This design comes from an exercise in tuning for small area, a short achievable clock period and few clock cycles on the open sky130 flow, not from production work. At most, simulation tests tie the RTL to the original design; equivalence was not proved. Some runs may be left out. An edit can pass the tests and still lose a function that they never use. Function not checked in runs 4 and 7: the RTL went through the layout flow alone.

==> flow/design.v <==
module flex_counter 
#( 
    parameter NUM_CNT_BITS = 4 
) 
(   input logic clk, 
    input logic n_rst, 
    input logic clear,  
    input logic count_enable,  
    input logic [(NUM_CNT_BITS - 1):0] rollover_val, 
    output logic [(NUM_CNT_BITS - 1):0] count_out, 
    output logic rollover_flag 
); 
  logic [(NUM_CNT_BITS - 1):0] count; 
  logic [(NUM_CNT_BITS - 1):0] next_count; 
  logic next_rollover_flag; 
  always_ff @(posedge clk, negedge n_rst) begin 
    if(n_rst == 1'b0) begin 
      count <= 'b0; 
      rollover_flag <= 'b0; 
    end 
    else begin 
        count <= next_count; 
        rollover_flag <= next_rollover_flag; 
    end 
  end 
  always_comb begin 
    next_rollover_flag = 1'b0; 
    if(clear == 1'b1) begin  
      next_count = '0;
      next_rollover_flag = 1'b0;
    end
    else begin
      if(count_enable == 1'b1) begin  
        if(count == rollover_val) 
          next_count = 'b1;  
        else 
          next_count = count + 1;  
        if(next_count == rollover_val)
          next_rollover_flag = 1'b1;  
        else
          next_rollover_flag = 1'b0;  
      end
      else begin 
        next_count = count; 
        next_rollover_flag = rollover_flag; 
      end
    end
  end
  assign count_out = count;
endmodule
module counter(
    input logic clk,
    input logic n_rst,
    input logic cnt_up,
    input logic clear,
    output logic one_k_samples
);
    logic [9:0] count_value;  
    flex_counter #(.NUM_CNT_BITS(10))
    count_to_a_thousand(
        .clk(clk),
        .n_rst(n_rst),
        .clear(clear),
        .count_enable(cnt_up),
        .rollover_val(10'd1000),  
        .count_out(count_value),
        .rollover_flag(one_k_samples)  
    );
endmodule
module magnitude(input logic [16:0] in, output logic [15:0] out);
    always_comb begin
        if(in[16] == 1'b1)
            out = ~in[15:0] + 1;
        else
            out = in[15:0];
    end
endmodule
module flex_sreg
#(
    parameter NUM_BITS = 17
)
(
    input logic clk,
    input logic n_reset,
    input logic write_enable,
    input logic [(NUM_BITS - 1):0] new_value,
    output logic [(NUM_BITS - 1):0] current_value
);
    always_ff @(posedge clk, negedge n_reset) begin
        if(n_reset == 1'b0)
            current_value <= '0;
        else if(write_enable == 1'b1)
            current_value <= new_value;
    end
endmodule
module register_file(
    input logic clk,
    input logic n_reset,
    input logic w_en,
    input logic [3:0] r1_sel,
    input logic [3:0] r2_sel,
    input logic [3:0] w_sel,
    input logic [16:0] w_data,
    output logic [16:0] r1_data,
    output logic [16:0] r2_data,
    output logic [16:0] outreg_data
);
    logic [15:0][16:0] regs_matrix;
    genvar i;
    generate
        for(i = 0; i < 16; i = i + 1) begin : genblk1
            flex_sreg #(.NUM_BITS(17)) REGX(
                .clk(clk),
                .n_reset(n_reset),
                .write_enable(w_en && (w_sel == i)),
                .new_value(w_data),
                .current_value(regs_matrix[i])
            );
        end
    endgenerate
    assign r1_data = regs_matrix[r1_sel];
    assign r2_data = regs_matrix[r2_sel];
    assign outreg_data = regs_matrix[0];
endmodule
module datapath_decode(
    input logic [2:0] op,
    output logic w_en,
    output logic [1:0] w_data_sel,
    output logic [1:0] alu_op
);
    always_comb begin
        w_en = (op != 3'b000);
        w_data_sel[1] = ~(op[1] & ~op[2]);
        w_data_sel[0] = ~w_data_sel[1] & op[0];
        alu_op[0] = op[2] & ~op[0];
        alu_op[1] = op[1] ? (op[2] & ~op[0]) : (op[2] & op[0]);
    end
endmodule
module alu(
    input logic [16:0] src1_data,
    input logic [16:0] src2_data,
    input logic [1:0] alu_op,
    output logic [16:0] result,
    output logic overflow
);
    logic [31:0] full_mult;
    logic [17:0] large_sum;
    logic [17:0] large_dif;
    always_comb begin
        full_mult = src1_data[15:0] * src2_data[15:0];
        large_sum = {src1_data[16], src1_data} + {src2_data[16], src2_data};
        large_dif = {src1_data[16], src1_data} - {src2_data[16], src2_data};
        case(alu_op)
            2'b00: begin
                result = src1_data;
                overflow = 1'b0;
            end
            2'b01: begin
                result = large_sum[16:0];
                overflow = large_sum[17] ^ large_sum[16];
            end
            2'b10: begin
                result = large_dif[16:0];
                overflow = large_dif[17] ^ large_dif[16];
            end
            default: begin
                result = {1'b0, full_mult[30:15]};
                overflow = full_mult[31];
            end
        endcase
    end
endmodule
module datapath(
    input logic clk,
    input logic n_reset,
    input logic [2:0] op,
    input logic [3:0] src1,
    input logic [3:0] src2,
    input logic [3:0] dest,
    input logic [15:0] ext_data1,
    input logic [15:0] ext_data2,
    output logic [16:0] outreg_data,
    output logic overflow
);
    logic w_en;
    logic [1:0] w_data_sel;
    logic [1:0] alu_op;
    logic [16:0] src1_data;
    logic [16:0] src2_data;
    logic [16:0] alu_result;
    logic [16:0] dest_data;
    datapath_decode DEC(.op(op), .w_en(w_en), .w_data_sel(w_data_sel), .alu_op(alu_op));
    alu CORE(.src1_data(src1_data), .src2_data(src2_data), .alu_op(alu_op),
             .result(alu_result), .overflow(overflow));
    register_file RF(.clk(clk), .n_reset(n_reset), .w_en(w_en), .r1_sel(src1),
                     .r2_sel(src2), .w_sel(dest), .w_data(dest_data),
                     .r1_data(src1_data), .r2_data(src2_data), .outreg_data(outreg_data));
    always_comb begin
        case(w_data_sel)
            2'b00: dest_data = {1'b0, ext_data1};
            2'b01: dest_data = {1'b0, ext_data2};
            default: dest_data = alu_result;
        endcase
    end
endmodule
module controller(
    input logic clk,
    input logic n_rst,
    input logic dr,
    input logic lc,
    input logic overflow,
    output logic cnt_up,
    output logic clear,
    output logic modwait,
    output logic [2:0] op,
    output logic [3:0] src1,
    output logic [3:0] src2,
    output logic [3:0] dest,
    output logic err
);
    typedef enum logic [4:0] {IDLE, COLOAD1, WAIT1, COLOAD2,
                              WAIT2, COLOAD3, WAIT3, COLOAD4,
                              STORE, ZERO, SORT1, SORT2, SORT3,
                              SORT4, MUL1, ADD1, MUL2, SUB2, MUL3,
                              ADD3, MUL4, SUB4, EIDLE} state_t;
    state_t state;
    state_t next_state;
    logic next_modwait;
    always_ff @(posedge clk, negedge n_rst) begin
        if(~n_rst) begin
            state <= IDLE;
            modwait <= 1'b0;
        end
        else begin
            state <= next_state;
            modwait <= next_modwait;
        end
    end
    always_comb begin
        case(state)
        IDLE: begin
            if(dr == 1)
                next_state = STORE;
            else if(lc == 1)
                next_state = COLOAD1;
            else
                next_state = IDLE;
        end
        COLOAD1: begin
            next_state = WAIT1;
        end
        WAIT1: begin
            if(lc == 1)
                next_state = COLOAD2;
            else
                next_state = WAIT1;
        end
        COLOAD2: begin
            next_state = WAIT2;
        end
        WAIT2: begin
            if(lc == 1)
                next_state = COLOAD3;
            else
                next_state = WAIT2;
        end
        COLOAD3: begin
            next_state = WAIT3;
        end
        WAIT3: begin
            if(lc == 1)
                next_state = COLOAD4;
            else
                next_state = WAIT3;
        end
        COLOAD4: begin
            next_state = IDLE;
        end
        STORE: begin
            if(dr == 1)
                next_state = ZERO;
            else
                next_state = EIDLE;
        end
        ZERO: begin
            next_state = SORT1;
        end
        SORT1: begin
            next_state = SORT2;
        end
        SORT2: begin
            next_state = SORT3;
        end
        SORT3: begin
            next_state = SORT4;
        end
        SORT4: begin
            next_state = MUL1;
        end
        MUL1: begin
            if(overflow == 0)
                next_state = ADD1;
            else
                next_state = EIDLE;
        end
        ADD1: begin
            if(overflow == 0)
                next_state = MUL2;
            else
                next_state = EIDLE;
        end
        MUL2: begin
            if(overflow == 0)
                next_state = SUB2;
            else
                next_state = EIDLE;
        end
        SUB2: begin
            if(overflow == 0)
                next_state = MUL3;
            else
                next_state = EIDLE;
        end
        MUL3: begin
            if(overflow == 0)
                next_state = ADD3;
            else
                next_state = EIDLE;
        end
        ADD3: begin
            if(overflow == 0)
                next_state = MUL4;
            else
                next_state = EIDLE;
        end
        MUL4: begin
            if(overflow == 0)
                next_state = SUB4;
            else
                next_state = EIDLE;
        end
        SUB4: begin
            if(overflow == 0)
                next_state = IDLE;
            else
                next_state = EIDLE;
        end
        EIDLE: begin
            if(dr == 1)
                next_state = STORE;
            else if(lc == 1)
                next_state = COLOAD1;
            else
                next_state = EIDLE;
        end
        default: next_state = IDLE;
        endcase
    end
    always_comb begin
        case(state)
        IDLE: begin
            next_modwait = lc || dr;
            cnt_up = 0;
            err = 0;
            op = 3'b000;
            dest = 4'b0000;
            src1 = 4'b0000;
            src2 = 4'b0000;
        end
        COLOAD1: begin
            next_modwait = 1;  
            cnt_up = 0;
            err = 0;
            dest = 4'b1001;
            op = 3'b011;
            src1 = 4'b0000;
            src2 = 4'b0000;
        end
        WAIT1: begin
            next_modwait = 0;
            cnt_up = 0;
            err = 0;
            dest = 4'b0000;
            op = 3'b000;
            src1 = 4'b0000;
            src2 = 4'b0000;
        end
        COLOAD2: begin
            next_modwait = 1;
            cnt_up = 0;
            err = 0;
            dest = 4'b1000;
            op = 3'b011;
            src1 = 4'b0000;
            src2 = 4'b0000;
        end
        WAIT2: begin
            next_modwait = 0;
            cnt_up = 0;
            err = 0;
            dest = 4'b0000;
            op = 3'b000;
            src1 = 4'b0000;
            src2 = 4'b0000;
        end
        COLOAD3: begin
            next_modwait = 1;
            cnt_up = 0;
            err = 0;
            dest = 4'b0111;
            op = 3'b011;
            src1 = 4'b0000;
            src2 = 4'b0000;
        end
        WAIT3: begin
            next_modwait = 0;
            cnt_up = 0;
            err = 0;
            dest = 4'b0000;
            src1 = 4'b0000;
            op = 3'b000;
            src2 = 4'b0000;
        end
        COLOAD4: begin
            next_modwait = 1;
            cnt_up = 0;
            err = 0;
            dest = 4'b0110;
            op = 3'b011;
            src1 = 4'b0000;
            src2 = 4'b0000;
        end
        STORE: begin
            next_modwait = 1;
            cnt_up = 1;
            err = 0;
            dest = 4'b0101;
            op = 3'b010;
            src1 = 4'b0000;
            src2 = 4'b0000;
        end
        ZERO: begin
            next_modwait = 1;
            cnt_up = 0;
            err = 0;
            dest = 4'b0000;
            op = 3'b101;
            src1 = 4'b0000;
            src2 = 4'b0000;
        end
        SORT1: begin
            next_modwait = 1;
            cnt_up = 0;
            err = 0;
            dest = 4'b0001;
            op = 3'b001;
            src1 = 4'b0010;
            src2 = 4'b0000;
        end
        SORT2: begin
            next_modwait = 1;
            cnt_up = 0;
            err = 0;
            dest = 4'b0010;
            src1 = 4'b0011;
            op = 3'b001;
            src2 = 4'b0000;
        end
        SORT3: begin
            next_modwait = 1;
            cnt_up = 0;
            err = 0;
            dest = 4'b0011;
            src1 = 4'b0100;
            op = 3'b001;
            src2 = 4'b0000;
        end
        SORT4: begin
            next_modwait = 1;
            cnt_up = 0;
            err = 0;
            dest = 4'b0100;
            src1 = 4'b0101;
            op = 3'b001;
            src2 = 4'b0000;
        end
        MUL1: begin
            next_modwait = 1;
            cnt_up = 0;
            err = 0;
            dest = 4'b1010;
            op = 3'b110;
            src1 = 4'b0100;
            src2 = 4'b1001;
        end
        ADD1: begin
            next_modwait = 1;
            cnt_up = 0;
            err = 0;
            dest = 4'b0000;
            op = 3'b100;
            src1 = 4'b0000;
            src2 = 4'b1010;
        end
        MUL2: begin
            next_modwait = 1;
            cnt_up = 0;
            err = 0;
            dest = 4'b1010;
            op = 3'b110;
            src1 = 4'b0011;
            src2 = 4'b1000;
        end
        SUB2: begin
            next_modwait = 1;
            cnt_up = 0;
            err = 0;
            dest = 4'b0000;
            op = 3'b101;
            src1 = 4'b0000;
            src2 = 4'b1010;
        end
        MUL3: begin
            next_modwait = 1;
            cnt_up = 0;
            err = 0;
            dest = 4'b1010;
            op = 3'b110;
            src1 = 4'b0010;
            src2 = 4'b0111;
        end
        ADD3: begin
            next_modwait = 1;
            cnt_up = 0;
            err = 0;
            dest = 4'b0000;
            op = 3'b100;
            src1 = 4'b0000;
            src2 = 4'b1010;
        end
        MUL4: begin
            next_modwait = 1;
            cnt_up = 0;
            err = 0;
            dest = 4'b1010;
            op = 3'b110;
            src1 = 4'b0001;
            src2 = 4'b0110;
        end
        SUB4: begin
            next_modwait = 0;  
            cnt_up = 0;
            err = 0;
            dest = 4'b0000;
            op = 3'b101;
            src1 = 4'b0000;
            src2 = 4'b1010;
        end
        EIDLE: begin
            next_modwait = lc || dr;
            cnt_up = 0;
            err = 1;
            op = 3'b000;
            src1 = 4'b0000;
            src2 = 4'b0000;
            dest = 4'b0000;
        end
        default: begin
            next_modwait = 0;
            cnt_up = 0;
            err = 0;
            op = 3'b000;
            src1 = 4'b0000;
            src2 = 4'b0000;
            dest = 4'b0000;
        end
        endcase
    clear = lc;
    end
endmodule
module fir_filter(
    input logic clk,
    input logic n_reset,
    input logic [15:0] sample_data,
    input logic [15:0] fir_coefficient,
    input logic load_coeff,
    input logic data_ready,
    output logic one_k_samples,
    output logic modwait,
    output logic [15:0] fir_out,
    output logic err
);
    logic cnt_up;
    logic clear;
    logic [2:0] op;
    logic [3:0] src1;
    logic [3:0] src2;
    logic [3:0] dest;
    logic [16:0] outreg_data;
    logic overflow;
    controller whooop_whoop(
        .clk(clk),
        .n_rst(n_reset),
        .dr(data_ready),
        .lc(load_coeff),
        .overflow(overflow),
        .cnt_up(cnt_up),
        .clear(clear),
        .modwait(modwait),
        .op(op),
        .src1(src1),
        .src2(src2),
        .dest(dest),
        .err(err)
    );
    counter thats_the(
        .clk(clk),
        .n_rst(n_reset),
        .cnt_up(cnt_up),
        .clear(clear),
        .one_k_samples(one_k_samples)
    );
    datapath sound_of_the(
        .clk(clk),
        .n_reset(n_reset),
        .op(op),
        .src1(src1),
        .src2(src2),
        .dest(dest),
        .ext_data1(sample_data),
        .ext_data2(fir_coefficient),
        .outreg_data(outreg_data),
        .overflow(overflow)
    );
    magnitude police(
        .in(outreg_data),
        .out(fir_out)
    );
endmodule
module coefficient_loader(
    input logic clk,
    input logic n_reset,
    input logic new_coefficient_set,
    input logic modwait,
    output logic load_coeff,
    output logic [1:0] coefficient_num,
    output logic clear_new_coefficient
);
    typedef enum logic [3:0] {IDLE, COLOAD0, WAIT0, COLOAD1,
                              WAIT1, COLOAD2, WAIT2, COLOAD3, WAIT3} state_t;
    state_t state;
    state_t next_state;
    logic next_load_coeff;
    logic next_clear_new_coefficient;
    logic [1:0] next_coefficient_num;
    always_ff @(posedge clk, negedge n_reset) begin
        if(~n_reset) begin
            state <= IDLE;
            load_coeff <= '0;
            coefficient_num <= '0;
        end
        else begin
            state <= next_state;
            load_coeff <= next_load_coeff;
            coefficient_num <= next_coefficient_num;
        end
    end
    always_comb begin
        case(state)
            IDLE: begin
                if(new_coefficient_set == 1)
                    next_state = COLOAD0;
                else
                    next_state = IDLE;
            end
            COLOAD0: begin
                next_state = WAIT0;
            end
            WAIT0: begin
                if(modwait == 1)
                    next_state = WAIT0;
                else
                    next_state = COLOAD1;
            end
            COLOAD1: begin
                next_state = WAIT1;
            end
            WAIT1: begin
                if(modwait == 1)
                    next_state = WAIT1;
                else
                    next_state = COLOAD2;
            end
            COLOAD2: begin
                next_state = WAIT2;
            end
            WAIT2: begin
                if(modwait == 1)
                    next_state = WAIT2;
                else 
                    next_state = COLOAD3;
            end
            COLOAD3: begin
                next_state = WAIT3;
            end
            WAIT3: begin  
                next_state = IDLE;
            end
            default: begin
                next_state = IDLE;
            end
        endcase
    end
    always_comb begin
         case(state)
            IDLE: begin
                next_load_coeff = 0;
                next_coefficient_num = 2'd0;
                next_clear_new_coefficient = 1'b0;
            end
            COLOAD0: begin
                next_load_coeff = 1;
                next_coefficient_num = 2'd0;
                next_clear_new_coefficient = 1'b0;
            end
            WAIT0: begin
                next_load_coeff = 0;
                next_coefficient_num = 2'd0;
                next_clear_new_coefficient = 1'b0;
            end
            COLOAD1: begin
                next_load_coeff = 1;
                next_coefficient_num = 2'd1;
                next_clear_new_coefficient = 1'b0;
            end
            WAIT1: begin
                next_load_coeff = 0;
                next_coefficient_num = 2'd1;
                next_clear_new_coefficient = 1'b0;
            end
            COLOAD2: begin
                next_load_coeff = 1;
                next_coefficient_num = 2'd2;
                next_clear_new_coefficient = 1'b0;
            end
            WAIT2: begin
                next_load_coeff = 0;
                next_coefficient_num = 2'd2;
                next_clear_new_coefficient = 1'b0;
            end
            COLOAD3: begin
                next_load_coeff = 1;
                next_coefficient_num = 2'd3;
                next_clear_new_coefficient = 1'b0;
            end
            WAIT3: begin
                next_load_coeff = 0;
                next_coefficient_num = 2'd3;
                next_clear_new_coefficient = 1'b1;
            end
            default: begin
                next_load_coeff = '0;
                next_coefficient_num = '0;
                next_clear_new_coefficient = '0;
            end
        endcase
    end
endmodule
module ahb_lite_slave
(
	input logic clk,
	input logic n_rst,
	input logic [1:0] coefficient_num,
	input logic modwait,
	input logic [15:0] fir_out,
	input logic err,
	input logic hsel,
	input logic [3:0] haddr,
	input logic hsize,
	input logic [1:0] htrans,
	input logic hwrite,
	input logic [15:0] hwdata,
    input logic clear_new_coefficient,
	output logic [15:0] sample_data,
	output logic data_ready,
	output logic new_coefficient_set,
	output logic [15:0] fir_coefficient,
	output logic [15:0] hrdata,
	output logic hresp
);
	logic [1:0] state;
	logic [1:0] next_state;
	logic [15:0][7:0] Register_Map;
	logic [15:0][7:0] next_Register_Map;
	logic next_data_ready;
	logic [3:0] address_mapping;
	logic size_buffer;
typedef enum logic [1:0] {IDLE,
			WRITE,
			READ,
			ERROR} state_t;
always_comb begin
	next_state = state;
	case(state)
		IDLE: next_state  = (hsel && ((hwrite && ((haddr == 0) | (haddr == 1) | (haddr == 2) | (haddr == 3) | (haddr == 15))) 
					| ((!hwrite) && (haddr == 15)))) ? ERROR :
				   (hsel && hwrite && (htrans != 0)) ? WRITE :
				   (hsel && !hwrite && (htrans != 0)) ? READ :
				   IDLE;
		WRITE: next_state = (hsel && ((hwrite && ((haddr == 0) | (haddr == 1) | (haddr == 2) | (haddr == 3) | (haddr == 15))) 
					| ((!hwrite) && (haddr == 15)))) ? ERROR :
				   (hsel && hwrite && (htrans != 0)) ? WRITE :
				   (hsel && !hwrite && (htrans != 0)) ? READ :
				   IDLE;
		READ: next_state  = (hsel && ((hwrite && ((haddr == 0) | (haddr == 1) | (haddr == 2) | (haddr == 3) | (haddr == 15))) 
					| ((!hwrite) && (haddr == 15)))) ? ERROR :
				   (hsel && hwrite && (htrans != 0)) ? WRITE :
				   (hsel && !hwrite && (htrans != 0)) ? READ :
				   IDLE;
		ERROR: next_state = (hsel && ((hwrite && ((haddr == 0) | (haddr == 1) | (haddr == 2) | (haddr == 3) | (haddr == 15))) 
					| ((!hwrite) && (haddr == 15)))) ? ERROR :
				   (hsel && hwrite && (htrans != 0)) ? WRITE :
				   (hsel && !hwrite && (htrans != 0)) ? READ :
				   IDLE;
	endcase
end
always_ff @(posedge clk, negedge n_rst) begin
	if(!n_rst) begin
		state <= IDLE;
		data_ready <= 0;
		Register_Map <= 0;
		address_mapping <= 0; 
		size_buffer <= 0; 
	end
	else begin
		state <= next_state;
		data_ready <= next_data_ready;
		Register_Map <= next_Register_Map;
		address_mapping <= haddr;
		size_buffer <= hsize;
	end
end
always_comb begin
	hrdata = 0;
	hresp = (hsel && ((hwrite && ((haddr == 0) | (haddr == 1) | (haddr == 2) | (haddr == 3) | (haddr == 15))) 
					| ((!hwrite) && (haddr == 15)))) ? 1 : 0;
	case(state)
		READ: begin
			if (size_buffer == 1)
				if (address_mapping % 2 == 1)
					hrdata = {Register_Map[address_mapping], Register_Map[address_mapping - 1'b1]};
				else
					hrdata = {Register_Map[address_mapping + 1'b1], Register_Map[address_mapping]};
			else
				if (address_mapping % 2 == 1)
					hrdata = {Register_Map[address_mapping], 8'b0};
				else
					hrdata = {8'b0, Register_Map[address_mapping]};
			if (address_mapping == 4'd14) hrdata = {8'b0, Register_Map[14]};
		end
	endcase
end
always_comb begin
	next_Register_Map = Register_Map;
	next_data_ready = data_ready;
	next_Register_Map[1] = {7'b0, err};
	next_Register_Map[0] = {7'b0, new_coefficient_set | modwait};
	next_Register_Map[2] = fir_out[7:0];
	next_Register_Map[3] = fir_out[15:8];
	next_Register_Map[15] = '0;
	if (coefficient_num == 3) begin
		next_Register_Map[14] = '0;
	end
	new_coefficient_set = Register_Map[14];
	sample_data = {Register_Map[5], Register_Map[4]};
	fir_coefficient = {Register_Map[coefficient_num * 2 + 7], Register_Map[coefficient_num * 2 + 6]};
	case(state)
		WRITE: begin
			if(size_buffer == 1)
				if(address_mapping % 2 == 1) begin
					next_Register_Map[address_mapping - 1'b1] = hwdata[7:0];
					next_Register_Map[address_mapping] = hwdata[15:8];
				end
				else begin
					next_Register_Map[address_mapping] = hwdata[7:0];
					next_Register_Map[address_mapping + 1'b1] = hwdata[15:8];
				end
			else
				if(address_mapping % 2 == 1)
					next_Register_Map[address_mapping] = hwdata[15:8];
				else
					next_Register_Map[address_mapping] = hwdata[7:0];
			if(address_mapping == 4 | address_mapping == 5)
				next_data_ready = 1;
		end
	endcase
	if (modwait) next_data_ready = 0;
end
endmodule
module ahb_lite_fir_filter(
    input logic clk,
    input logic n_rst,
    input logic hsel,
    input logic [3:0] haddr,
    input logic hsize,
    input logic [1:0] htrans,
    input logic hwrite,
    input logic [15:0] hwdata,
    output logic [15:0] hrdata,
    output logic hresp
);
    logic [1:0] coefficient_num;
    logic [15:0] sample_data;
    logic data_ready;
    logic new_coefficient_set;
    logic [15:0] fir_coefficient;
    logic modwait;
    logic [15:0] fir_out;
    logic err;
    logic load_coeff;
    logic one_k_samples;
    logic clear_new_coefficient;
    ahb_lite_slave whoever_threw_that_paper(
        .clk(clk),
        .n_rst(n_rst),
        .sample_data(sample_data),
        .data_ready(data_ready),
        .new_coefficient_set(new_coefficient_set),
        .coefficient_num(coefficient_num),
        .fir_coefficient(fir_coefficient),
        .modwait(modwait),
        .fir_out(fir_out),
        .err(err),
        .hsel(hsel),
        .haddr(haddr),
        .hsize(hsize),
        .htrans(htrans),
        .hwrite(hwrite),
        .hwdata(hwdata),
        .clear_new_coefficient(clear_new_coefficient),
        .hrdata(hrdata),
        .hresp(hresp)
    );
    coefficient_loader your_moms(
        .clk(clk),
        .n_reset(n_rst),
        .new_coefficient_set(new_coefficient_set),
        .modwait(modwait),
        .load_coeff(load_coeff),
        .coefficient_num(coefficient_num),
        .clear_new_coefficient(clear_new_coefficient)
    );
    fir_filter a_ho(
        .clk(clk),
        .n_reset(n_rst),
        .sample_data(sample_data),
        .fir_coefficient(fir_coefficient),
        .load_coeff(load_coeff),
        .data_ready(data_ready),
        .one_k_samples(one_k_samples),
        .modwait(modwait),
        .fir_out(fir_out),
        .err(err)
    );
endmodule
==> flow/run.sh <==
#!/bin/bash
# synth_recipe.tcl (not shown) runs the flow's synth.tcl, then flattens the netlist and writes it again
# the make line also repeats each setting of config.mk as NAME=value (left out here)
make -C /OpenROAD-flow-scripts/flow DESIGN_CONFIG=/design/flow/config.mk WORK_HOME=/design/flow/orfs CLKGATE_MAP_FILE= SYNTH_SCRIPT=/design/flow/synth_recipe.tcl finish
==> flow/config.mk <==
export PLATFORM = sky130hd
export DESIGN_NAME = ahb_lite_fir_filter
export DESIGN_NICKNAME = ahb_lite_fir_filter
export VERILOG_FILES = /design/flow/design.v
export SDC_FILE = /design/flow/constraint.sdc
export NUM_CORES = 4
export LEC_CHECK = 0
export CAP_MARGIN = 20
export CORE_MARGIN = 2
export CORE_UTILIZATION = 40
export SLEW_MARGIN = 20
==> flow/constraint.sdc <==
create_clock -name core_clock -period 10.0 [get_ports {clk}]
set_input_delay 2.0000 -clock core_clock [delete_from_list [all_inputs] [get_ports {clk}]]
set_output_delay 2.0000 -clock core_clock [all_outputs]
set_load 0.01 [all_outputs]
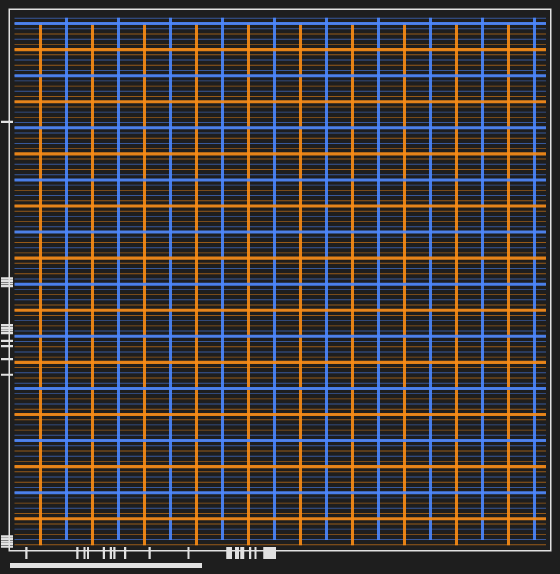
Figure 1: run 1, supply network.
Scale bar: 100 um. Pins as bars on the die edge.
[VSS] orange
[VDD] blue
met1 rails: 102
met4 straps: 20
met5 straps: 20
Core Box Area: 0.07620 mm2
Die X: 281.8 um

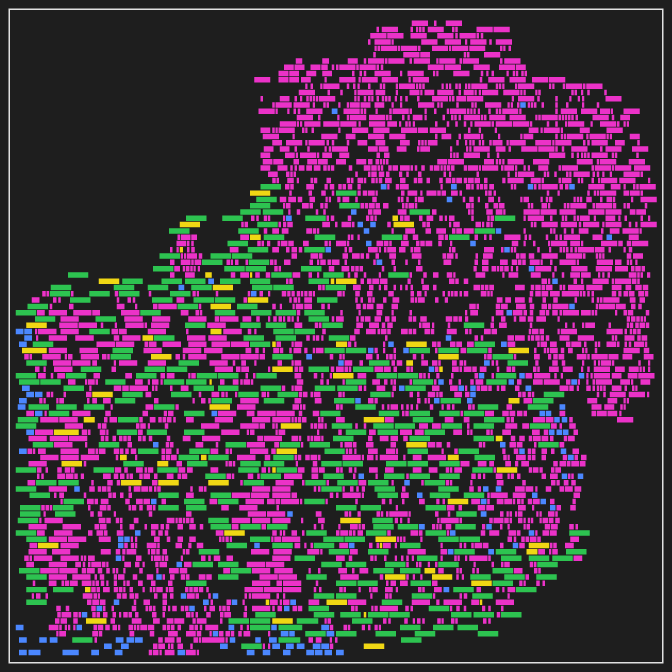
Figure 2: run 1, placed cells, one color a class.
[remaining logic cells] magenta | cells: 2825
[sequential cells] green | cells: 336
[remaining buffers and delay cells] blue | cells: 156
[clock drivers and dummy loads] yellow | cells: 69
sequential cell area share: 0.2478
Std-Cell Rows: 101
design area: 0.03396 mm2
Finished Core Util: 0.4456

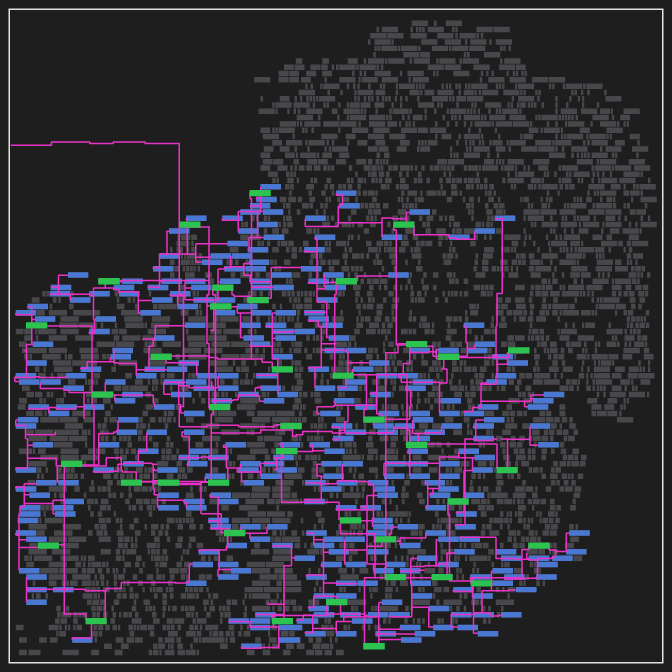
Figure 3: run 1, clock network drawn from the DEF.
[flip-flops] blue | count: 336
[clock-net drivers] green | count: 39
[clock wires] magenta | length: 5220 um
routed clock nets: 40
clock latency on the worst-skew pair: 0.58 ns

==> summary.md, run 1 <==
| Metric | Value |
|---|---|
| Outcome | `no timing/DRC/antenna violations` |
| First-pass GRT wire length | `175000 um` |
| Clk slew on worst S/H paths | `0.06 ns` |
| Mapped Area | `0.03087 mm2` |
| Final Max Slew Viols | `0` |
| Worst Setup SP | `a_ho.whooop_whoop.state[1]` |
| Final hold vios | `0` |
| Antenna violations before repair | `2` |
| Syn Area/Cell | `9.143 um2` |
| CP Data Required Time | `10.51 ns` |
| Max reg flops | `187` |
| CTS sink count | `336` |
| WL/cell | `26.34 um` |
| Fin Hold WS | `0.4690 ns` |
| Ys Warns | `9` |
| DRT Pass-1 Iters | `6` |
| CTS resizes | `0` |
| Setup Fix Bufs, Post-CTS | `0` |
| Uppermost layer routed | `met5` |
| Worst Path Buf+Inv | `5` |
| Share of cells above drive strength 1 | `0.1234` |
| Rel. slew slack | `0.2221` |
| Unrepaired setup endpoints after global routing | `false` |
| Met2 WL post-DR | `52020 um` |
| Final Non-Filler Cells | `4417` |
| Worst R2R Start | `a_ho.whooop_whoop.state[1]` |
| Root Driver | `clkbuf_16` |
| Gr usage total | `0.2961` |
| Final setup margin | `0.6217 ns` |
| Final setup TNS | `0 ns` |
| Die area | `0.07940 mm2` |
| CP Max Fanout | `16` |
| Final wirelength | `116400 um` |
| Filler Cells Inserted | `7410` |
| Kind of critical path | `flop to flop` |
| Vias after detailed routing | `27580` |
| #FFs+latches synth | `336` |
| H-tree Lvls | `2` |
| Wl on met1 | `45670 um` |
| Final setup vio count | `0` |
| Slowest stage cell on the critical path | `or4b_1` |
| Area growth, synth to finish | `10.01%` |
| # hold bufs at CTS | `0` |
| Routing usage on met1 | `0.3891` |
| Placed cell count | `4347` |
| DP Worst Slack | `0.7603 ns` |
| Largest registers | `a_ho.sound_of_the.RF.genblk1.REGX.current_value: 187 flops, whoever_threw_that_paper.Register_Map: 128 flops, a_ho.whooop_whoop.state: 5 flops` |
| Vias in the first global route | `26996` |
| Routed Antenna Nets | `0` |
| Largest net degree at the start of global routing | `162` |
| Crit-path most repeated cell | `fa_1` |
| DRC | `0` |
| Grt total ovfl | `0` |
| Synthesized instance count | `3376` |
| Max Cap Viol | `0` |
| Placed cell areas | `0.03267 mm2` |
| GR Layer Usage met2 | `0.4598` |
| Net count reported at finish | `3736` |
| Vias/cell | `6.244` |
| Routability cong. | `0.9868` |
| Largest register by flop count | `a_ho.sound_of_the.RF.genblk1.REGX.current_value` |
| Tcrit/Tclk final | `0.9378` |
| Max clock buf depth | `3` |
| Initial Util | `0.4051` |
| DR iter-0 viols | `3425` |
| Metal3 WL | `11290 um` |
| Asr flop ratio synth | `1.000` |
| Critical path launch point type | `flop` |
| CTS buffer count | `39` |
| FF-to-FF setup slack | `0.62 ns` |
| I/O Buffers | `43` |
| Syn_nets | `3754` |
| Most frequent cells in the layout | `nand2_1 (472), dfrtp_1 (333), nor2_1 (332), inv_1 (309), o21ai_0 (197)` |
| Post-synthesis cell type count | `95` |
| Worst-margin pin slew | `1.167 ns` |
| GRT met3 Usage | `0.06016` |
| Crit path capture type | `flop` |
| Most common cell after layout, fill and taps aside | `nand2_1` |
| Hold Crit Class | `flop to flop` |
| Register area share after synthesis | `0.2724` |
| CTS tree | `done` |
| Minimum clock period | `9.378 ns` |
| HPWL Detailed | `85610 um` |
| Most used routing layer | `met2` |
| # IOs | `44` |
| Fmax | `106.6 MHz` |
| Post-synth top flop | `dfrtp_1` |
| Post-synth EDFFs | `0` |
| Crit path DAT | `9.88 ns` |
| Slowest stage delay, CP | `0.61 ns` |
| Crit-path leading delay family | `adder cells` |
| Setup Skew | `0.02080 ns` |
Testbench counts for the RTL of run 1, summed over its fixed seeds: cycles 8,069.
==> run 1: synth_stat cells (12+ instances only) <==
library cell	number	share of area
a31oi_1	20	0.0041
and3_1	18	0.0036
buf_1	26	0.0032
a22oi_1	32	0.0078
nor4_1	13	0.0026
mux4_2	140	0.10
nand4_1	30	0.0061
xnor2_1	23	0.0065
nor3_1	31	0.0050
a211oi_1	13	0.0032
nand2b_1	21	0.0043
buf_2	27	0.0044
nand2_1	472	0.057
clkbuf_1	150	0.018
nor2_1	336	0.041
mux2_2	35	0.013
a221oi_1	14	0.0040
a22o_1	24	0.0068
a21oi_1	186	0.030
xor2_1	14	0.0040
a311oi_1	13	0.0037
fa_1	195	0.13
o21a_1	16	0.0039
o211ai_1	19	0.0046
and2_1	17	0.0034
dfrtp_1	336	0.27
or3_1	12	0.0024
a32o_1	38	0.012
o31ai_1	21	0.0051
or2_2	12	0.0024
mux2i_1	53	0.017
o22ai_1	54	0.011
a21o_1	50	0.012
ha_1	156	0.063
nand3_1	52	0.0084
o21ai_0	198	0.032
nor2b_1	20	0.0041
inv_1	309	0.038
==> run 1: worst paths after layout <==
path	end	depth (start not counted)
setup / recovery	flop	27
hold / removal	flop	2
setup reg to reg	flop	27
hold reg to reg	flop	2
max in group asynchronous	asynchronous set/reset pin	2
min in group asynchronous	whoever_threw_that_paper.Register_Map[108]	1
==> run 1: logic make-up after synthesis <==
kind of cell / count (synthesis) / synth area share
AOI/OAI and AO/OA: 817 / 0.1765
xor gates and xnor gates: 37 / 0.01050
adders and majority gates: 351 / 0.1897
buffers and inverters: 538 / 0.06798
DFF: 336 / 0.2724
muxes: 228 / 0.1321
and+or+nand+nor: 1069 / 0.1508
==> run 1: cell type report <==
| type | instances | area [um2] | area share |
|---|---|---|---|
| Clock buffer | 54 | 1132 | 0.03335 |
| Sequential cell | 336 | 8414 | 0.2478 |
| Multi-Input combinational cell | 2502 | 20460 | 0.6025 |
| Inverter | 323 | 1215 | 0.03578 |
| Clock inverter | 15 | 147.6 | 0.004348 |
| Antenna cell | 1 | 2.502 | 0.00007369 |
| Timing Repair Buffer | 156 | 1296 | 0.03817 |
| Tap cell | 1030 | 1289 | 0.03795 |
==> run 2: a larger rewrite; changed files in full <==
==> flow/design.v <==
module magnitude(input logic [16:0] in, output logic [15:0] out);
    assign out = in[16] ? (~in[15:0] + 16'd1) : in[15:0];
endmodule
module datapath(
    input  logic [15:0] a,
    input  logic [15:0] b,
    output logic [16:0] p
);
    logic [31:0] full;
    assign full = a * b;
    assign p = full[31:15];
endmodule
module fir_filter(
    input  logic        clk,
    input  logic        n_rst,
    input  logic        start_sample,    
    input  logic        start_load,      
    input  logic [15:0] new_sample,      
    input  logic [63:0] coeff_regs,      
    output logic        busy,
    output logic        err,
    output logic [15:0] fir_out
);
    logic [15:0] x0, x1, x2;             
    logic [15:0] f0, f1, f2, f3;         
    logic [16:0] p0;                     
    logic [16:0] q1, q2, q3;             
    logic        act, ld;
    logic [1:0]  slot;
    logic [15:0] ma, mb;
    logic [16:0] mp;
    assign x0 = new_sample;
    always_comb begin
        case (slot)
            2'd0: begin ma = x0; mb = f0; end
            2'd1: begin ma = x0; mb = f1; end
            2'd2: begin ma = x1; mb = f2; end
            default: begin ma = x2; mb = f3; end
        endcase
    end
    datapath mul(.a(ma), .b(mb), .p(mp));
    always_ff @(posedge clk) p0 <= mp;
    logic [17:0] t2, t3, t4;
    logic        ovf3, ovf4, e_next;
    logic [16:0] r;
    logic [15:0] mag;
    always_comb begin
        t2 = {1'b0, p0[15:0]} - {2'b00, q1[15:0]};
        t3 = {1'b0, p0[15:0]} - {2'b00, q1[15:0]} + {2'b00, q2[15:0]};
        t4 = {t3[16], t3[16:0]} - {2'b00, q3[15:0]};
        ovf3 = t3[17] ^ t3[16];
        ovf4 = t4[17] ^ t4[16];
        e_next = 1'b1;
        if (p0[16])       r = 17'd0;
        else if (q1[16])  r = {1'b0, p0[15:0]};
        else if (q2[16])  r = t2[16:0];
        else if (ovf3)    r = t3[16:0];
        else if (q3[16])  r = t3[16:0];
        else begin
            r = t4[16:0];
            e_next = ovf4;
        end
    end
    magnitude mag_u(.in(r), .out(mag));
    wire acc = act & ~ld & (slot == 2'd1);
    always_ff @(posedge clk, negedge n_rst) begin
        if (!n_rst) begin
            x1 <= '0; x2 <= '0;
            f0 <= '0; f1 <= '0; f2 <= '0; f3 <= '0;
            q1 <= '0; q2 <= '0; q3 <= '0;
            act <= 1'b0; ld <= 1'b0; slot <= 2'd0;
            busy <= 1'b0; err <= 1'b0; fir_out <= '0;
        end else begin
            if (start_sample) begin
                x1 <= x0;
                x2 <= x1;
            end
            if (start_load) begin
                f0 <= coeff_regs[15:0];
                f1 <= coeff_regs[31:16];
                f2 <= coeff_regs[47:32];
                f3 <= coeff_regs[63:48];
            end
            if (act) begin
                case (slot)
                    2'd1: q1 <= mp;
                    2'd2: q2 <= mp;
                    2'd3: q3 <= mp;
                    default: ;
                endcase
            end
            if (acc) begin
                fir_out <= mag;
                err <= e_next;
            end else if (start_load) begin
                err <= 1'b0;
            end
            if (start_sample) begin
                act <= 1'b1; ld <= 1'b0; slot <= 2'd0;
            end else if (start_load) begin
                act <= 1'b1; ld <= 1'b1; slot <= 2'd1;
            end else if (act) begin
                slot <= slot + 2'd1;
                if (slot == 2'd3) act <= 1'b0;
            end
            busy <= start_sample | start_load | (act & ~ld & slot == 2'd0)
                  | (act & ld & slot != 2'd3);
        end
    end
endmodule
module ahb_lite_fir_filter(
    input logic clk,
    input logic n_rst,
    input logic hsel,
    input logic [3:0] haddr,
    input logic hsize,
    input logic [1:0] htrans,
    input logic hwrite,
    input logic [15:0] hwdata,
    output logic [15:0] hrdata,
    output logic hresp
);
    logic        wr_q;           
    logic [3:0]  a_q;
    logic        sz_q;
    logic [13:4][7:0] regs;      
    logic [7:1]  reg14;          
    logic        busy, err;
    logic [15:0] fir_out;
    logic [13:4] be;
    assign hresp = hsel & ((hwrite & ((haddr <= 4'd3) | (haddr == 4'd15)))
                         | (~hwrite & (haddr == 4'd15)));
    always_comb begin
        for (int i = 4; i <= 13; i++)
            be[i] = wr_q & (a_q[3:1] == i[3:1]) & (sz_q | (a_q[0] == i[0]));
    end
    wire be14 = wr_q & (a_q == 4'd14);
    wire start_sample = be[4] | be[5];
    wire start_load = be14 & hwdata[0];
    always_ff @(posedge clk, negedge n_rst) begin
        if (!n_rst) begin
            wr_q <= 1'b0;
            a_q <= '0;
            sz_q <= 1'b0;
            for (int i = 4; i <= 13; i++) regs[i] <= '0;
            reg14 <= '0;
        end else begin
            wr_q <= hsel & (htrans != 2'b00) & hwrite & ~hresp;
            a_q <= haddr;
            sz_q <= hsize;
            for (int i = 4; i <= 13; i++)
                if (be[i]) regs[i] <= i[0] ? hwdata[15:8] : hwdata[7:0];
            if (be14) reg14 <= hwdata[0] ? 7'd0 : hwdata[7:1];
        end
    end
    logic [7:0] rb [0:15];
    always_comb begin
        rb[0] = {7'd0, busy};
        rb[1] = {7'd0, err};
        rb[2] = fir_out[7:0];
        rb[3] = fir_out[15:8];
        for (int i = 4; i <= 13; i++) rb[i] = regs[i];
        rb[14] = {reg14, 1'b0};
        rb[15] = 8'd0;
        hrdata[15:8] = (a_q == 4'd14 || (!sz_q && !a_q[0])) ? 8'd0 : rb[{a_q[3:1], 1'b1}];
        hrdata[7:0]  = (!sz_q && a_q[0]) ? 8'd0 : rb[{a_q[3:1], 1'b0}];
    end
    fir_filter filt(
        .clk(clk), .n_rst(n_rst),
        .start_sample(start_sample), .start_load(start_load),
        .new_sample({regs[5], regs[4]}),
        .coeff_regs({regs[13], regs[12], regs[11], regs[10], regs[9], regs[8], regs[7], regs[6]}),
        .busy(busy), .err(err), .fir_out(fir_out)
    );
endmodule
==> flow/config.mk <==
export PLATFORM = sky130hd
export DESIGN_NAME = ahb_lite_fir_filter
export DESIGN_NICKNAME = ahb_lite_fir_filter
export VERILOG_FILES = /design/flow/design.v
export SDC_FILE = /design/flow/constraint.sdc
export NUM_CORES = 4
export LEC_CHECK = 0
export CAP_MARGIN = 20
export CORE_MARGIN = 2
export CORE_UTILIZATION = 40
export SETUP_SLACK_MARGIN = 5
export SLEW_MARGIN = 20
export TNS_END_PERCENT = 100
==> run 2 against run 1 <==
  * Area after synthesis fell by 25%
  * Die area down 25%
  * Setup slack gained 2.0 ns
  * Synthesized cell count shrank 27%
  * Register-to-register slack better by 2.0 ns
  * Sequential share of layout area shrank 1.0 points
  * Utilization up 6.0 points
  * Global-route usage is 5.6 points lower
  * Maximum frequency rose by 26%
  * Critical path type unchanged
==> summary.md, run 2 <==
| Metric | Value |
|---|---|
| HPWL Detailed | `50910 um (-41%)` |
| Max Cap Viol | `0 (unchanged)` |
| Core Box Area | `0.05748 mm2 (-25%)` |
| I/O Buffers | `43 (unchanged)` |
| Fin Hold WS | `0.4708 ns (+0.001781 ns)` |
| Final hold vios | `0 (unchanged)` |
| Cell with the most instances after synthesis | `nand2_1` |
| Final Non-Filler Cells | `3474 (-21%)` |
| Metal3 WL | `3721 um (-67%)` |
| Clock latency on the worst-skew pair | `0.57 ns (about the same)` |
| CP Max Fanout | `16 (unchanged)` |
| WL/cell | `20.34 um (-23%)` |
| CTS tree | `done` |
| Hold Crit Class | `flop to flop` |
| Final setup TNS | `0 ns (unchanged)` |
| Post-synth top flop | `dfrtp_1` |
| Syn_nets | `2841 (-24%)` |
| Slowest stage delay, CP | `0.57 ns (-0.04 ns)` |
| Crit path capture type | `flop` |
| Rel. slew slack | `0.2008 (-0.02125)` |
| Mapped Area | `0.02320 mm2 (-25%)` |
| Crit path DAT | `7.87 ns (-2.01 ns)` |
| Asr flop ratio synth | `0.9391 (-0.06093)` |
| Max clock buf depth | `3 (unchanged)` |
| Synthesized instance count | `2462 (-27%)` |
| Most common library cells after synthesis | `nand2_1 (445), inv_1 (296), dfrtp_1 (262), fa_1 (196), mux2_2 (178)` |
| Vias after detailed routing | `19039 (-31%)` |
| #FFs+latches synth | `279 (-17%)` |
| Register area share after synthesis | `0.2973 (+0.02485)` |
| Final Max Slew Viols | `0 (unchanged)` |
| Uppermost layer routed | `met4` |
| Vias/cell | `5.480 (-12%)` |
| Crit-path leading delay family | `adder cells` |
| CP Data Required Time | `10.45 ns (-0.06 ns)` |
| # IOs | `44 (unchanged)` |
| Crit-path most repeated cell | `fa_1` |
| Net count reported at finish | `3061 (-18%)` |
| Gr usage total | `0.2399 (-0.05623)` |
| Worst-margin pin slew | `1.196 ns (+0.02898 ns)` |
| Unrepaired setup endpoints after global routing | `true` |
| Share of cells above drive strength 1 | `0.2779 (+0.1545)` |
| Worst Path Buf+Inv | `7 (+2)` |
| Fmax | `134.9 MHz (+26%)` |
| Grt total ovfl | `0 (unchanged)` |
| Share of the synthesized area in the top cell type | `0.2826 (+0.01018)` |
| Met2 WL post-DR | `34200 um (-34%)` |
| Routed Antenna Nets | `0 (unchanged)` |
| Synth area leader | `dfrtp_1` |
| # hold bufs at CTS | `0 (unchanged)` |
| DRC | `0 (unchanged)` |
| Kind of critical path | `flop to flop` |
| Most area-consuming cells after synthesis | `dfrtp_1 (28%), fa_1 (17%), mux2_2 (8.6%)` |
| Vias in the first global route | `20149 (-25%)` |
| Critical path launch point type | `flop` |
| Post-synth EDFFs | `0 (unchanged)` |
| Outcome | `no timing/DRC/antenna violations` |
| DR iter-0 viols | `1347 (-61%)` |
| Antenna violations before repair | `4 (+2)` |
| Final wirelength | `70680 um (-39%)` |
| First-pass GRT wire length | `113100 um (-35%)` |
| Wl on met1 | `30330 um (-34%)` |
| Final setup vio count | `0 (unchanged)` |
| Minimum clock period | `7.415 ns (-1.964 ns)` |
| Largest register by flop count | `regs` |
| Ys Warns | `3 (-6)` |
| Largest net degree at the start of global routing | `151 (-6.8%)` |
| Post-synthesis cell type count | `80 (-16%)` |
| Most frequent cells in the layout | `nand2_1 (425), inv_1 (272), dfrtp_1 (260), fa_1 (184), buf_4 (174)` |
| Slowest stage cell on the critical path | `fa_1` |
| DRT Pass-1 Iters | `5 (-1)` |
| Max reg flops | `80 (-57%)` |
| Syn Area/Cell | `9.424 um2 (+3.1%)` |
| Placed cell count | `3214 (-26%)` |
| DIE HEIGHT | `244.8 um` |
| Setup Skew | `0.01256 ns (-0.008235 ns)` |
| Clk slew on worst S/H paths | `0.06 ns (about the same)` |
| Die area | `0.05994 mm2 (-25%)` |
| Routability cong. | `0.9781 (-0.88%)` |
| Die X | `244.8 um (-13%)` |
| Tcrit/Tclk final | `0.7415 (-0.1964)` |
| Initial Util | `0.4037 (-0.001384)` |
| Most common cell after layout, fill and taps aside | `nand2_1` |
| Area growth, synth to finish | `25.34%` |
Testbench counts for the RTL of run 2, summed over its fixed seeds: cycles 2,696.
-- run 2: cell type report --
class                   instances  area [um2]
fillers                      5221       28400
diodes                          3       7.507
clock inverters                11       111.4
flip-flops and latches        279        6902
multi-input cells            1797       16550
repair inverters                1       8.758
well taps                     765       957.2
inverters                     299        1145
repair buffers                274        2542
clock buffers                  45       858.3
-- run 2: routing by layer --
metal	up-vias	GRT usage
li1	8627	-
met1	9725	0.3217
met2	548	0.4069
met3	139	0.02996
met4	0	0.06923
met5	-	0
-- run 2: final timing paths --
kind	start	to	slack, ns	depth (start not counted)
max in group asynchronous	n_rst	regs[22]	7.15	2
min in group asynchronous	n_rst	filt.fir_out[13]	1.47	1
worst max-delay path	filt.slot[0]	filt.q2[14]	2.59	30
worst min register to register	reg14[4]	reg14[4]	0.47	2
worst max register to register	filt.slot[0]	filt.q2[14]	2.59	30
worst min-delay path	reg14[4]	reg14[4]	0.47	2
-- run 2: cell families (layout without fill, tap and decap cells) --
kind of cell / Yosys count / in the layout / synth area share
AO/OA/AOI/OAI: 368 / 368 / 0.1074
flip-flops: 279 / 279 / 0.2973
other: 0 / 3 / 0
buffers and inverters: 387 / 630 / 0.06342
adder cells (fa/ha/maj): 352 / 352 / 0.2532
multiplexers: 213 / 213 / 0.1043
XOR/XNOR: 65 / 65 / 0.02454
AND/OR/NAND/NOR: 798 / 799 / 0.1499
-- run 2: timing repair --
item / CTS / global route
pin swaps: 85 / 83
endpoints found under the setup margin: 97 / 92
gates cloned: 4 / 0
setup buffers: 142 / 55
resized for setup: 198 / 137
-- run 2: per-stage QoR --
| stage | setup slack (ns) | instance area [um2] |
|---|---|---|
| finish | 2.585 | 29080 |
| global route | 2.316 | 29070 |
| CTS | 2.621 | 28140 |
| detailed placement | 1.576 | 24970 |
| global placement | 1.792 | 24960 |
| floorplan | 2.785 | 23860 |
-- run 2: worst reg2reg max path, delay by kind of cell, from the launching register on --
kind | cells | cell delay, ns
multiplexers | 1 | 0.28
XOR/XNOR | 1 | 0.18
AND/OR/NAND/NOR | 2 | 0.25
buffers and inverters | 7 | 0.75
flip-flops | 1 | 0.43
AO/OA/AOI/OAI | 11 | 2.05
adder cells (fa/ha/maj) | 8 | 3.36
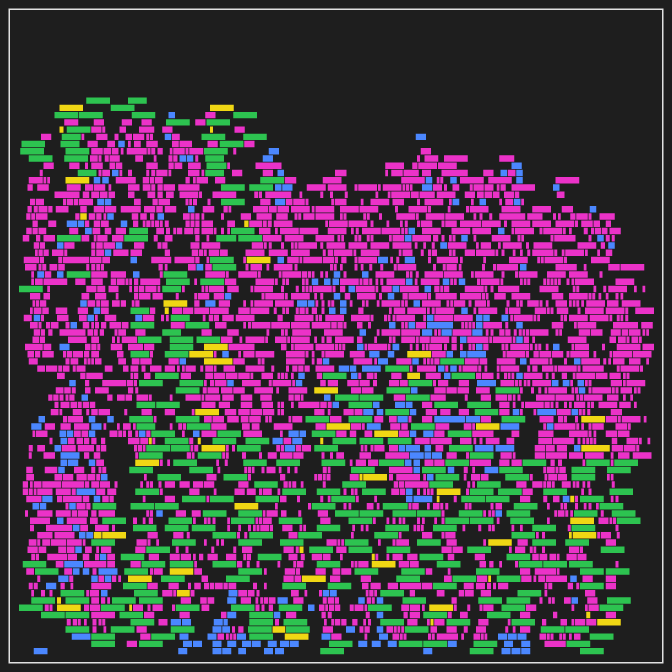
Figure 4: run 2, placed cells, one color a class.
Finished Core Util: 0.5059
Std-Cell Rows: 88
design area: 0.02908 mm2

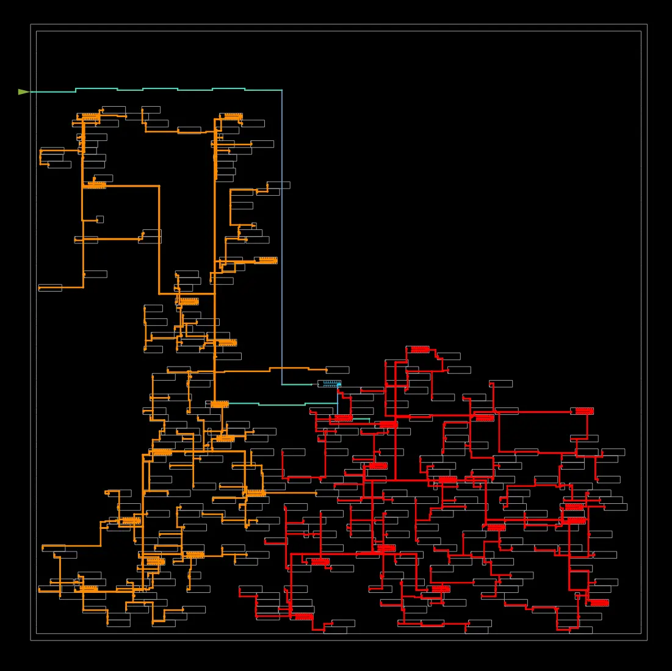
Figure 5: run 2, the clock tree on the layout.
H-tree Lvls: 1
CTS buffer count: 30
CTS sink count: 279
Seq cells: 279
Root Driver: clkbuf_16

==> run 3: changes to the inputs <==
--- a/flow/config.mk
+++ b/flow/config.mk
@@ -8,6 +8,4 @@
 export CAP_MARGIN = 20
 export CORE_MARGIN = 2
 export CORE_UTILIZATION = 40
-export SETUP_SLACK_MARGIN = 5
 export SLEW_MARGIN = 20
-export TNS_END_PERCENT = 100
==> run 3 against run 2 <==
  * Still clean
  * Clock-buffer cell count down 1
  * Design area is 12% lower
  * Register-to-register slack got worse by 1.9 ns
  * Global-route usage decreased by 2.1 points
  * Worst hold slack improved by 0.0038 ns
==> summary.md, run 3 <==
| Metric | Value |
|---|---|
| Crit path capture type | `flop` |
| CTS sink count | `279 (unchanged)` |
| Antenna violations before repair | `1 (-3)` |
| Hold Crit Class | `flop to flop` |
| DRC | `0 (unchanged)` |
| Kind of critical path | `flop to flop` |
| Area of the multi-input gates | `0.01487 mm2 (-10%)` |
| Final setup vio count | `0 (unchanged)` |
| Syn Area/Cell | `9.424 um2 (unchanged)` |
| # IOs | `44 (unchanged)` |
| Final hold vios | `0 (unchanged)` |
| Filler Cells Inserted | `5530 (+5.9%)` |
| Largest net degree at the start of global routing | `132 (-13%)` |
| Post-synthesis cell type count | `80 (unchanged)` |
| First-pass GRT wire length | `103500 um (-8.5%)` |
| H-tree Lvls | `1 (unchanged)` |
| Max Cap Viol | `0 (unchanged)` |
| Share of cells above drive strength 1 | `0.1256 (-0.1523)` |
| Design area | `0.02565 mm2 (-12%)` |
| Most frequent cells in the layout | `nand2_1 (441), inv_1 (296), dfrtp_1 (261), fa_1 (196), mux2_2 (178)` |
| CP Data Required Time | `10.45 ns (about the same)` |
| Synthesized instance count | `2462 (unchanged)` |
| Clock latency on the worst-skew pair | `0.60 ns (+0.03 ns)` |
| Post-synth top flop | `dfrtp_1` |
| Syn_nets | `2841 (unchanged)` |
| Minimum clock period | `9.310 ns (+1.896 ns)` |
| Most common cell after layout, fill and taps aside | `nand2_1` |
| Cell with the most instances after synthesis | `nand2_1` |
| Worst-margin pin slew | `1.130 ns (-0.06588 ns)` |
| Antenna fix cells | `0 (-3)` |
| Rel. slew slack | `0.2348 (+0.03395)` |
| Grt total ovfl | `0 (unchanged)` |
| Initial Util | `0.4037 (unchanged)` |
| Placed cell count | `3224 (+0.31%)` |
| I/O Buffers | `43 (unchanged)` |
| Max clock buf depth | `3 (unchanged)` |
| Crit path DAT | `9.76 ns (+1.89 ns)` |
| Most common library cells after synthesis | `nand2_1 (445), inv_1 (296), dfrtp_1 (262), fa_1 (196), mux2_2 (178)` |
| Max reg flops | `80 (unchanged)` |
| Final wirelength | `64610 um (-8.6%)` |
| Crit-path leading delay family | `adder cells` |
| CTS resizes | `0 (-100%)` |
| Die X | `244.8 um (unchanged)` |
| Worst Path Buf+Inv | `6 (-1)` |
| Final Non-Filler Cells | `3280 (-5.6%)` |
| Synth area leader | `dfrtp_1` |
| Sequential cell area | `0.006898 mm2 (about the same)` |
| Largest register by flop count | `regs` |
| Die area | `0.05994 mm2 (unchanged)` |
| # hold bufs at CTS | `0 (unchanged)` |
| Slowest stage cell on the critical path | `ha_1` |
| Setup Skew | `0.01098 ns (-0.001584 ns)` |
| DRT Pass-1 Iters | `7 (+2)` |
| Placed cell areas | `0.02459 mm2 (-1.5%)` |
| Area growth, synth to finish | `10.54%` |
| Ys Warns | `3 (unchanged)` |
| Most area-consuming cells after synthesis | `dfrtp_1 (28%), fa_1 (17%), mux2_2 (8.6%)` |
| Unrepaired setup endpoints after global routing | `false` |
| CP Max Fanout | `20 (+4)` |
| Gr usage total | `0.2186 (-0.02125)` |
| Tcrit/Tclk final | `0.9310 (+0.1896)` |
| Final Max Slew Viols | `0 (unchanged)` |
| Setup Fix Bufs, Post-CTS | `0 (-100%)` |
| Post-synth EDFFs | `0 (unchanged)` |
| Final setup TNS | `0 ns (unchanged)` |
| Share of the synthesized area in the top cell type | `0.2826 (unchanged)` |
| CTS tree | `done` |
| Std-Cell Rows | `88 (unchanged)` |
| Vias/cell | `5.449 (-0.57%)` |
| Vias in the first global route | `18405 (-8.7%)` |
| Vias after detailed routing | `17873 (-6.1%)` |
| DIE HEIGHT | `244.8 um (unchanged)` |
| Outcome | `no timing/DRC/antenna violations` |
| Routed Antenna Nets | `0 (unchanged)` |
| DP Worst Slack | `0.7101 ns (-0.8657 ns)` |
| Clk slew on worst S/H paths | `0.06 ns (about the same)` |
| Net count reported at finish | `2871 (-6.2%)` |
| Slowest stage delay, CP | `0.83 ns (+0.26 ns)` |
| Asr flop ratio synth | `0.9391 (unchanged)` |
| Root Driver | `clkbuf_16` |
| HPWL Detailed | `49520 um (-2.7%)` |
| Final setup margin | `0.6898 ns (-1.896 ns)` |
| Critical path launch point type | `flop` |
| WL/cell | `19.70 um (-3.2%)` |
| DR iter-0 viols | `1236 (-8.2%)` |
| Routability cong. | `0.9383 (-4.1%)` |
| #FFs+latches synth | `279 (unchanged)` |
| Register area share after synthesis | `0.2973 (unchanged)` |
| Mapped Area | `0.02320 mm2 (unchanged)` |
| CTS buffer count | `30 (unchanged)` |
| Fmax | `107.4 MHz (-20%)` |
## run 3: changes by cell type in the layout (fill, tap and decap cells not counted), sizes merged
cell,previous run,this run
clkinvlp,1,2
diode,3,0
bufinv,2,1
or3,8,7
bufbuf,1,0
clkdlybuf4s50,39,42
dlygate4sd2,2,0
clkbuf,46,44
inv,297,296
buf,231,44
## run 3: path summary, 6_finish.rpt
path / from / endpoint / slack [ns] / cells after the start
max: filt.slot[0] / filt.q1[16] / 0.69 / 30
min: reg14[3] / reg14[3] / 0.47 / 2
max reg2reg: filt.slot[0] / filt.q1[16] / 0.69 / 30
min reg2reg: reg14[3] / reg14[3] / 0.47 / 2
max in group asynchronous: n_rst / regs[79] / 6.93 / 3
min in group asynchronous: n_rst / filt.f3[2] / 1.34 / 1
## run 3: area by class of cell
type                            instances  share of cell area
Sequential cell                       279              0.2690
Clock inverter                         11            0.004439
Clock buffer                           44             0.03483
Timing Repair Buffer                   86             0.03083
Tap cell                              765             0.03732
Inverter                              299             0.04376
Multi-Input combinational cell       1796              0.5799
## run 3: routing by layer
layer	up-vias	share of wire	track usage
li1	8237	-	-
met1	9056	0.45	0.3074
met2	502	0.48	0.3639
met3	78	0.050	0.02384
met4	0	0.020	0.04770
met5	-	0	0
## run 3: cell families (layout without fill, tap and decap cells)
group | after synthesis | after routing | share of synthesized area
buffers and inverters | 387 | 440 | 0.06342
XOR/XNOR | 65 | 65 | 0.02454
AO/OA/AOI/OAI | 368 | 368 | 0.1074
adder cells (fa/ha/maj) | 352 | 352 | 0.2532
flip-flops | 279 | 279 | 0.2973
AND/OR/NAND/NOR | 798 | 798 | 0.1499
multiplexers | 213 | 213 | 0.1043
## run 3: through the flow
stage | hold WS, ns | utilization
floorplan | 0.4331 | -
global placement | 0.4498 | 0.4279
detailed placement | 0.4609 | 0.4279
finish | 0.4745 | 0.4462
CTS | 0.4736 | 0.4454
global route | 0.4918 | 0.4462
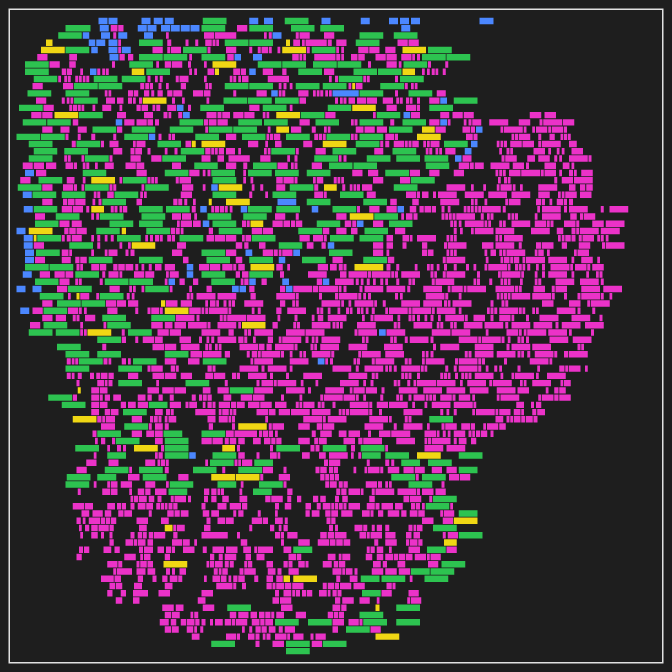
Figure 6: run 3, placed cells, one color a class.
[remaining buffers and delay cells] blue | cells: 86
[remaining logic cells] magenta | cells: 2095
[clock drivers and dummy loads] yellow | cells: 55
[sequential cells] green | cells: 279
Finished Core Util: 0.4462
Core Box Area: 0.05748 mm2

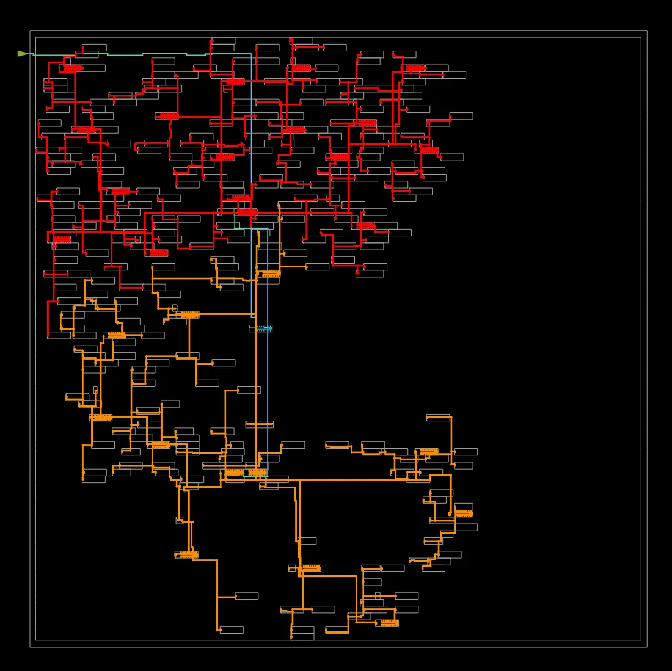
Figure 7: run 3, the clock tree on the layout.

## Run 4: large edit since run 3, in outline
flow/design.v: 175 -> 864 lines; modules unchanged: 1
  mul_tree: new, 685 lines
  fir_filter: edited, 98 -> 109 lines
  ahb_lite_fir_filter: edited, 65 -> 67 lines
  removed: datapath
==> module fir_filter as of run 4 <==
module fir_filter(
    input  logic        clk,
    input  logic        n_rst,
    input  logic        start_sample,    
    input  logic        start_load,      
    input  logic [15:0] new_sample,      
    input  logic [63:0] coeff_regs,      
    output logic        busy,
    output logic        err,
    output logic [16:0] r_q              
);
    logic [15:0] x0, x1, x2;             
    logic [15:0] f0, f1, f2, f3;         
    logic [16:0] q1, q2, q3;             
    logic [3:0]  s1;                     
    logic [3:0]  s2;                     
    logic        ld;                     
    logic [15:0] ma, mb;
    logic [31:0] ra, rb;                 
    logic [31:0] pa, pb;                 
    assign x0 = new_sample;
    always_comb begin
        ma = s1[2] ? x1 : (s1[3] ? x2 : x0);
        mb = ({16{s1[0]}} & f0) | ({16{s1[1]}} & f1) | ({16{s1[2]}} & f2) | ({16{s1[3]}} & f3);
    end
    mul_tree tree(.a(ma), .b(mb), .ra(ra), .rb(rb));
    always_ff @(posedge clk) begin
        pa <= ra;
        pb <= rb;
    end
    logic [15:0] lo;
    logic        c15;
    logic [16:0] ph;
    assign {c15, lo[14:0]} = {1'b0, pa[14:0]} + {1'b0, pb[14:0]};
    assign lo[15] = 1'b0;
    assign ph = pa[31:15] + pb[31:15] + {16'd0, c15};
    logic [18:0] ea, eb, nq1, eq2, nq3;
    logic [18:0] s1a, c1a, s2a, c2a, s3a, c3a;
    logic [18:0] t2, t3, t4;
    always_comb begin
        ea  = {2'b00, pa[31:15]};
        eb  = {2'b00, pb[31:15]};
        nq1 = ~{3'b000, q1[15:0]};
        eq2 = {3'b000, q2[15:0]};
        nq3 = ~{3'b000, q3[15:0]};
        s1a = ea ^ eb ^ nq1;
        c1a = {((ea & eb) | (ea & nq1) | (eb & nq1)), c15};
        t2  = s1a + c1a + 19'd1;
        s2a = s1a ^ c1a ^ eq2;
        c2a = {((s1a & c1a) | (s1a & eq2) | (c1a & eq2)), 1'b1};
        t3  = s2a + c2a;
        s3a = s2a ^ c2a ^ nq3;
        c3a = {((s2a & c2a) | (s2a & nq3) | (c2a & nq3)), 1'b1};
        t4  = s3a + c3a;
    end
    logic        ovf3, ovf4, e_next;
    logic [16:0] r;
    always_comb begin
        ovf3 = ~t3[18] & t3[16];
        ovf4 = t4[18] & ~t4[16];
        e_next = 1'b1;
        if (ph[16])       r = 17'd0;
        else if (q1[16])  r = {1'b0, ph[15:0]};
        else if (q2[16])  r = t2[16:0];
        else if (ovf3)    r = t3[16:0];
        else if (q3[16])  r = t3[16:0];
        else begin
            r = t4[16:0];
            e_next = ovf4;
        end
    end
    wire acc = s2[0];
    always_ff @(posedge clk, negedge n_rst) begin
        if (!n_rst) begin
            x1 <= '0; x2 <= '0;
            f0 <= '0; f1 <= '0; f2 <= '0; f3 <= '0;
            q1 <= '0; q2 <= '0; q3 <= '0;
            s1 <= '0; s2 <= '0; ld <= 1'b0;
            busy <= 1'b0; err <= 1'b0; r_q <= '0;
        end else begin
            if (start_sample) begin
                x1 <= x0;
                x2 <= x1;
            end
            if (start_load) begin
                f0 <= coeff_regs[15:0];
                f1 <= coeff_regs[31:16];
                f2 <= coeff_regs[47:32];
                f3 <= coeff_regs[63:48];
            end
            if (s2[1]) q1 <= ph;
            if (s2[2]) q2 <= ph;
            if (s2[3]) q3 <= ph;
            if (acc) begin
                r_q <= r;
                err <= e_next;
            end else if (start_load) begin
                err <= 1'b0;
            end
            if (start_sample)    s1 <= 4'b0001;
            else if (start_load) s1 <= 4'b0010;
            else                 s1 <= {s1[2:0], 1'b0};
            s2 <= s1;
            if (start_sample)    ld <= 1'b0;
            else if (start_load) ld <= 1'b1;
            busy <= start_sample | start_load | (~ld & s1[0]) | (ld & (s1[1] | s1[2] | s1[3]));
        end
    end
endmodule
==> module ahb_lite_fir_filter as of run 4 <==
module ahb_lite_fir_filter(
    input logic clk,
    input logic n_rst,
    input logic hsel,
    input logic [3:0] haddr,
    input logic hsize,
    input logic [1:0] htrans,
    input logic hwrite,
    input logic [15:0] hwdata,
    output logic [15:0] hrdata,
    output logic hresp
);
    logic        wr_q;           
    logic [3:0]  a_q;
    logic        sz_q;
    logic [13:4][7:0] regs;      
    logic [7:1]  reg14;          
    logic        busy, err;
    logic [15:0] fir_out;
    logic [16:0] r_q;
    logic [13:4] be;
    assign hresp = hsel & ((hwrite & ((haddr <= 4'd3) | (haddr == 4'd15)))
                         | (~hwrite & (haddr == 4'd15)));
    always_comb begin
        for (int i = 4; i <= 13; i++)
            be[i] = wr_q & (a_q[3:1] == i[3:1]) & (sz_q | (a_q[0] == i[0]));
    end
    wire be14 = wr_q & (a_q == 4'd14);
    wire start_sample = be[4] | be[5];
    wire start_load = be14 & hwdata[0];
    always_ff @(posedge clk, negedge n_rst) begin
        if (!n_rst) begin
            wr_q <= 1'b0;
            a_q <= '0;
            sz_q <= 1'b0;
            for (int i = 4; i <= 13; i++) regs[i] <= '0;
            reg14 <= '0;
        end else begin
            wr_q <= hsel & (htrans != 2'b00) & hwrite & ~hresp;
            a_q <= haddr;
            sz_q <= hsize;
            for (int i = 4; i <= 13; i++)
                if (be[i]) regs[i] <= i[0] ? hwdata[15:8] : hwdata[7:0];
            if (be14) reg14 <= hwdata[0] ? 7'd0 : hwdata[7:1];
        end
    end
    magnitude mag_u(.in(r_q), .out(fir_out));
    logic [7:0] rb [0:15];
    always_comb begin
        rb[0] = {7'd0, busy};
        rb[1] = {7'd0, err};
        rb[2] = fir_out[7:0];
        rb[3] = fir_out[15:8];
        for (int i = 4; i <= 13; i++) rb[i] = regs[i];
        rb[14] = {reg14, 1'b0};
        rb[15] = 8'd0;
        hrdata[15:8] = (a_q == 4'd14 || (!sz_q && !a_q[0])) ? 8'd0 : rb[{a_q[3:1], 1'b1}];
        hrdata[7:0]  = (!sz_q && a_q[0]) ? 8'd0 : rb[{a_q[3:1], 1'b0}];
    end
    fir_filter filt(
        .clk(clk), .n_rst(n_rst),
        .start_sample(start_sample), .start_load(start_load),
        .new_sample({regs[5], regs[4]}),
        .coeff_regs({regs[13], regs[12], regs[11], regs[10], regs[9], regs[8], regs[7], regs[6]}),
        .busy(busy), .err(err), .r_q(r_q)
    );
endmodule
--- a/flow/config.mk
+++ b/flow/config.mk
@@ -9,3 +9,5 @@
 export CORE_MARGIN = 2
 export CORE_UTILIZATION = 40
+export SETUP_SLACK_MARGIN = 5
 export SLEW_MARGIN = 20
+export TNS_END_PERCENT = 100
==> run 4 against run 3 <==
  * Die area grew 2.8%
  * Setup slack gained 4.2 ns
  * Global-route usage shrank 0.65 points
  * Sequential share of layout area grew 1.8 points
  * Register-to-register slack gained 4.2 ns
  * Area after synthesis grew 2.9%
  * Critical endpoint is now filt.r_q[14]
  * Clock-buffer cell count grew 16
  * Design area grew 7.5%
==> summary.md, run 4 <==
| Metric | Value |
|---|---|
| Tcrit/Tclk final | `0.5096 (-0.4214)` |
| Outcome | `no timing/DRC/antenna violations` |
| Die area | `0.06164 mm2 (+2.8%)` |
| Clk slew on worst S/H paths | `0.06 ns (about the same)` |
| Most common cell after layout, fill and taps aside | `inv_1` |
| Initial Util | `0.4044 (+0.0007604)` |
| GR Layer Usage met2 | `0.3513 (-0.01263)` |
| Synthesized instance count | `2375 (-3.5%)` |
| Worst R2R End | `filt.r_q[14]` |
| I/O Buffers | `43 (unchanged)` |
| DR iter-0 viols | `1153 (-6.7%)` |
| CTS tree | `done` |
| Final wirelength | `63910 um (-1.1%)` |
| Final setup vio count | `0 (unchanged)` |
| Largest register by flop count | `regs` |
| Worst Hold Depth | `2 (unchanged)` |
| Routing usage on met1 | `0.2903 (-0.01710)` |
| # IOs | `44 (unchanged)` |
| CP Max Fanout | `3 (-85%)` |
| # hold bufs at CTS | `0 (unchanged)` |
| Most area-consuming cells after synthesis | `dfrtp_1 (28%), fa_1 (21%), mux2_2 (9.1%)` |
| Most used routing layer | `met2` |
| First-pass GRT wire length | `102200 um (-1.3%)` |
| Crit-path cells | `ha_4 > a31o_4 > a21o_1 > a21o_1 > a21o_1 > a21oi_2 > o211ai_1 > a21oi_2 > o21ai_2 > a21oi_4 > fa_2 > buf_6 > fa_2 > fa_2 > nor2b_2 > o31a_1 > o31ai_4 > a31oi_2 > o211ai_1 > buf_4 > a21boi_2 > or3_1 > nand4_1 > a22oi_1` |
| Most common library cells after synthesis | `inv_1 (334), nor2_1 (310), dfrtp_1 (268), fa_1 (248), mux2_2 (193)` |
| Wl on met1 | `28510 um (-2.7%)` |
| Fin Hold WS | `0.4667 ns (-0.007815 ns)` |
| Final hold vios | `0 (unchanged)` |
| Fmax | `196.2 MHz (+83%)` |
| Grt total ovfl | `0 (unchanged)` |
| DRC | `0 (unchanged)` |
| Share of cells above drive strength 1 | `0.2032 (+0.07752)` |
| Largest net degree at the start of global routing | `163 (+23%)` |
| Uppermost layer routed | `met4` |
| Area growth, synth to finish | `15.51%` |
| H-tree Lvls | `2 (+1)` |
| Max reg flops | `80 (unchanged)` |
| Rel. slew slack | `0.2383 (+0.003519)` |
| GRT met3 Usage | `0.02801 (+0.004176)` |
| Die X | `248.3 um (+1.4%)` |
| Net count reported at finish | `2805 (-2.3%)` |
| Critical path launch point type | `flop` |
| Area of the multi-input gates | `0.01502 mm2 (+1.0%)` |
| FF-to-FF setup slack | `4.90 ns (+4.21 ns)` |
| Vias after detailed routing | `17485 (-2.2%)` |
| Slowest stage delay, CP | `0.58 ns (-0.25 ns)` |
| Max clock buf depth | `3 (unchanged)` |
| Syn_nets | `2745 (-3.4%)` |
| #FFs+latches synth | `328 (+18%)` |
| Sequential cell area | `0.007924 mm2 (+15%)` |
| DRT Pass-1 Iters | `6 (-1)` |
| Crit path DAT | `5.55 ns (-4.21 ns)` |
| Share of the synthesized area in the top cell type | `0.2810 (-0.001620)` |
| DIE HEIGHT | `248.3 um (+1.4%)` |
| Cell with the most instances after synthesis | `inv_1` |
| Root Driver | `clkbuf_16` |
| Vias/cell | `5.397 (-0.96%)` |
| WL/cell | `19.73 um (+0.14%)` |
| Reg2Reg Depth | `24 (-20%)` |
| Asr flop ratio synth | `0.8171 (-0.1220)` |
| Most frequent cells in the layout | `inv_1 (331), nor2_1 (305), dfrtp_1 (261), fa_1 (244), mux2_2 (193)` |
| Worst-margin pin slew | `1.138 ns (+0.008377 ns)` |
| Vias in the first global route | `18587 (+0.99%)` |
| Kind of critical path | `flop to flop` |
| Synth area leader | `dfrtp_1` |
| Syn Area/Cell | `10.05 um2 (+6.6%)` |
| Post-synth EDFFs | `0 (unchanged)` |
| Gr usage total | `0.2121 (-0.006509)` |
| Worst Path Buf+Inv | `2 (-4)` |
| Hold Crit Class | `flop to flop` |
| Max Cap Viol | `0 (unchanged)` |
| CTS sink count | `328 (+18%)` |
| Metal3 WL | `3183 um (-1.8%)` |
| Final Max Slew Viols | `0 (unchanged)` |
| Register area share after synthesis | `0.3313 (+0.03403)` |
| Ys Warns | `3 (unchanged)` |
| Antenna violations before repair | `1 (unchanged)` |
| Minimum clock period | `5.096 ns (-4.214 ns)` |
| Met2 WL post-DR | `30590 um (-0.70%)` |
| Hold Startpoint | `reg14[7]` |
| Routed Antenna Nets | `0 (unchanged)` |
| CP Data Required Time | `10.46 ns (about the same)` |
| HPWL Detailed | `45800 um (-7.5%)` |
| Post-synthesis cell type count | `70 (-13%)` |
| Post-synth top flop | `dfrtp_1` |
| Routability cong. | `0.8868 (-5.5%)` |
| Slowest stage cell on the critical path | `fa_2` |
| Filler Cells Inserted | `5436 (-1.7%)` |
| Mapped Area | `0.02387 mm2 (+2.9%)` |
| Worst R2R Start | `filt.pa[2]` |
| Largest registers | `regs: 80 flops, filt.pa: 30 flops, filt.pb: 30 flops` |
| WHS Endpoint | `reg14[7]` |
| Placed cell areas | `0.02534 mm2 (+3.0%)` |
| Crit-path leading delay family | `compound AO/OA/AOI/OAI gates` |
| Final setup TNS | `0 ns (unchanged)` |
| CTS buffer count | `40 (+33%)` |
| Unrepaired setup endpoints after global routing | `true` |
| Crit path capture type | `flop` |
run 4: cell count changes after synthesis, sizes merged, moves of 20 or more:
| cell | previous run | this run |
|---|---|---|
| or2 | 2 | 48 |
| o21ai | 88 | 58 |
| dfxtp | 17 | 60 |
| inv | 296 | 335 |
| nor2 | 174 | 310 |
| ha | 156 | 95 |
| fa | 196 | 248 |
| a22oi | 36 | 14 |
| nand2 | 445 | 181 |
| a221oi | 8 | 28 |
| nand2b | 38 | 18 |
run 4: cell families (layout without fill, tap and decap cells):
family                   after synthesis  count (layout)  share of synthesized area
AND/OR/NAND/NOR                      651             651                     0.1185
buffers and inverters                434             525                    0.06877
adder cells (fa/ha/maj)              343             343                     0.2578
AO/OA/AOI/OAI                        330             330                    0.09388
flip-flops                           328             328                     0.3313
multiplexers                         229             229                     0.1077
XOR/XNOR                              60              60                    0.02202
other                                  0               1                          0
run 4: what timing repair did:
item / 4_1_cts / 5_1_grt
gates cloned: 2 / 1
pin swaps: 28 / 43
endpoints found under the setup margin: 57 / 52
setup buffers: 23 / 9
endpoints found under the hold margin: 0 / 0
resized for setup: 93 / 76
run 4: area by class of cell:
cell class	count	share of cell area
multi-input combinational	1613	0.5449
sequential	328	0.2874
inverter	336	0.04575
clock buffer	60	0.04084
timing repair buffer	116	0.04025
tap	773	0.03508
clock inverter	13	0.005673
antenna	1	0.00009076
run 4: tightest hold or removal path: cells and delay by family, from the launching register on:
family / cells / cell delay [ns]
DFF: 1 / 0.34
and+or+nand+nor: 2 / 0.10
run 4: worst max-delay path by stage:
stage,startpoint,to,cells after the start
final,filt.pa[2],filt.r_q[14],24
after global routing,filt.pa[2],filt.err,23
after CTS,filt.r_q[2],hrdata[13],9
after detailed placement,filt.pb[2],filt.r_q[2],23
after global placement,filt.pb[2],filt.r_q[2],23
after floorplan,filt.s1[3],filt.pa[16],15
run 4: through the flow:
step,cells,worst slack [ns]
CTS,3229,4.831
floorplan,2375,5.009
global placement,3129,4.268
finish,3240,4.904
global route,3239,4.652
detailed placement,3131,4.204
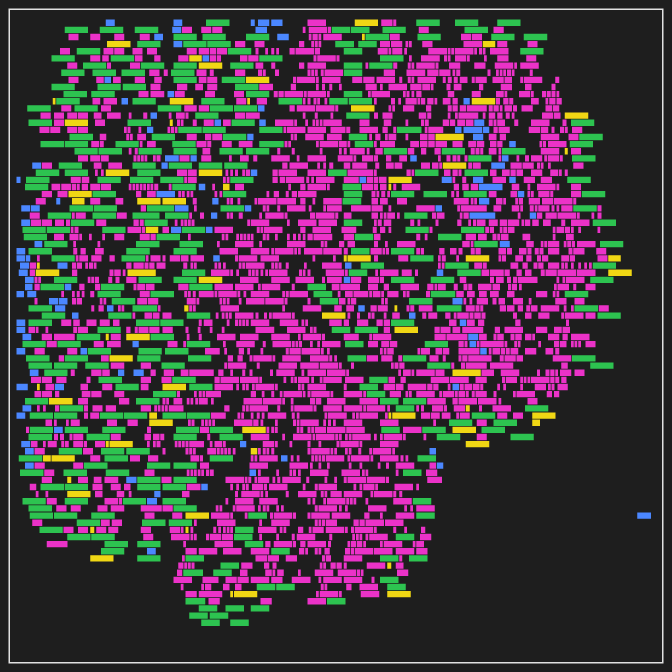
Figure 8: run 4, placed cells, one color a class.
design area: 0.02757 mm2
Finished Core Util: 0.4671
sequential cell area share: 0.2874
Core Box Area: 0.05902 mm2
Std-Cell Rows: 89

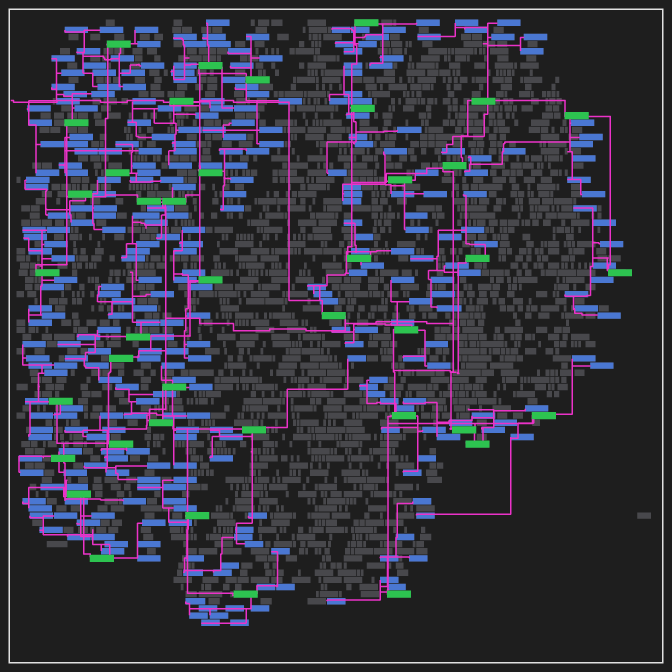
Figure 9: run 4, clock network drawn from the DEF.
Setup Skew: 0.03996 ns
clock latency on the worst-skew pair: 0.60 ns

==> run 5: changes to the inputs <==
--- a/flow/design.v
+++ b/flow/design.v
@@ -699,7 +699,9 @@
 );
     logic [15:0] x0, x1, x2;             
     logic [15:0] f0, f1, f2, f3;         
-    logic [16:0] q1, q2, q3;             
+    logic [16:0] q3;                     
+    logic [16:0] qd;                     
+    logic        e1, e2;                 
     logic [3:0]  s1;                     
     logic [3:0]  s2;                     
     logic        ld;                     
@@ -708,50 +710,44 @@
     logic [31:0] pa, pb;                 
     assign x0 = new_sample;
     always_comb begin
-        ma = s1[2] ? x1 : (s1[3] ? x2 : x0);
-        mb = ({16{s1[0]}} & f0) | ({16{s1[1]}} & f1) | ({16{s1[2]}} & f2) | ({16{s1[3]}} & f3);
+        ma = s1[1] ? x1 : (s1[2] ? x2 : x0);
+        mb = ({16{s1[0]}} & f0) | ({16{s1[3]}} & f1) | ({16{s1[1]}} & f2) | ({16{s1[2]}} & f3);
     end
     mul_tree tree(.a(ma), .b(mb), .ra(ra), .rb(rb));
     always_ff @(posedge clk) begin
         pa <= ra;
         pb <= rb;
     end
-    logic [15:0] lo;
+    logic [14:0] lo;
     logic        c15;
     logic [16:0] ph;
-    assign {c15, lo[14:0]} = {1'b0, pa[14:0]} + {1'b0, pb[14:0]};
-    assign lo[15] = 1'b0;
+    assign {c15, lo} = {1'b0, pa[14:0]} + {1'b0, pb[14:0]};
     assign ph = pa[31:15] + pb[31:15] + {16'd0, c15};
-    logic [18:0] ea, eb, nq1, eq2, nq3;
-    logic [18:0] s1a, c1a, s2a, c2a, s3a, c3a;
-    logic [18:0] t2, t3, t4;
+    logic [18:0] ea, eb, na, nq3;
+    logic [18:0] s1a, c1a, s2a, c2a;
+    logic [18:0] t3, t4;
     always_comb begin
         ea  = {2'b00, pa[31:15]};
         eb  = {2'b00, pb[31:15]};
-        nq1 = ~{3'b000, q1[15:0]};
-        eq2 = {3'b000, q2[15:0]};
+        if (s2[3]) na = ~{3'b000, qd[16] ? 16'd0 : qd[15:0]};
+        else       na = ~{{2{qd[16]}}, qd};
         nq3 = ~{3'b000, q3[15:0]};
-        s1a = ea ^ eb ^ nq1;
-        c1a = {((ea & eb) | (ea & nq1) | (eb & nq1)), c15};
-        t2  = s1a + c1a + 19'd1;
-        s2a = s1a ^ c1a ^ eq2;
-        c2a = {((s1a & c1a) | (s1a & eq2) | (c1a & eq2)), 1'b1};
-        t3  = s2a + c2a;
-        s3a = s2a ^ c2a ^ nq3;
-        c3a = {((s2a & c2a) | (s2a & nq3) | (c2a & nq3)), 1'b1};
-        t4  = s3a + c3a;
+        s1a = ea ^ eb ^ na;
+        c1a = {((ea & eb) | (ea & na) | (eb & na)), c15};
+        t3  = s1a + c1a + 19'd1;
+        s2a = s1a ^ c1a ^ nq3;
+        c2a = {((s1a & c1a) | (s1a & nq3) | (c1a & nq3)), 1'b1};
+        t4  = s2a + c2a + 19'd1;
     end
     logic        ovf3, ovf4, e_next;
     logic [16:0] r;
     always_comb begin
-        ovf3 = ~t3[18] & t3[16];
+        ovf3 = ~e2 & ~t3[18] & t3[16];
         ovf4 = t4[18] & ~t4[16];
         e_next = 1'b1;
-        if (ph[16])       r = 17'd0;
-        else if (q1[16])  r = {1'b0, ph[15:0]};
-        else if (q2[16])  r = t2[16:0];
-        else if (ovf3)    r = t3[16:0];
-        else if (q3[16])  r = t3[16:0];
+        if (ph[16])                      r = 17'd0;
+        else if (e1)                     r = {1'b0, ph[15:0]};
+        else if (e2 | ovf3 | q3[16])     r = t3[16:0];
         else begin
             r = t4[16:0];
             e_next = ovf4;
@@ -762,7 +758,7 @@
         if (!n_rst) begin
             x1 <= '0; x2 <= '0;
             f0 <= '0; f1 <= '0; f2 <= '0; f3 <= '0;
-            q1 <= '0; q2 <= '0; q3 <= '0;
+            q3 <= '0; qd <= '0; e1 <= 1'b0; e2 <= 1'b0;
             s1 <= '0; s2 <= '0; ld <= 1'b0;
             busy <= 1'b0; err <= 1'b0; r_q <= '0;
         end else begin
@@ -776,9 +772,13 @@
                 f2 <= coeff_regs[47:32];
                 f3 <= coeff_regs[63:48];
             end
-            if (s2[1]) q1 <= ph;
-            if (s2[2]) q2 <= ph;
-            if (s2[3]) q3 <= ph;
+            if (s2[1]) qd <= ph;
+            if (s2[2]) q3 <= ph;
+            if (s2[3]) begin
+                qd <= t3[16:0];
+                e1 <= ph[16];
+                e2 <= qd[16];
+            end
             if (acc) begin
                 r_q <= r;
                 err <= e_next;
==> run 5 against run 4 <==
  * Now fails the layout checks on capacitance limit, slew limit
  * Maximum frequency is 2.8% higher
  * Wire length is 3.5% lower
  * Sequential share of layout area is 0.61 points higher
  * Area after synthesis is 6.0% lower
  * Cell count is 5.6% lower
  * Clock skew is 0.020 ns lower
  * Setup slack better by 0.14 ns
  * Utilization is 0.18 points lower
  * Worst hold slack better by 0.0092 ns
  * Critical path type is now flop to primary output
  * Critical endpoint is now hrdata[3]
==> summary.md, run 5 <==
| Metric | Value |
|---|---|
| Outcome | `failed layout checks` |
| Violated Checks | `capacitance limit, slew limit` |
| CTS tree | `done` |
| Minimum clock period | `4.955 ns (-0.1411 ns)` |
| Antenna fix cells | `0 (-1)` |
| Max Cap Viol | `1 (+1)` |
| Setup Skew | `0.01998 ns (-0.01998 ns)` |
| Initial Util | `0.4056 (+0.001189)` |
| DIE HEIGHT | `240.8 um (-3.0%)` |
| Asr flop ratio synth | `0.8083 (-0.008766)` |
| Slowest stage cell on the critical path | `a222oi_1` |
| Final setup TNS | `0 ns (unchanged)` |
| Fin Hold WS | `0.4759 ns (+0.009201 ns)` |
| Share of the synthesized area in the top cell type | `0.2822 (+0.001242)` |
| Register area share after synthesis | `0.3358 (+0.004461)` |
| Cell with the most instances after synthesis | `inv_1` |
| First-pass GRT wire length | `98180 um (-3.9%)` |
| Most common library cells after synthesis | `inv_1 (300), nor2_1 (289), dfrtp_1 (253), fa_1 (232)` |
| Max clock buf depth | `3 (unchanged)` |
| DR iter-0 viols | `1097 (-4.9%)` |
| I/O Buffers | `43 (unchanged)` |
| Uppermost layer routed | `met5` |
| Wl on met1 | `26860 um (-5.8%)` |
| Largest register by flop count | `regs` |
| Final Max Slew Viols | `4 (+4)` |
| Clk slew on worst S/H paths | `0.06 ns (about the same)` |
| Antenna violations before repair | `2 (+1)` |
| CP Max Fanout | `29 (+26)` |
| Crit-path leading delay family | `buffers and inverters` |
| H-tree Lvls | `2 (unchanged)` |
| Most area-consuming cells after synthesis | `dfrtp_1 (28%), fa_1 (21%), mux2_2 (8.5%)` |
| Kind of critical path | `flop to primary output` |
| DRT Pass-1 Iters | `7 (+1)` |
| CP Data Required Time | `8.00 ns (-2.46 ns)` |
| Root Driver | `clkbuf_16` |
| HPWL Detailed | `43040 um (-6.0%)` |
| Final setup vio count | `0 (unchanged)` |
| Die area | `0.05799 mm2 (-5.9%)` |
| Syn_nets | `2560 (-6.7%)` |
| Std-Cell Rows | `86 (-3.4%)` |
| Most frequent cells in the layout | `inv_1 (300), nor2_1 (288), dfrtp_1 (242), fa_1 (231), mux2_2 (169)` |
| Final hold vios | `0 (unchanged)` |
| Clock latency on the worst-skew pair | `0.57 ns (-0.03 ns)` |
| Mapped Area | `0.02243 mm2 (-6.0%)` |
| Tcrit/Tclk final | `0.4955 (-0.01411)` |
| CTS buffer count | `38 (-5.0%)` |
| # IOs | `44 (unchanged)` |
| Max reg flops | `80 (unchanged)` |
| Routability cong. | `0.8872 (about the same)` |
| Most common cell after layout, fill and taps aside | `inv_1` |
| Hold Crit Class | `flop to flop` |
| Rel. slew slack | `-0.08522 (-0.3235)` |
| Metal3 WL | `4214 um (+32%)` |
| Area growth, synth to finish | `14.72%` |
| Crit path DAT | `2.95 ns (-2.60 ns)` |
| DRC | `0 (unchanged)` |
| Net count reported at finish | `2621 (-6.6%)` |
| Post-synth top flop | `dfrtp_1` |
| Crit-path cells | `buf_4 > nor2b_1 > buf_4 > nand2_1 > o21ai_0 > a222oi_1 > nor2_1 > clkdlybuf4s50_1` |
| Worst Path Buf+Inv | `3 (+1)` |
| Worst-margin pin slew | `1.587 ns (+0.4484 ns)` |
| CTS sink count | `313 (-4.6%)` |
| Routed Antenna Nets | `0 (unchanged)` |
| Vias in the first global route | `17532 (-5.7%)` |
| Post-synthesis cell type count | `74 (+5.7%)` |
| Synth area leader | `dfrtp_1` |
| Crit-path most repeated cell | `buf_4` |
| Ys Warns | `3 (unchanged)` |
| Largest net degree at the start of global routing | `134 (-18%)` |
| Crit path capture type | `primary output` |
| Filler Cells Inserted | `5133 (-5.6%)` |
| Share of cells above drive strength 1 | `0.1933 (-0.009824)` |
| #FFs+latches synth | `313 (-4.6%)` |
| Fmax | `201.8 MHz (+2.8%)` |
| Synthesized instance count | `2222 (-6.4%)` |
| Unrepaired setup endpoints after global routing | `true` |
| Grt total ovfl | `0 (unchanged)` |
| Slowest stage delay, CP | `0.58 ns (about the same)` |
| Post-synth EDFFs | `0 (unchanged)` |
| Largest registers | `regs: 80 flops, filt.pa: 30 flops, filt.pb: 30 flops` |
| Critical path launch point type | `flop` |
| Core Box Area | `0.05531 mm2 (-6.3%)` |
| Syn Area/Cell | `10.10 um2 (+0.46%)` |
| Die X | `240.8 um (-3.0%)` |
| Met2 WL post-DR | `29210 um (-4.5%)` |
| Vias/cell | `5.418 (+0.39%)` |
run 5: changes by cell type after synthesis, sizes merged, moves of 11 or more:
| cell | change |
|---|---|
| inv | -32 |
| mux2 | -24 |
| nor2 | -21 |
| mux2i | +17 |
| fa | -16 |
| ha | -16 |
| and2 | +15 |
| dfrtp | -15 |
| nand2 | -11 |
run 5: metal layers:
| layer | track usage | vias to the layer above |
|---|---|---|
| met5 | 0 | - |
| met4 | 0.06004 | 2 |
| met3 | 0.04506 | 113 |
| met2 | 0.3571 | 627 |
| met1 | 0.2964 | 8480 |
| li1 | - | 7356 |
run 5: cell families after synthesis:
family | synth area share
AO/OA/AOI/OAI | 0.09247
XOR/XNOR | 0.01952
adder cells (fa/ha/maj) | 0.2511
buffers and inverters | 0.06737
flip-flops | 0.3357
multiplexers | 0.1102
AND/OR/NAND/NOR | 0.1236
run 5: layout make-up:
type                       instances  area (um2)  share of cell area
inverter                         304        1141             0.04434
tap                              748       935.9             0.03637
multi-input combinational       1512       13780              0.5353
sequential                       313        7553              0.2935
clock buffer                      56        1141             0.04434
clock inverter                    13       165.2            0.006417
timing repair buffer             114        1022             0.03972
run 5: final timing paths:
path | from | endpoint | slack [ns] | depth (start not counted)
min in group asynchronous | n_rst | filt.f0[10] | 1.39 | 1
max in group asynchronous | n_rst | filt.r_q[5] | 6.82 | 3
max | a_q[2] | hrdata[3] | 5.05 | 8
max reg2reg | filt.s1[0] | filt.pa[17] | 5.13 | 11
min reg2reg | filt.x2[10] | filt.x2[10] | 0.48 | 2
min | filt.x2[10] | filt.x2[10] | 0.48 | 2
run 5: worst min-delay path, delay by kind of cell, from the launching register on:
family / cells / cell delay (ns)
flip-flops: 1 / 0.34
AND/OR/NAND/NOR: 2 / 0.10
run 5: per-stage QoR:
step	setup slack [ns]	cell area [um2]	cells
global route	4.903	25740	3060
detailed placement	4.313	23890	2963
global placement	4.439	23890	2963
finish	5.045	25740	3060
CTS	5.001	25430	3037
floorplan	5.012	22440	2222
run 5: timing repair:
item                                    in CTS  in global routing
pin swaps                                   10                  8
resized for setup                           61                 34
buffers inserted                             5                 20
endpoints found under the setup margin      57                 44
hold buffers                                 0                  0
gates cloned                                 0                  2
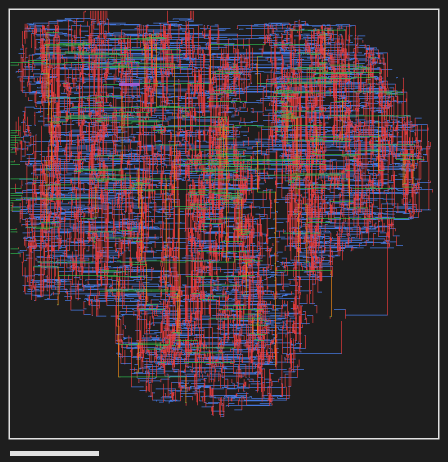
Figure 10: run 5, signal wires by layer.
Scale bar: 50 um.
[M2] red | wire length: 29.2 mm
[M3] green | wire length: 4210 um
[M1] blue | wire length: 26.9 mm
[M5] purple | wire length: 10.1 um
[M4] orange | wire length: 1380 um
vias after detailed routing: 16578
gr usage total: 0.2188
WL/cell: 20.16 um
final wirelength: 61680 um

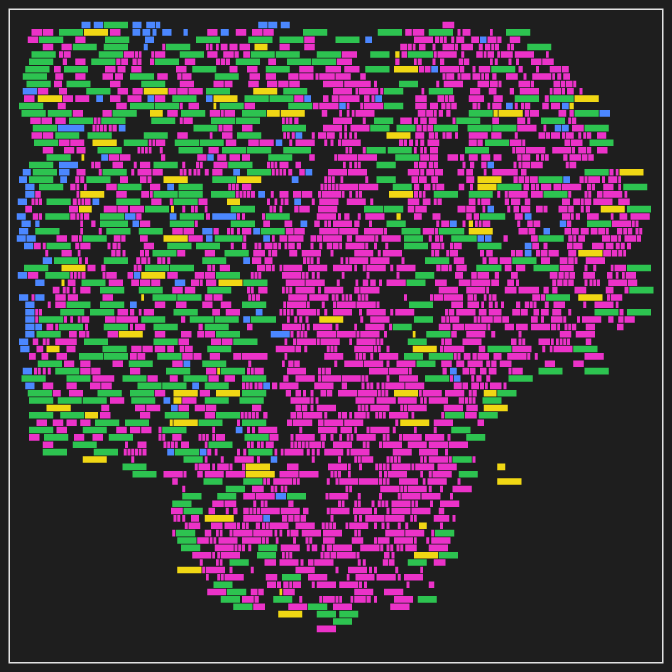
Figure 11: run 5, placed cells, one color a class.
[sequential cells] green | cells: 313
[clock drivers and dummy loads] yellow | cells: 69
[remaining logic cells] magenta | cells: 1816
[remaining buffers and delay cells] blue | cells: 114
design area: 0.02574 mm2
Finished Core Util: 0.4653

==> run 6: changes to the inputs <==
--- a/flow/config.mk
+++ b/flow/config.mk
@@ -8,6 +8,6 @@
 export CAP_MARGIN = 20
 export CORE_MARGIN = 2
 export CORE_UTILIZATION = 40
-export SETUP_SLACK_MARGIN = 5
+export SETUP_SLACK_MARGIN = 4.5
 export SLEW_MARGIN = 20
 export TNS_END_PERCENT = 100
==> run 6 against run 5 <==
  * The run now finishes clean
  * Synthesized cell count unchanged
  * Sequential cell count is the same
  * Largest cell class unchanged
  * Highest routed layer is now met4
==> summary.md, run 6 <==
| Metric | Value |
|---|---|
| #FFs+latches synth | `313 (unchanged)` |
| WL/cell | `19.96 um (-1.0%)` |
| Setup Fix Bufs, Post-CTS | `0 (-5)` |
| Post-Synth XOR/XNOR Area | `0.01952 (unchanged)` |
| Share of the synthesized area in the top cell type | `0.2822 (unchanged)` |
| DR iter-0 viols | `1029 (-6.2%)` |
| First-pass GRT wire length | `97900 um (-0.29%)` |
| Post-synthesis compound-gate area fraction | `0.09247 (unchanged)` |
| Final wirelength | `60490 um (-1.9%)` |
| Largest net degree at the start of global routing | `124 (-7.5%)` |
| Kind of critical path | `flop to primary output` |
| Std-Cell Rows | `86 (unchanged)` |
| Largest registers | `regs: 80 flops, filt.pa: 30 flops, filt.pb: 30 flops` |
| Clock latency on the worst-skew pair | `0.57 ns (about the same)` |
| Filler Cells Inserted | `5241 (+2.1%)` |
| Unrepaired setup endpoints after global routing | `true` |
| CTS tree | `done` |
| Final setup TNS | `0 ns (unchanged)` |
| Area growth, synth to finish | `12.70%` |
| Die area | `0.05799 mm2 (unchanged)` |
| Vias/cell | `5.339 (-1.5%)` |
| Routed Antenna Nets | `0 (unchanged)` |
| CP Max Fanout | `5 (-83%)` |
| Slowest stage cell on the critical path | `clkdlybuf4s50_1` |
| Post-synthesis cell type count | `74 (unchanged)` |
| Asr flop ratio synth | `0.8083 (unchanged)` |
| Vias in the first global route | `17411 (-0.69%)` |
| Hold Crit Class | `flop to flop` |
| Post-synth top flop | `dfrtp_1` |
| Synth Area in Adders | `0.2511 (unchanged)` |
| Syn_nets | `2560 (unchanged)` |
| Syn Area/Cell | `10.10 um2 (unchanged)` |
| # hold bufs at CTS | `0 (unchanged)` |
| Final Non-Filler Cells | `3031 (-0.95%)` |
| H-tree Lvls | `2 (unchanged)` |
| CTS resizes | `4 (-93%)` |
| Largest register by flop count | `regs` |
| Max clock buf depth | `3 (unchanged)` |
| # IOs | `44 (unchanged)` |
| Most used routing layer | `met2` |
| Gr usage total | `0.2175 (-0.001251)` |
| Final Max Slew Viols | `0 (-4)` |
| Final setup vio count | `0 (unchanged)` |
| Net count reported at finish | `2591 (-1.1%)` |
| Post-synth EDFFs | `0 (unchanged)` |
| Outcome | `no timing/DRC/antenna violations` |
| Tcrit/Tclk final | `0.5385 (+0.04301)` |
| Cell with the most instances after synthesis | `inv_1` |
| CTS sink count | `313 (unchanged)` |
| Fmax | `185.7 MHz (-8.0%)` |
| CTS buffer count | `38 (unchanged)` |
| Final hold vios | `0 (unchanged)` |
| Grt total ovfl | `0 (unchanged)` |
| Post-synthesis simple-gate area fraction | `0.1236 (unchanged)` |
| Most area-consuming cells after synthesis | `dfrtp_1 (28%), fa_1 (21%), mux2_2 (8.5%)` |
| Routability cong. | `0.8826 (-0.52%)` |
| Minimum clock period | `5.385 ns (+0.4300 ns)` |
| Ys Warns | `3 (unchanged)` |
| Crit-path cells | `inv_1 > ha_1 > nand2_1 > or2_2 > or3_1 > o21ai_1 > xnor2_1 > a21oi_1 > nor2_1 > clkdlybuf4s50_1` |
| HPWL Detailed | `43040 um (about the same)` |
| Most frequent cells in the layout | `inv_1 (300), nor2_1 (288), dfrtp_1 (250), fa_1 (232), mux2_2 (169)` |
| Clk slew on worst S/H paths | `0.06 ns (about the same)` |
| Mapped Area | `0.02243 mm2 (unchanged)` |
| Vias after detailed routing | `16182 (-2.4%)` |
| Root Driver | `clkbuf_16` |
| Main combinational cell family by area after synthesis | `adder cells` |
| Max Cap Viol | `0 (-1)` |
| Worst-margin pin slew | `1.128 ns (-0.4590 ns)` |
| Crit-path leading delay family | `simple AND/OR/NAND/NOR gates` |
| Slowest stage delay, CP | `0.54 ns (-0.04 ns)` |
| DP Worst Slack | `4.320 ns (+0.006480 ns)` |
| Crit path DAT | `3.38 ns (+0.43 ns)` |
| Max reg flops | `80 (unchanged)` |
| Critical path launch point type | `flop` |
| Crit path capture type | `primary output` |
| Synth area leader | `dfrtp_1` |
| Initial Util | `0.4056 (unchanged)` |
| DRT Pass-1 Iters | `5 (-2)` |
| CP Data Required Time | `8.00 ns (about the same)` |
| Routing usage on met1 | `0.3036 (+0.007177)` |
| DRC | `0 (unchanged)` |
| Share of cells above drive strength 1 | `0.1673 (-0.02602)` |
| Placed cell count | `2961 (-0.067%)` |
| GRT met3 Usage | `0.02688 (-0.01819)` |
| Register area share after synthesis | `0.3358 (unchanged)` |
| Antenna violations before repair | `0 (-2)` |
| Multiplexer share of the synthesized area | `0.1102 (unchanged)` |
| Rel. slew slack | `0.2453 (+0.3306)` |
| Most common library cells after synthesis | `inv_1 (300), nor2_1 (289), dfrtp_1 (253), fa_1 (232)` |
| Most common cell after layout, fill and taps aside | `inv_1` |
| Setup Skew | `0.02219 ns (+0.002207 ns)` |
| Worst Path Buf+Inv | `2 (-1)` |
| Synthesized instance count | `2222 (unchanged)` |
| Final setup margin | `4.615 ns (-0.4300 ns)` |
| Antenna fix cells | `0 (unchanged)` |
| I/O Buffers | `43 (unchanged)` |
| GR Layer Usage met2 | `0.3560 (-0.001135)` |
==> run 6: changes by cell type in the layout (fill, tap and decap cells not counted), moves of 4 or more <==
cell             change
a221oi_1             +4
buf_4               -19
clkbuf_2             -4
xnor2_2              -5
dlygate4sd2_1        -5
dfrtp_2              -5
dfrtp_1              +8
xnor2_1              +5
clkdlybuf4s50_1     +10
buf_6                -6
==> run 6: stage by stage <==
stage	utilization	cell area (um2)	hold WS (ns)
6_report	0.4572	25280	0.4779
3_3_place_gp	0.4316	23870	0.4506
4_1_cts	0.4566	25250	0.4787
5_1_grt	0.4572	25280	0.4931
3_5_place_dp	0.4316	23870	0.4627
2_1_floorplan	-	22430	0.3519
==> run 6: final cells by class <==
type	count	area, um2	share of cell area
clock buffers	55	1137	0.04498
clock inverters	15	230.2	0.009105
inverters	304	1141	0.04513
multi-input cells	1511	13550	0.5360
flip-flops and latches	313	7536	0.2981
well taps	748	935.9	0.03702
repair buffers	85	750.7	0.02969
==> run 6: metal layers <==
| layer | up-vias | part of all wire | routed length (um) |
|---|---|---|---|
| li1 | 7294 | - | - |
| met1 | 8299 | 0.45 | 27170 |
| met2 | 490 | 0.47 | 28480 |
| met3 | 99 | 0.055 | 3325 |
| met4 | 0 | 0.025 | 1511 |
| met5 | - | 0 | 0 |
==> run 6: worst paths after layout <==
check | start | slack (ns) | cells past startpoint | to
max | filt.r_q[0] | 4.62 | 10 | hrdata[14]
min | filt.x2[9] | 0.48 | 2 | filt.x2[9]
max reg2reg | filt.s1[0] | 4.72 | 13 | filt.pa[18]
min reg2reg | filt.x2[9] | 0.48 | 2 | filt.x2[9]
max in group asynchronous | n_rst | 6.94 | 2 | filt.qd[3]
min in group asynchronous | n_rst | 1.51 | 1 | regs[30]
==> run 6: kinds of logic (layout without fill, tap and decap cells) <==
| family | after synthesis | in the layout |
|---|---|---|
| AO/OA/AOI/OAI | 305 | 305 |
| multiplexers | 222 | 222 |
| XOR/XNOR | 50 | 50 |
| adder cells (fa/ha/maj) | 311 | 311 |
| flip-flops | 313 | 313 |
| AND/OR/NAND/NOR | 623 | 623 |
| buffers and inverters | 398 | 459 |
==> run 6: tightest hold or removal path: stages, from the launching register on <==
cell and delay [ns]:
dfrtp_1 0.34, nand2_1 0.05, nand2_1 0.05
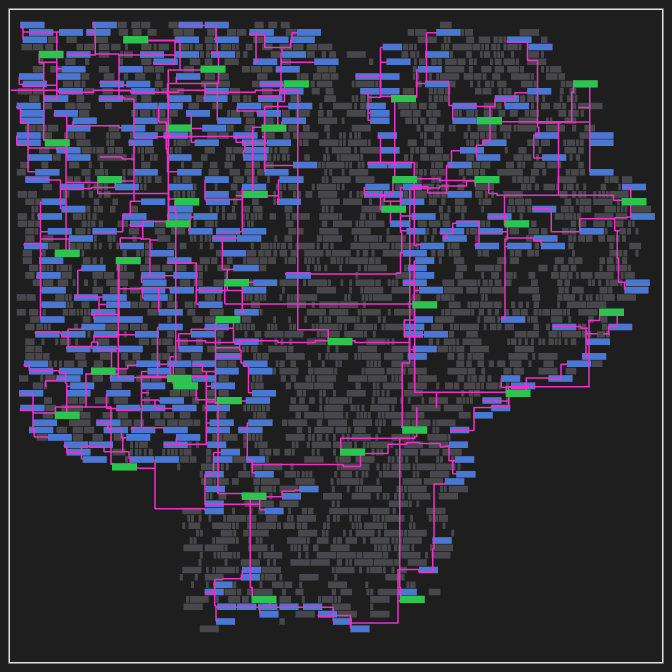
Figure 12: run 6, clock network drawn from the DEF.
[clock wires] magenta | length: 4740 um
[flip-flops] blue | count: 313
[clock-net drivers] green | count: 38
routed clock nets: 39

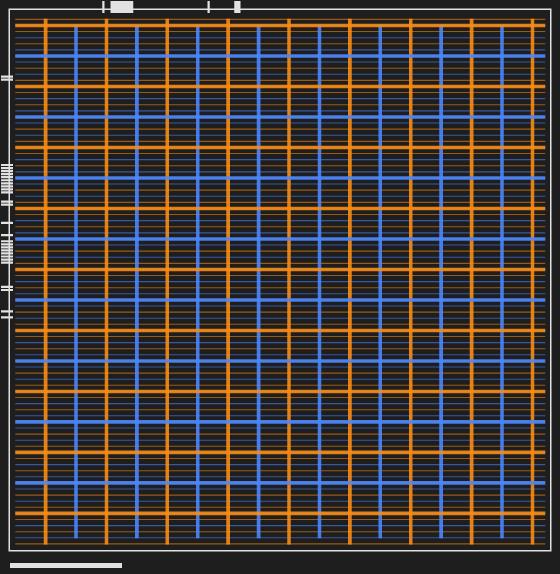
Figure 13: run 6, supply network.
Scale bar: 50 um. Pins as bars on the die edge.
[VSS] orange
[VDD] blue
rows: 86
signal pins: 44
met4 straps: 17
met1 rails: 87
DIE HEIGHT: 240.8 um
Core Box Area: 0.05531 mm2
Die X: 240.8 um

==> run 7: changes to the inputs <==
--- a/flow/design.v
+++ b/flow/design.v
@@ -707,43 +707,45 @@
     logic        ld;                     
     logic [15:0] ma, mb;
     logic [31:0] ra, rb;                 
-    logic [31:0] pa, pb;                 
+    logic [16:0] pa, pb;                 
+    logic        c15;                    
     assign x0 = new_sample;
     always_comb begin
         ma = s1[1] ? x1 : (s1[2] ? x2 : x0);
         mb = ({16{s1[0]}} & f0) | ({16{s1[3]}} & f1) | ({16{s1[1]}} & f2) | ({16{s1[2]}} & f3);
     end
     mul_tree tree(.a(ma), .b(mb), .ra(ra), .rb(rb));
+    logic [14:0] lo;
+    logic        c15_d;
+    assign {c15_d, lo} = {1'b0, ra[14:0]} + {1'b0, rb[14:0]};
     always_ff @(posedge clk) begin
-        pa <= ra;
-        pb <= rb;
+        pa <= ra[31:15];
+        pb <= rb[31:15];
+        c15 <= c15_d;
     end
-    logic [14:0] lo;
-    logic        c15;
     logic [16:0] ph;
-    assign {c15, lo} = {1'b0, pa[14:0]} + {1'b0, pb[14:0]};
-    assign ph = pa[31:15] + pb[31:15] + {16'd0, c15};
-    logic [18:0] ea, eb, na, nq3;
-    logic [18:0] s1a, c1a, s2a, c2a;
-    logic [18:0] t3, t4;
+    assign ph = pa + pb + {16'd0, c15};
+    logic [17:0] ea, eb, na, nq3;
+    logic [17:0] s1a, c1a, s2a, c2a;
+    logic [17:0] t3, t4;
     always_comb begin
-        ea  = {2'b00, pa[31:15]};
-        eb  = {2'b00, pb[31:15]};
-        if (s2[3]) na = ~{3'b000, qd[16] ? 16'd0 : qd[15:0]};
-        else       na = ~{{2{qd[16]}}, qd};
-        nq3 = ~{3'b000, q3[15:0]};
+        ea  = {1'b0, pa};
+        eb  = {1'b0, pb};
+        if (s2[3]) na = ~{2'b00, qd[16] ? 16'd0 : qd[15:0]};
+        else       na = ~{qd[16], qd};
+        nq3 = ~{2'b00, q3[15:0]};
         s1a = ea ^ eb ^ na;
-        c1a = {((ea & eb) | (ea & na) | (eb & na)), c15};
-        t3  = s1a + c1a + 19'd1;
+        c1a = {((ea[16:0] & eb[16:0]) | (ea[16:0] & na[16:0]) | (eb[16:0] & na[16:0])), c15};
+        t3  = s1a + c1a + 18'd1;
         s2a = s1a ^ c1a ^ nq3;
-        c2a = {((s1a & c1a) | (s1a & nq3) | (c1a & nq3)), 1'b1};
-        t4  = s2a + c2a + 19'd1;
+        c2a = {((s1a[16:0] & c1a[16:0]) | (s1a[16:0] & nq3[16:0]) | (c1a[16:0] & nq3[16:0])), 1'b1};
+        t4  = s2a + c2a + 18'd1;
     end
     logic        ovf3, ovf4, e_next;
     logic [16:0] r;
     always_comb begin
-        ovf3 = ~e2 & ~t3[18] & t3[16];
-        ovf4 = t4[18] & ~t4[16];
+        ovf3 = ~e2 & ~t3[17] & t3[16];
+        ovf4 = t4[17] & ~t4[16];
         e_next = 1'b1;
         if (ph[16])                      r = 17'd0;
         else if (e1)                     r = {1'b0, ph[15:0]};
--- a/flow/config.mk
+++ b/flow/config.mk
@@ -5,9 +5,9 @@
 export SDC_FILE = /design/flow/constraint.sdc
 export NUM_CORES = 4
 export LEC_CHECK = 0
-export CAP_MARGIN = 20
+export CAP_MARGIN = 30
 export CORE_MARGIN = 2
 export CORE_UTILIZATION = 40
-export SETUP_SLACK_MARGIN = 4.5
-export SLEW_MARGIN = 20
+export SETUP_SLACK_MARGIN = 5
+export SLEW_MARGIN = 30
 export TNS_END_PERCENT = 100
==> run 7 against run 6 <==
  * Clock skew increased by 0.017 ns
  * Die area decreased by 2.1%
  * Cell count decreased by 0.89%
  * Via count increased by 0.49%
  * Critical path depth increased by 9
  * Synthesized cell count decreased by 0.54%
  * Critical path type is now flop to flop
  * Register-to-register slack about the same
  * Still clean
  * Critical endpoint is now filt.c15
==> summary.md, run 7 <==
| Metric | Value |
|---|---|
| Final setup vio count | `0 (unchanged)` |
| # hold bufs at CTS | `0 (unchanged)` |
| Vias in the first global route | `17098 (-1.8%)` |
| Final setup margin | `4.708 ns (+0.09314 ns)` |
| # IOs | `44 (unchanged)` |
| Clock latency on the worst-skew pair | `0.55 ns (-0.02 ns)` |
| Post-synth EDFFs | `0 (unchanged)` |
| Max clock buf depth | `3 (unchanged)` |
| Most area-consuming cells after synthesis | `dfrtp_1 (29%), fa_1 (21%), mux2_2 (8.7%)` |
| Area growth, synth to finish | `15.69%` |
| Antenna violations before repair | `1 (+1)` |
| Register area share after synthesis | `0.3185 (-0.01727)` |
| Post-synth top flop | `dfrtp_1` |
| Asr flop ratio synth | `0.8846 (+0.07631)` |
| Syn_nets | `2547 (-0.51%)` |
| Clk slew on worst S/H paths | `0.08 ns (+0.02 ns)` |
| Worst R2R Start | `filt.s1[2]` |
| Grt total ovfl | `0 (unchanged)` |
| H-tree Lvls | `2 (unchanged)` |
| Initial Util | `0.4063 (+0.0007261)` |
| CP Data Required Time | `10.47 ns (+2.47 ns)` |
| Filler Cells Inserted | `5071 (-3.2%)` |
| DR iter-0 viols | `1254 (+22%)` |
| Antenna fix cells | `0 (unchanged)` |
| Routability cong. | `0.8807 (-0.22%)` |
| Largest net degree at the start of global routing | `94 (-24%)` |
| Worst Setup SP | `filt.s1[2]` |
| DRT Pass-1 Iters | `6 (+1)` |
| Most common library cells after synthesis | `inv_1 (300), dfrtp_1 (253), fa_1 (231), nor2_1 (229), nand2_1 (222)` |
| Std-Cell Rows | `85 (-1.2%)` |
| Crit path DAT | `5.76 ns (+2.38 ns)` |
| Share of the synthesized area in the top cell type | `0.2884 (+0.006176)` |
| Finished Core Util | `0.4701 (+0.01295)` |
| Routed Antenna Nets | `0 (unchanged)` |
| Most frequent cells in the layout | `inv_1 (295), dfrtp_1 (242), fa_1 (225), nand2_1 (219), nor2_1 (218)` |
| Post-synthesis cell type count | `73 (-1.4%)` |
| Final setup TNS | `0 ns (unchanged)` |
| Mapped Area | `0.02195 mm2 (-2.1%)` |
| CP Max Fanout | `7 (+2)` |
| Final hold vios | `0 (unchanged)` |
| DP Worst Slack | `3.887 ns (-0.4330 ns)` |
| Fmax | `189.0 MHz (+1.8%)` |
| Max reg flops | `80 (unchanged)` |
| Critical path launch point type | `flop` |
| #FFs+latches synth | `286 (-8.6%)` |
| Final Max Slew Viols | `0 (unchanged)` |
| Tcrit/Tclk final | `0.5292 (-0.009314)` |
| Hold Startpoint | `filt.x2[1]` |
| Largest register by flop count | `regs` |
| Rel. slew slack | `0.3269 (+0.08160)` |
| Share of cells above drive strength 1 | `0.2023 (+0.03502)` |
| CTS sink count | `286 (-8.6%)` |
| DRC | `0 (unchanged)` |
| I/O Buffers | `43 (unchanged)` |
| Cell with the most instances after synthesis | `inv_1` |
| Reg2Reg Depth | `19 (+6)` |
| Fin Hold WS | `0.4747 ns (-0.003174 ns)` |
| Unrepaired setup endpoints after global routing | `true` |
| Most common cell after layout, fill and taps aside | `inv_1` |
| Minimum clock period | `5.292 ns (-0.09314 ns)` |
| HPWL Detailed | `45990 um (+6.9%)` |
| Syn Area/Cell | `9.934 um2 (-1.6%)` |
| Crit path capture type | `flop` |
| First-pass GRT wire length | `100000 um (+2.2%)` |
| Worst-margin pin slew | `1.004 ns (-0.1237 ns)` |
| Ys Warns | `3 (unchanged)` |
| Vias/cell | `5.413 (+1.4%)` |
| Die area | `0.05678 mm2 (-2.1%)` |
| Net count reported at finish | `2620 (+1.1%)` |
| Worst Hold Depth | `2 (unchanged)` |
| Max Cap Viol | `0 (unchanged)` |
| Setup Skew | `0.03953 ns (+0.01734 ns)` |
| Root Driver | `clkbuf_16` |
| Kind of critical path | `flop to flop` |
| Synth area leader | `dfrtp_1` |
| CTS buffer count | `34 (-11%)` |
| Hold Crit Class | `flop to flop` |
| CTS tree | `done` |
| Outcome | `no timing/DRC/antenna violations` |
| Synthesized instance count | `2210 (-0.54%)` |
run 7: layout make-up:
class / instances / area (um2) / area share
Tap cell: 696 / 870.8 / 0.03429
Clock buffer: 46 / 977.2 / 0.03847
Timing Repair Buffer: 132 / 1315 / 0.05178
Multi-Input combinational cell: 1526 / 13890 / 0.5468
Clock inverter: 15 / 200.2 / 0.007882
Sequential cell: 286 / 7010 / 0.2760
Inverter: 303 / 1137 / 0.04478
run 7: kinds of logic after synthesis:
kind of cell    count (synthesis)  share of synthesized area
compound gates                328                     0.1008
xor+xnor                       51                    0.02035
fa+ha+maj                     310                     0.2557
buf+inv                       398                    0.06868
flops                         286                     0.3185
mux                           225                     0.1135
simple gates                  612                     0.1226
run 7: final timing paths:
kind                            slack [ns]          to
max in group asynchronous             7.09  filt.s1[2]
worst max register to register        4.71    filt.c15
min in group asynchronous             1.44  filt.qd[3]
worst max-delay path                  4.71    filt.c15
worst min register to register        0.47  filt.x2[1]
worst min-delay path                  0.47  filt.x2[1]
run 7: repair_timing:
action / 4_1_cts / 5_1_grt
endpoints found under the setup margin: 49 / 33
pin swaps: 21 / 47
gates resized for setup: 85 / 63
buffers inserted: 39 / 22
gates cloned: 1 / 2
run 7: layer usage:
layer / share of wire / vias to the layer above / GRT usage
met5: 0.00020 / - / 0
met4: 0.025 / 2 / 0.05398
met3: 0.055 / 93 / 0.03170
met2: 0.48 / 513 / 0.3787
met1: 0.44 / 8301 / 0.3146
li1: - / 7352 / -
run 7: worst max-delay path, cell delays in order (launching register included):
cell,delay [ns]
dfrtp_4,0.49
buf_12,0.16
buf_12,0.14
mux2i_1,0.15
nor2_1,0.09
a21oi_4,0.19
nor2_2,0.06
fa_1,0.50
inv_1,0.05
fa_1,0.46
fa_1,0.53
fa_1,0.43
fa_1,0.49
inv_1,0.05
fa_1,0.48
ha_4,0.30
and4_4,0.21
o211ai_1,0.09
o21a_1,0.18
a31oi_1,0.17
run 7: per-stage QoR:
step                      cells  instance area, um2
after detailed placement   2879               23200
after CTS                  2980               24990
final                      3004               25400
after global routing       3004               25400
after global placement     2878               23170
after floorplan            2210               22130
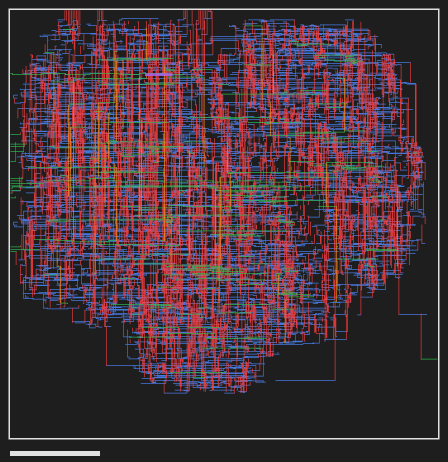
Figure 14: run 7, signal wires by layer.
Scale bar: 50 um.
vias after detailed routing: 16261
final wirelength: 63850 um
gr usage total: 0.2274
WL/cell: 21.26 um

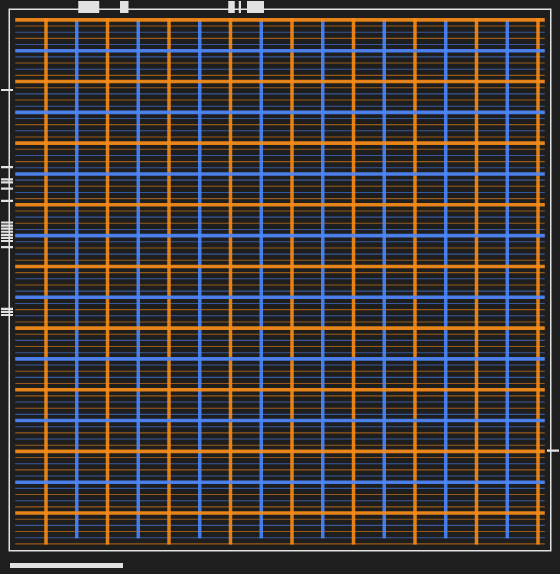
Figure 15: run 7, supply network.
Scale bar: 50 um. Pins as bars on the die edge.
[VSS] orange
[VDD] blue
signal pins: 44
rows: 85
met1 rails: 86
DIE HEIGHT: 238.3 um
Core Box Area: 0.05403 mm2
Die X: 238.3 um


## Gallery

Signal wires by layer.
Plate I
Scale bar: 50 um.
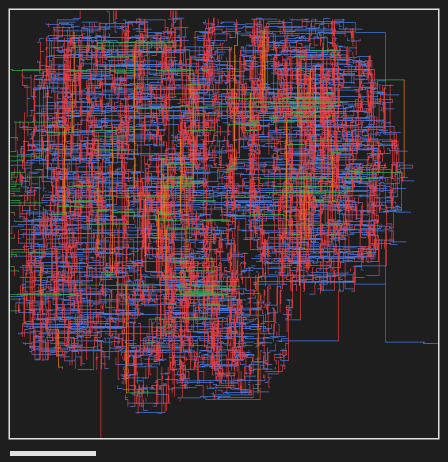
Plate II
Scale bar: 50 um.
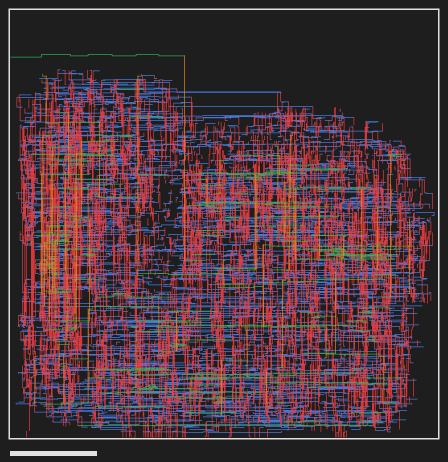
Plate III
Scale bar: 100 um.
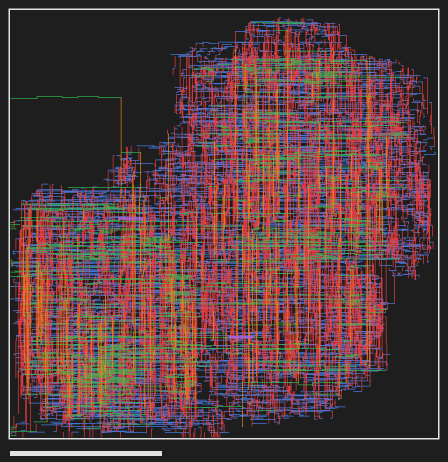
Plate IV
Scale bar: 50 um.
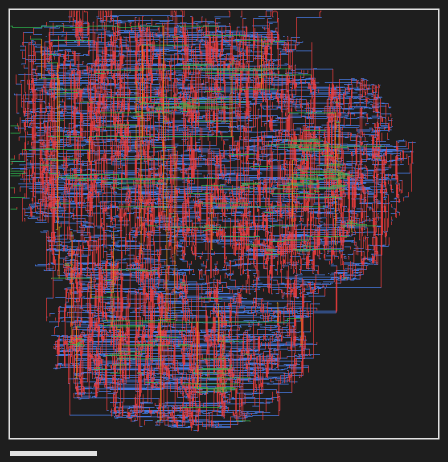
Run 1 is Plate III.
Run 2 is Plate II.
Run 4 is Plate I.
Run 3 is Plate IV.
Of these, largest die: Plate III
Of these, most wire: Plate III

Key to Plate II:
[M4] orange | wire length: 2430 um
[M2] red | wire length: 34.2 mm
[M1] blue | wire length: 30.3 mm
[M3] green | wire length: 3720 um

==> port drivers added, routing unchanged <==
The results above use ideal ports. As a check the final layouts listed here were re-extracted and re-timed, cells and wires unchanged. Step 1 sets driving cells, clkbuf_16 on the clock port and buf_2 on the other inputs (assumed; they add their load-dependent delay and slew). Step 2 adds t to the input delays and takes it off the output delays; t is the mean of the earliest and latest rising clock arrival at the registers after step 1. Input paths then give back, and output paths get back, about the clock's delay inside the block. Three values: ideal ports, drivers, drivers and shift; two values: the first two.
run	t (ns)	slack for setup (ns)	worst setup path at the end	worst data-port slew with drivers (ns)	cell pins on the clock port's net
run 1	0.631	0.622 / 0.622 / 0.622	register to register	0.05	1
run 2	0.625	2.585 / 2.585 / 2.585	register to register	0.06	1
run 3	0.651	0.690 / 0.690 / 0.690	register to register	0.06	1
run 4	0.635	4.904 / 4.904 / 4.904	register to register	0.05	1
run 5	0.620	5.045 / 4.987 / 5.099	input to output	0.05	1
run 6	0.624	4.615 / 4.553 / 4.633	input to output	0.05	1
run 7	0.583	4.708 / 4.708 / 4.708	register to register	0.06	1
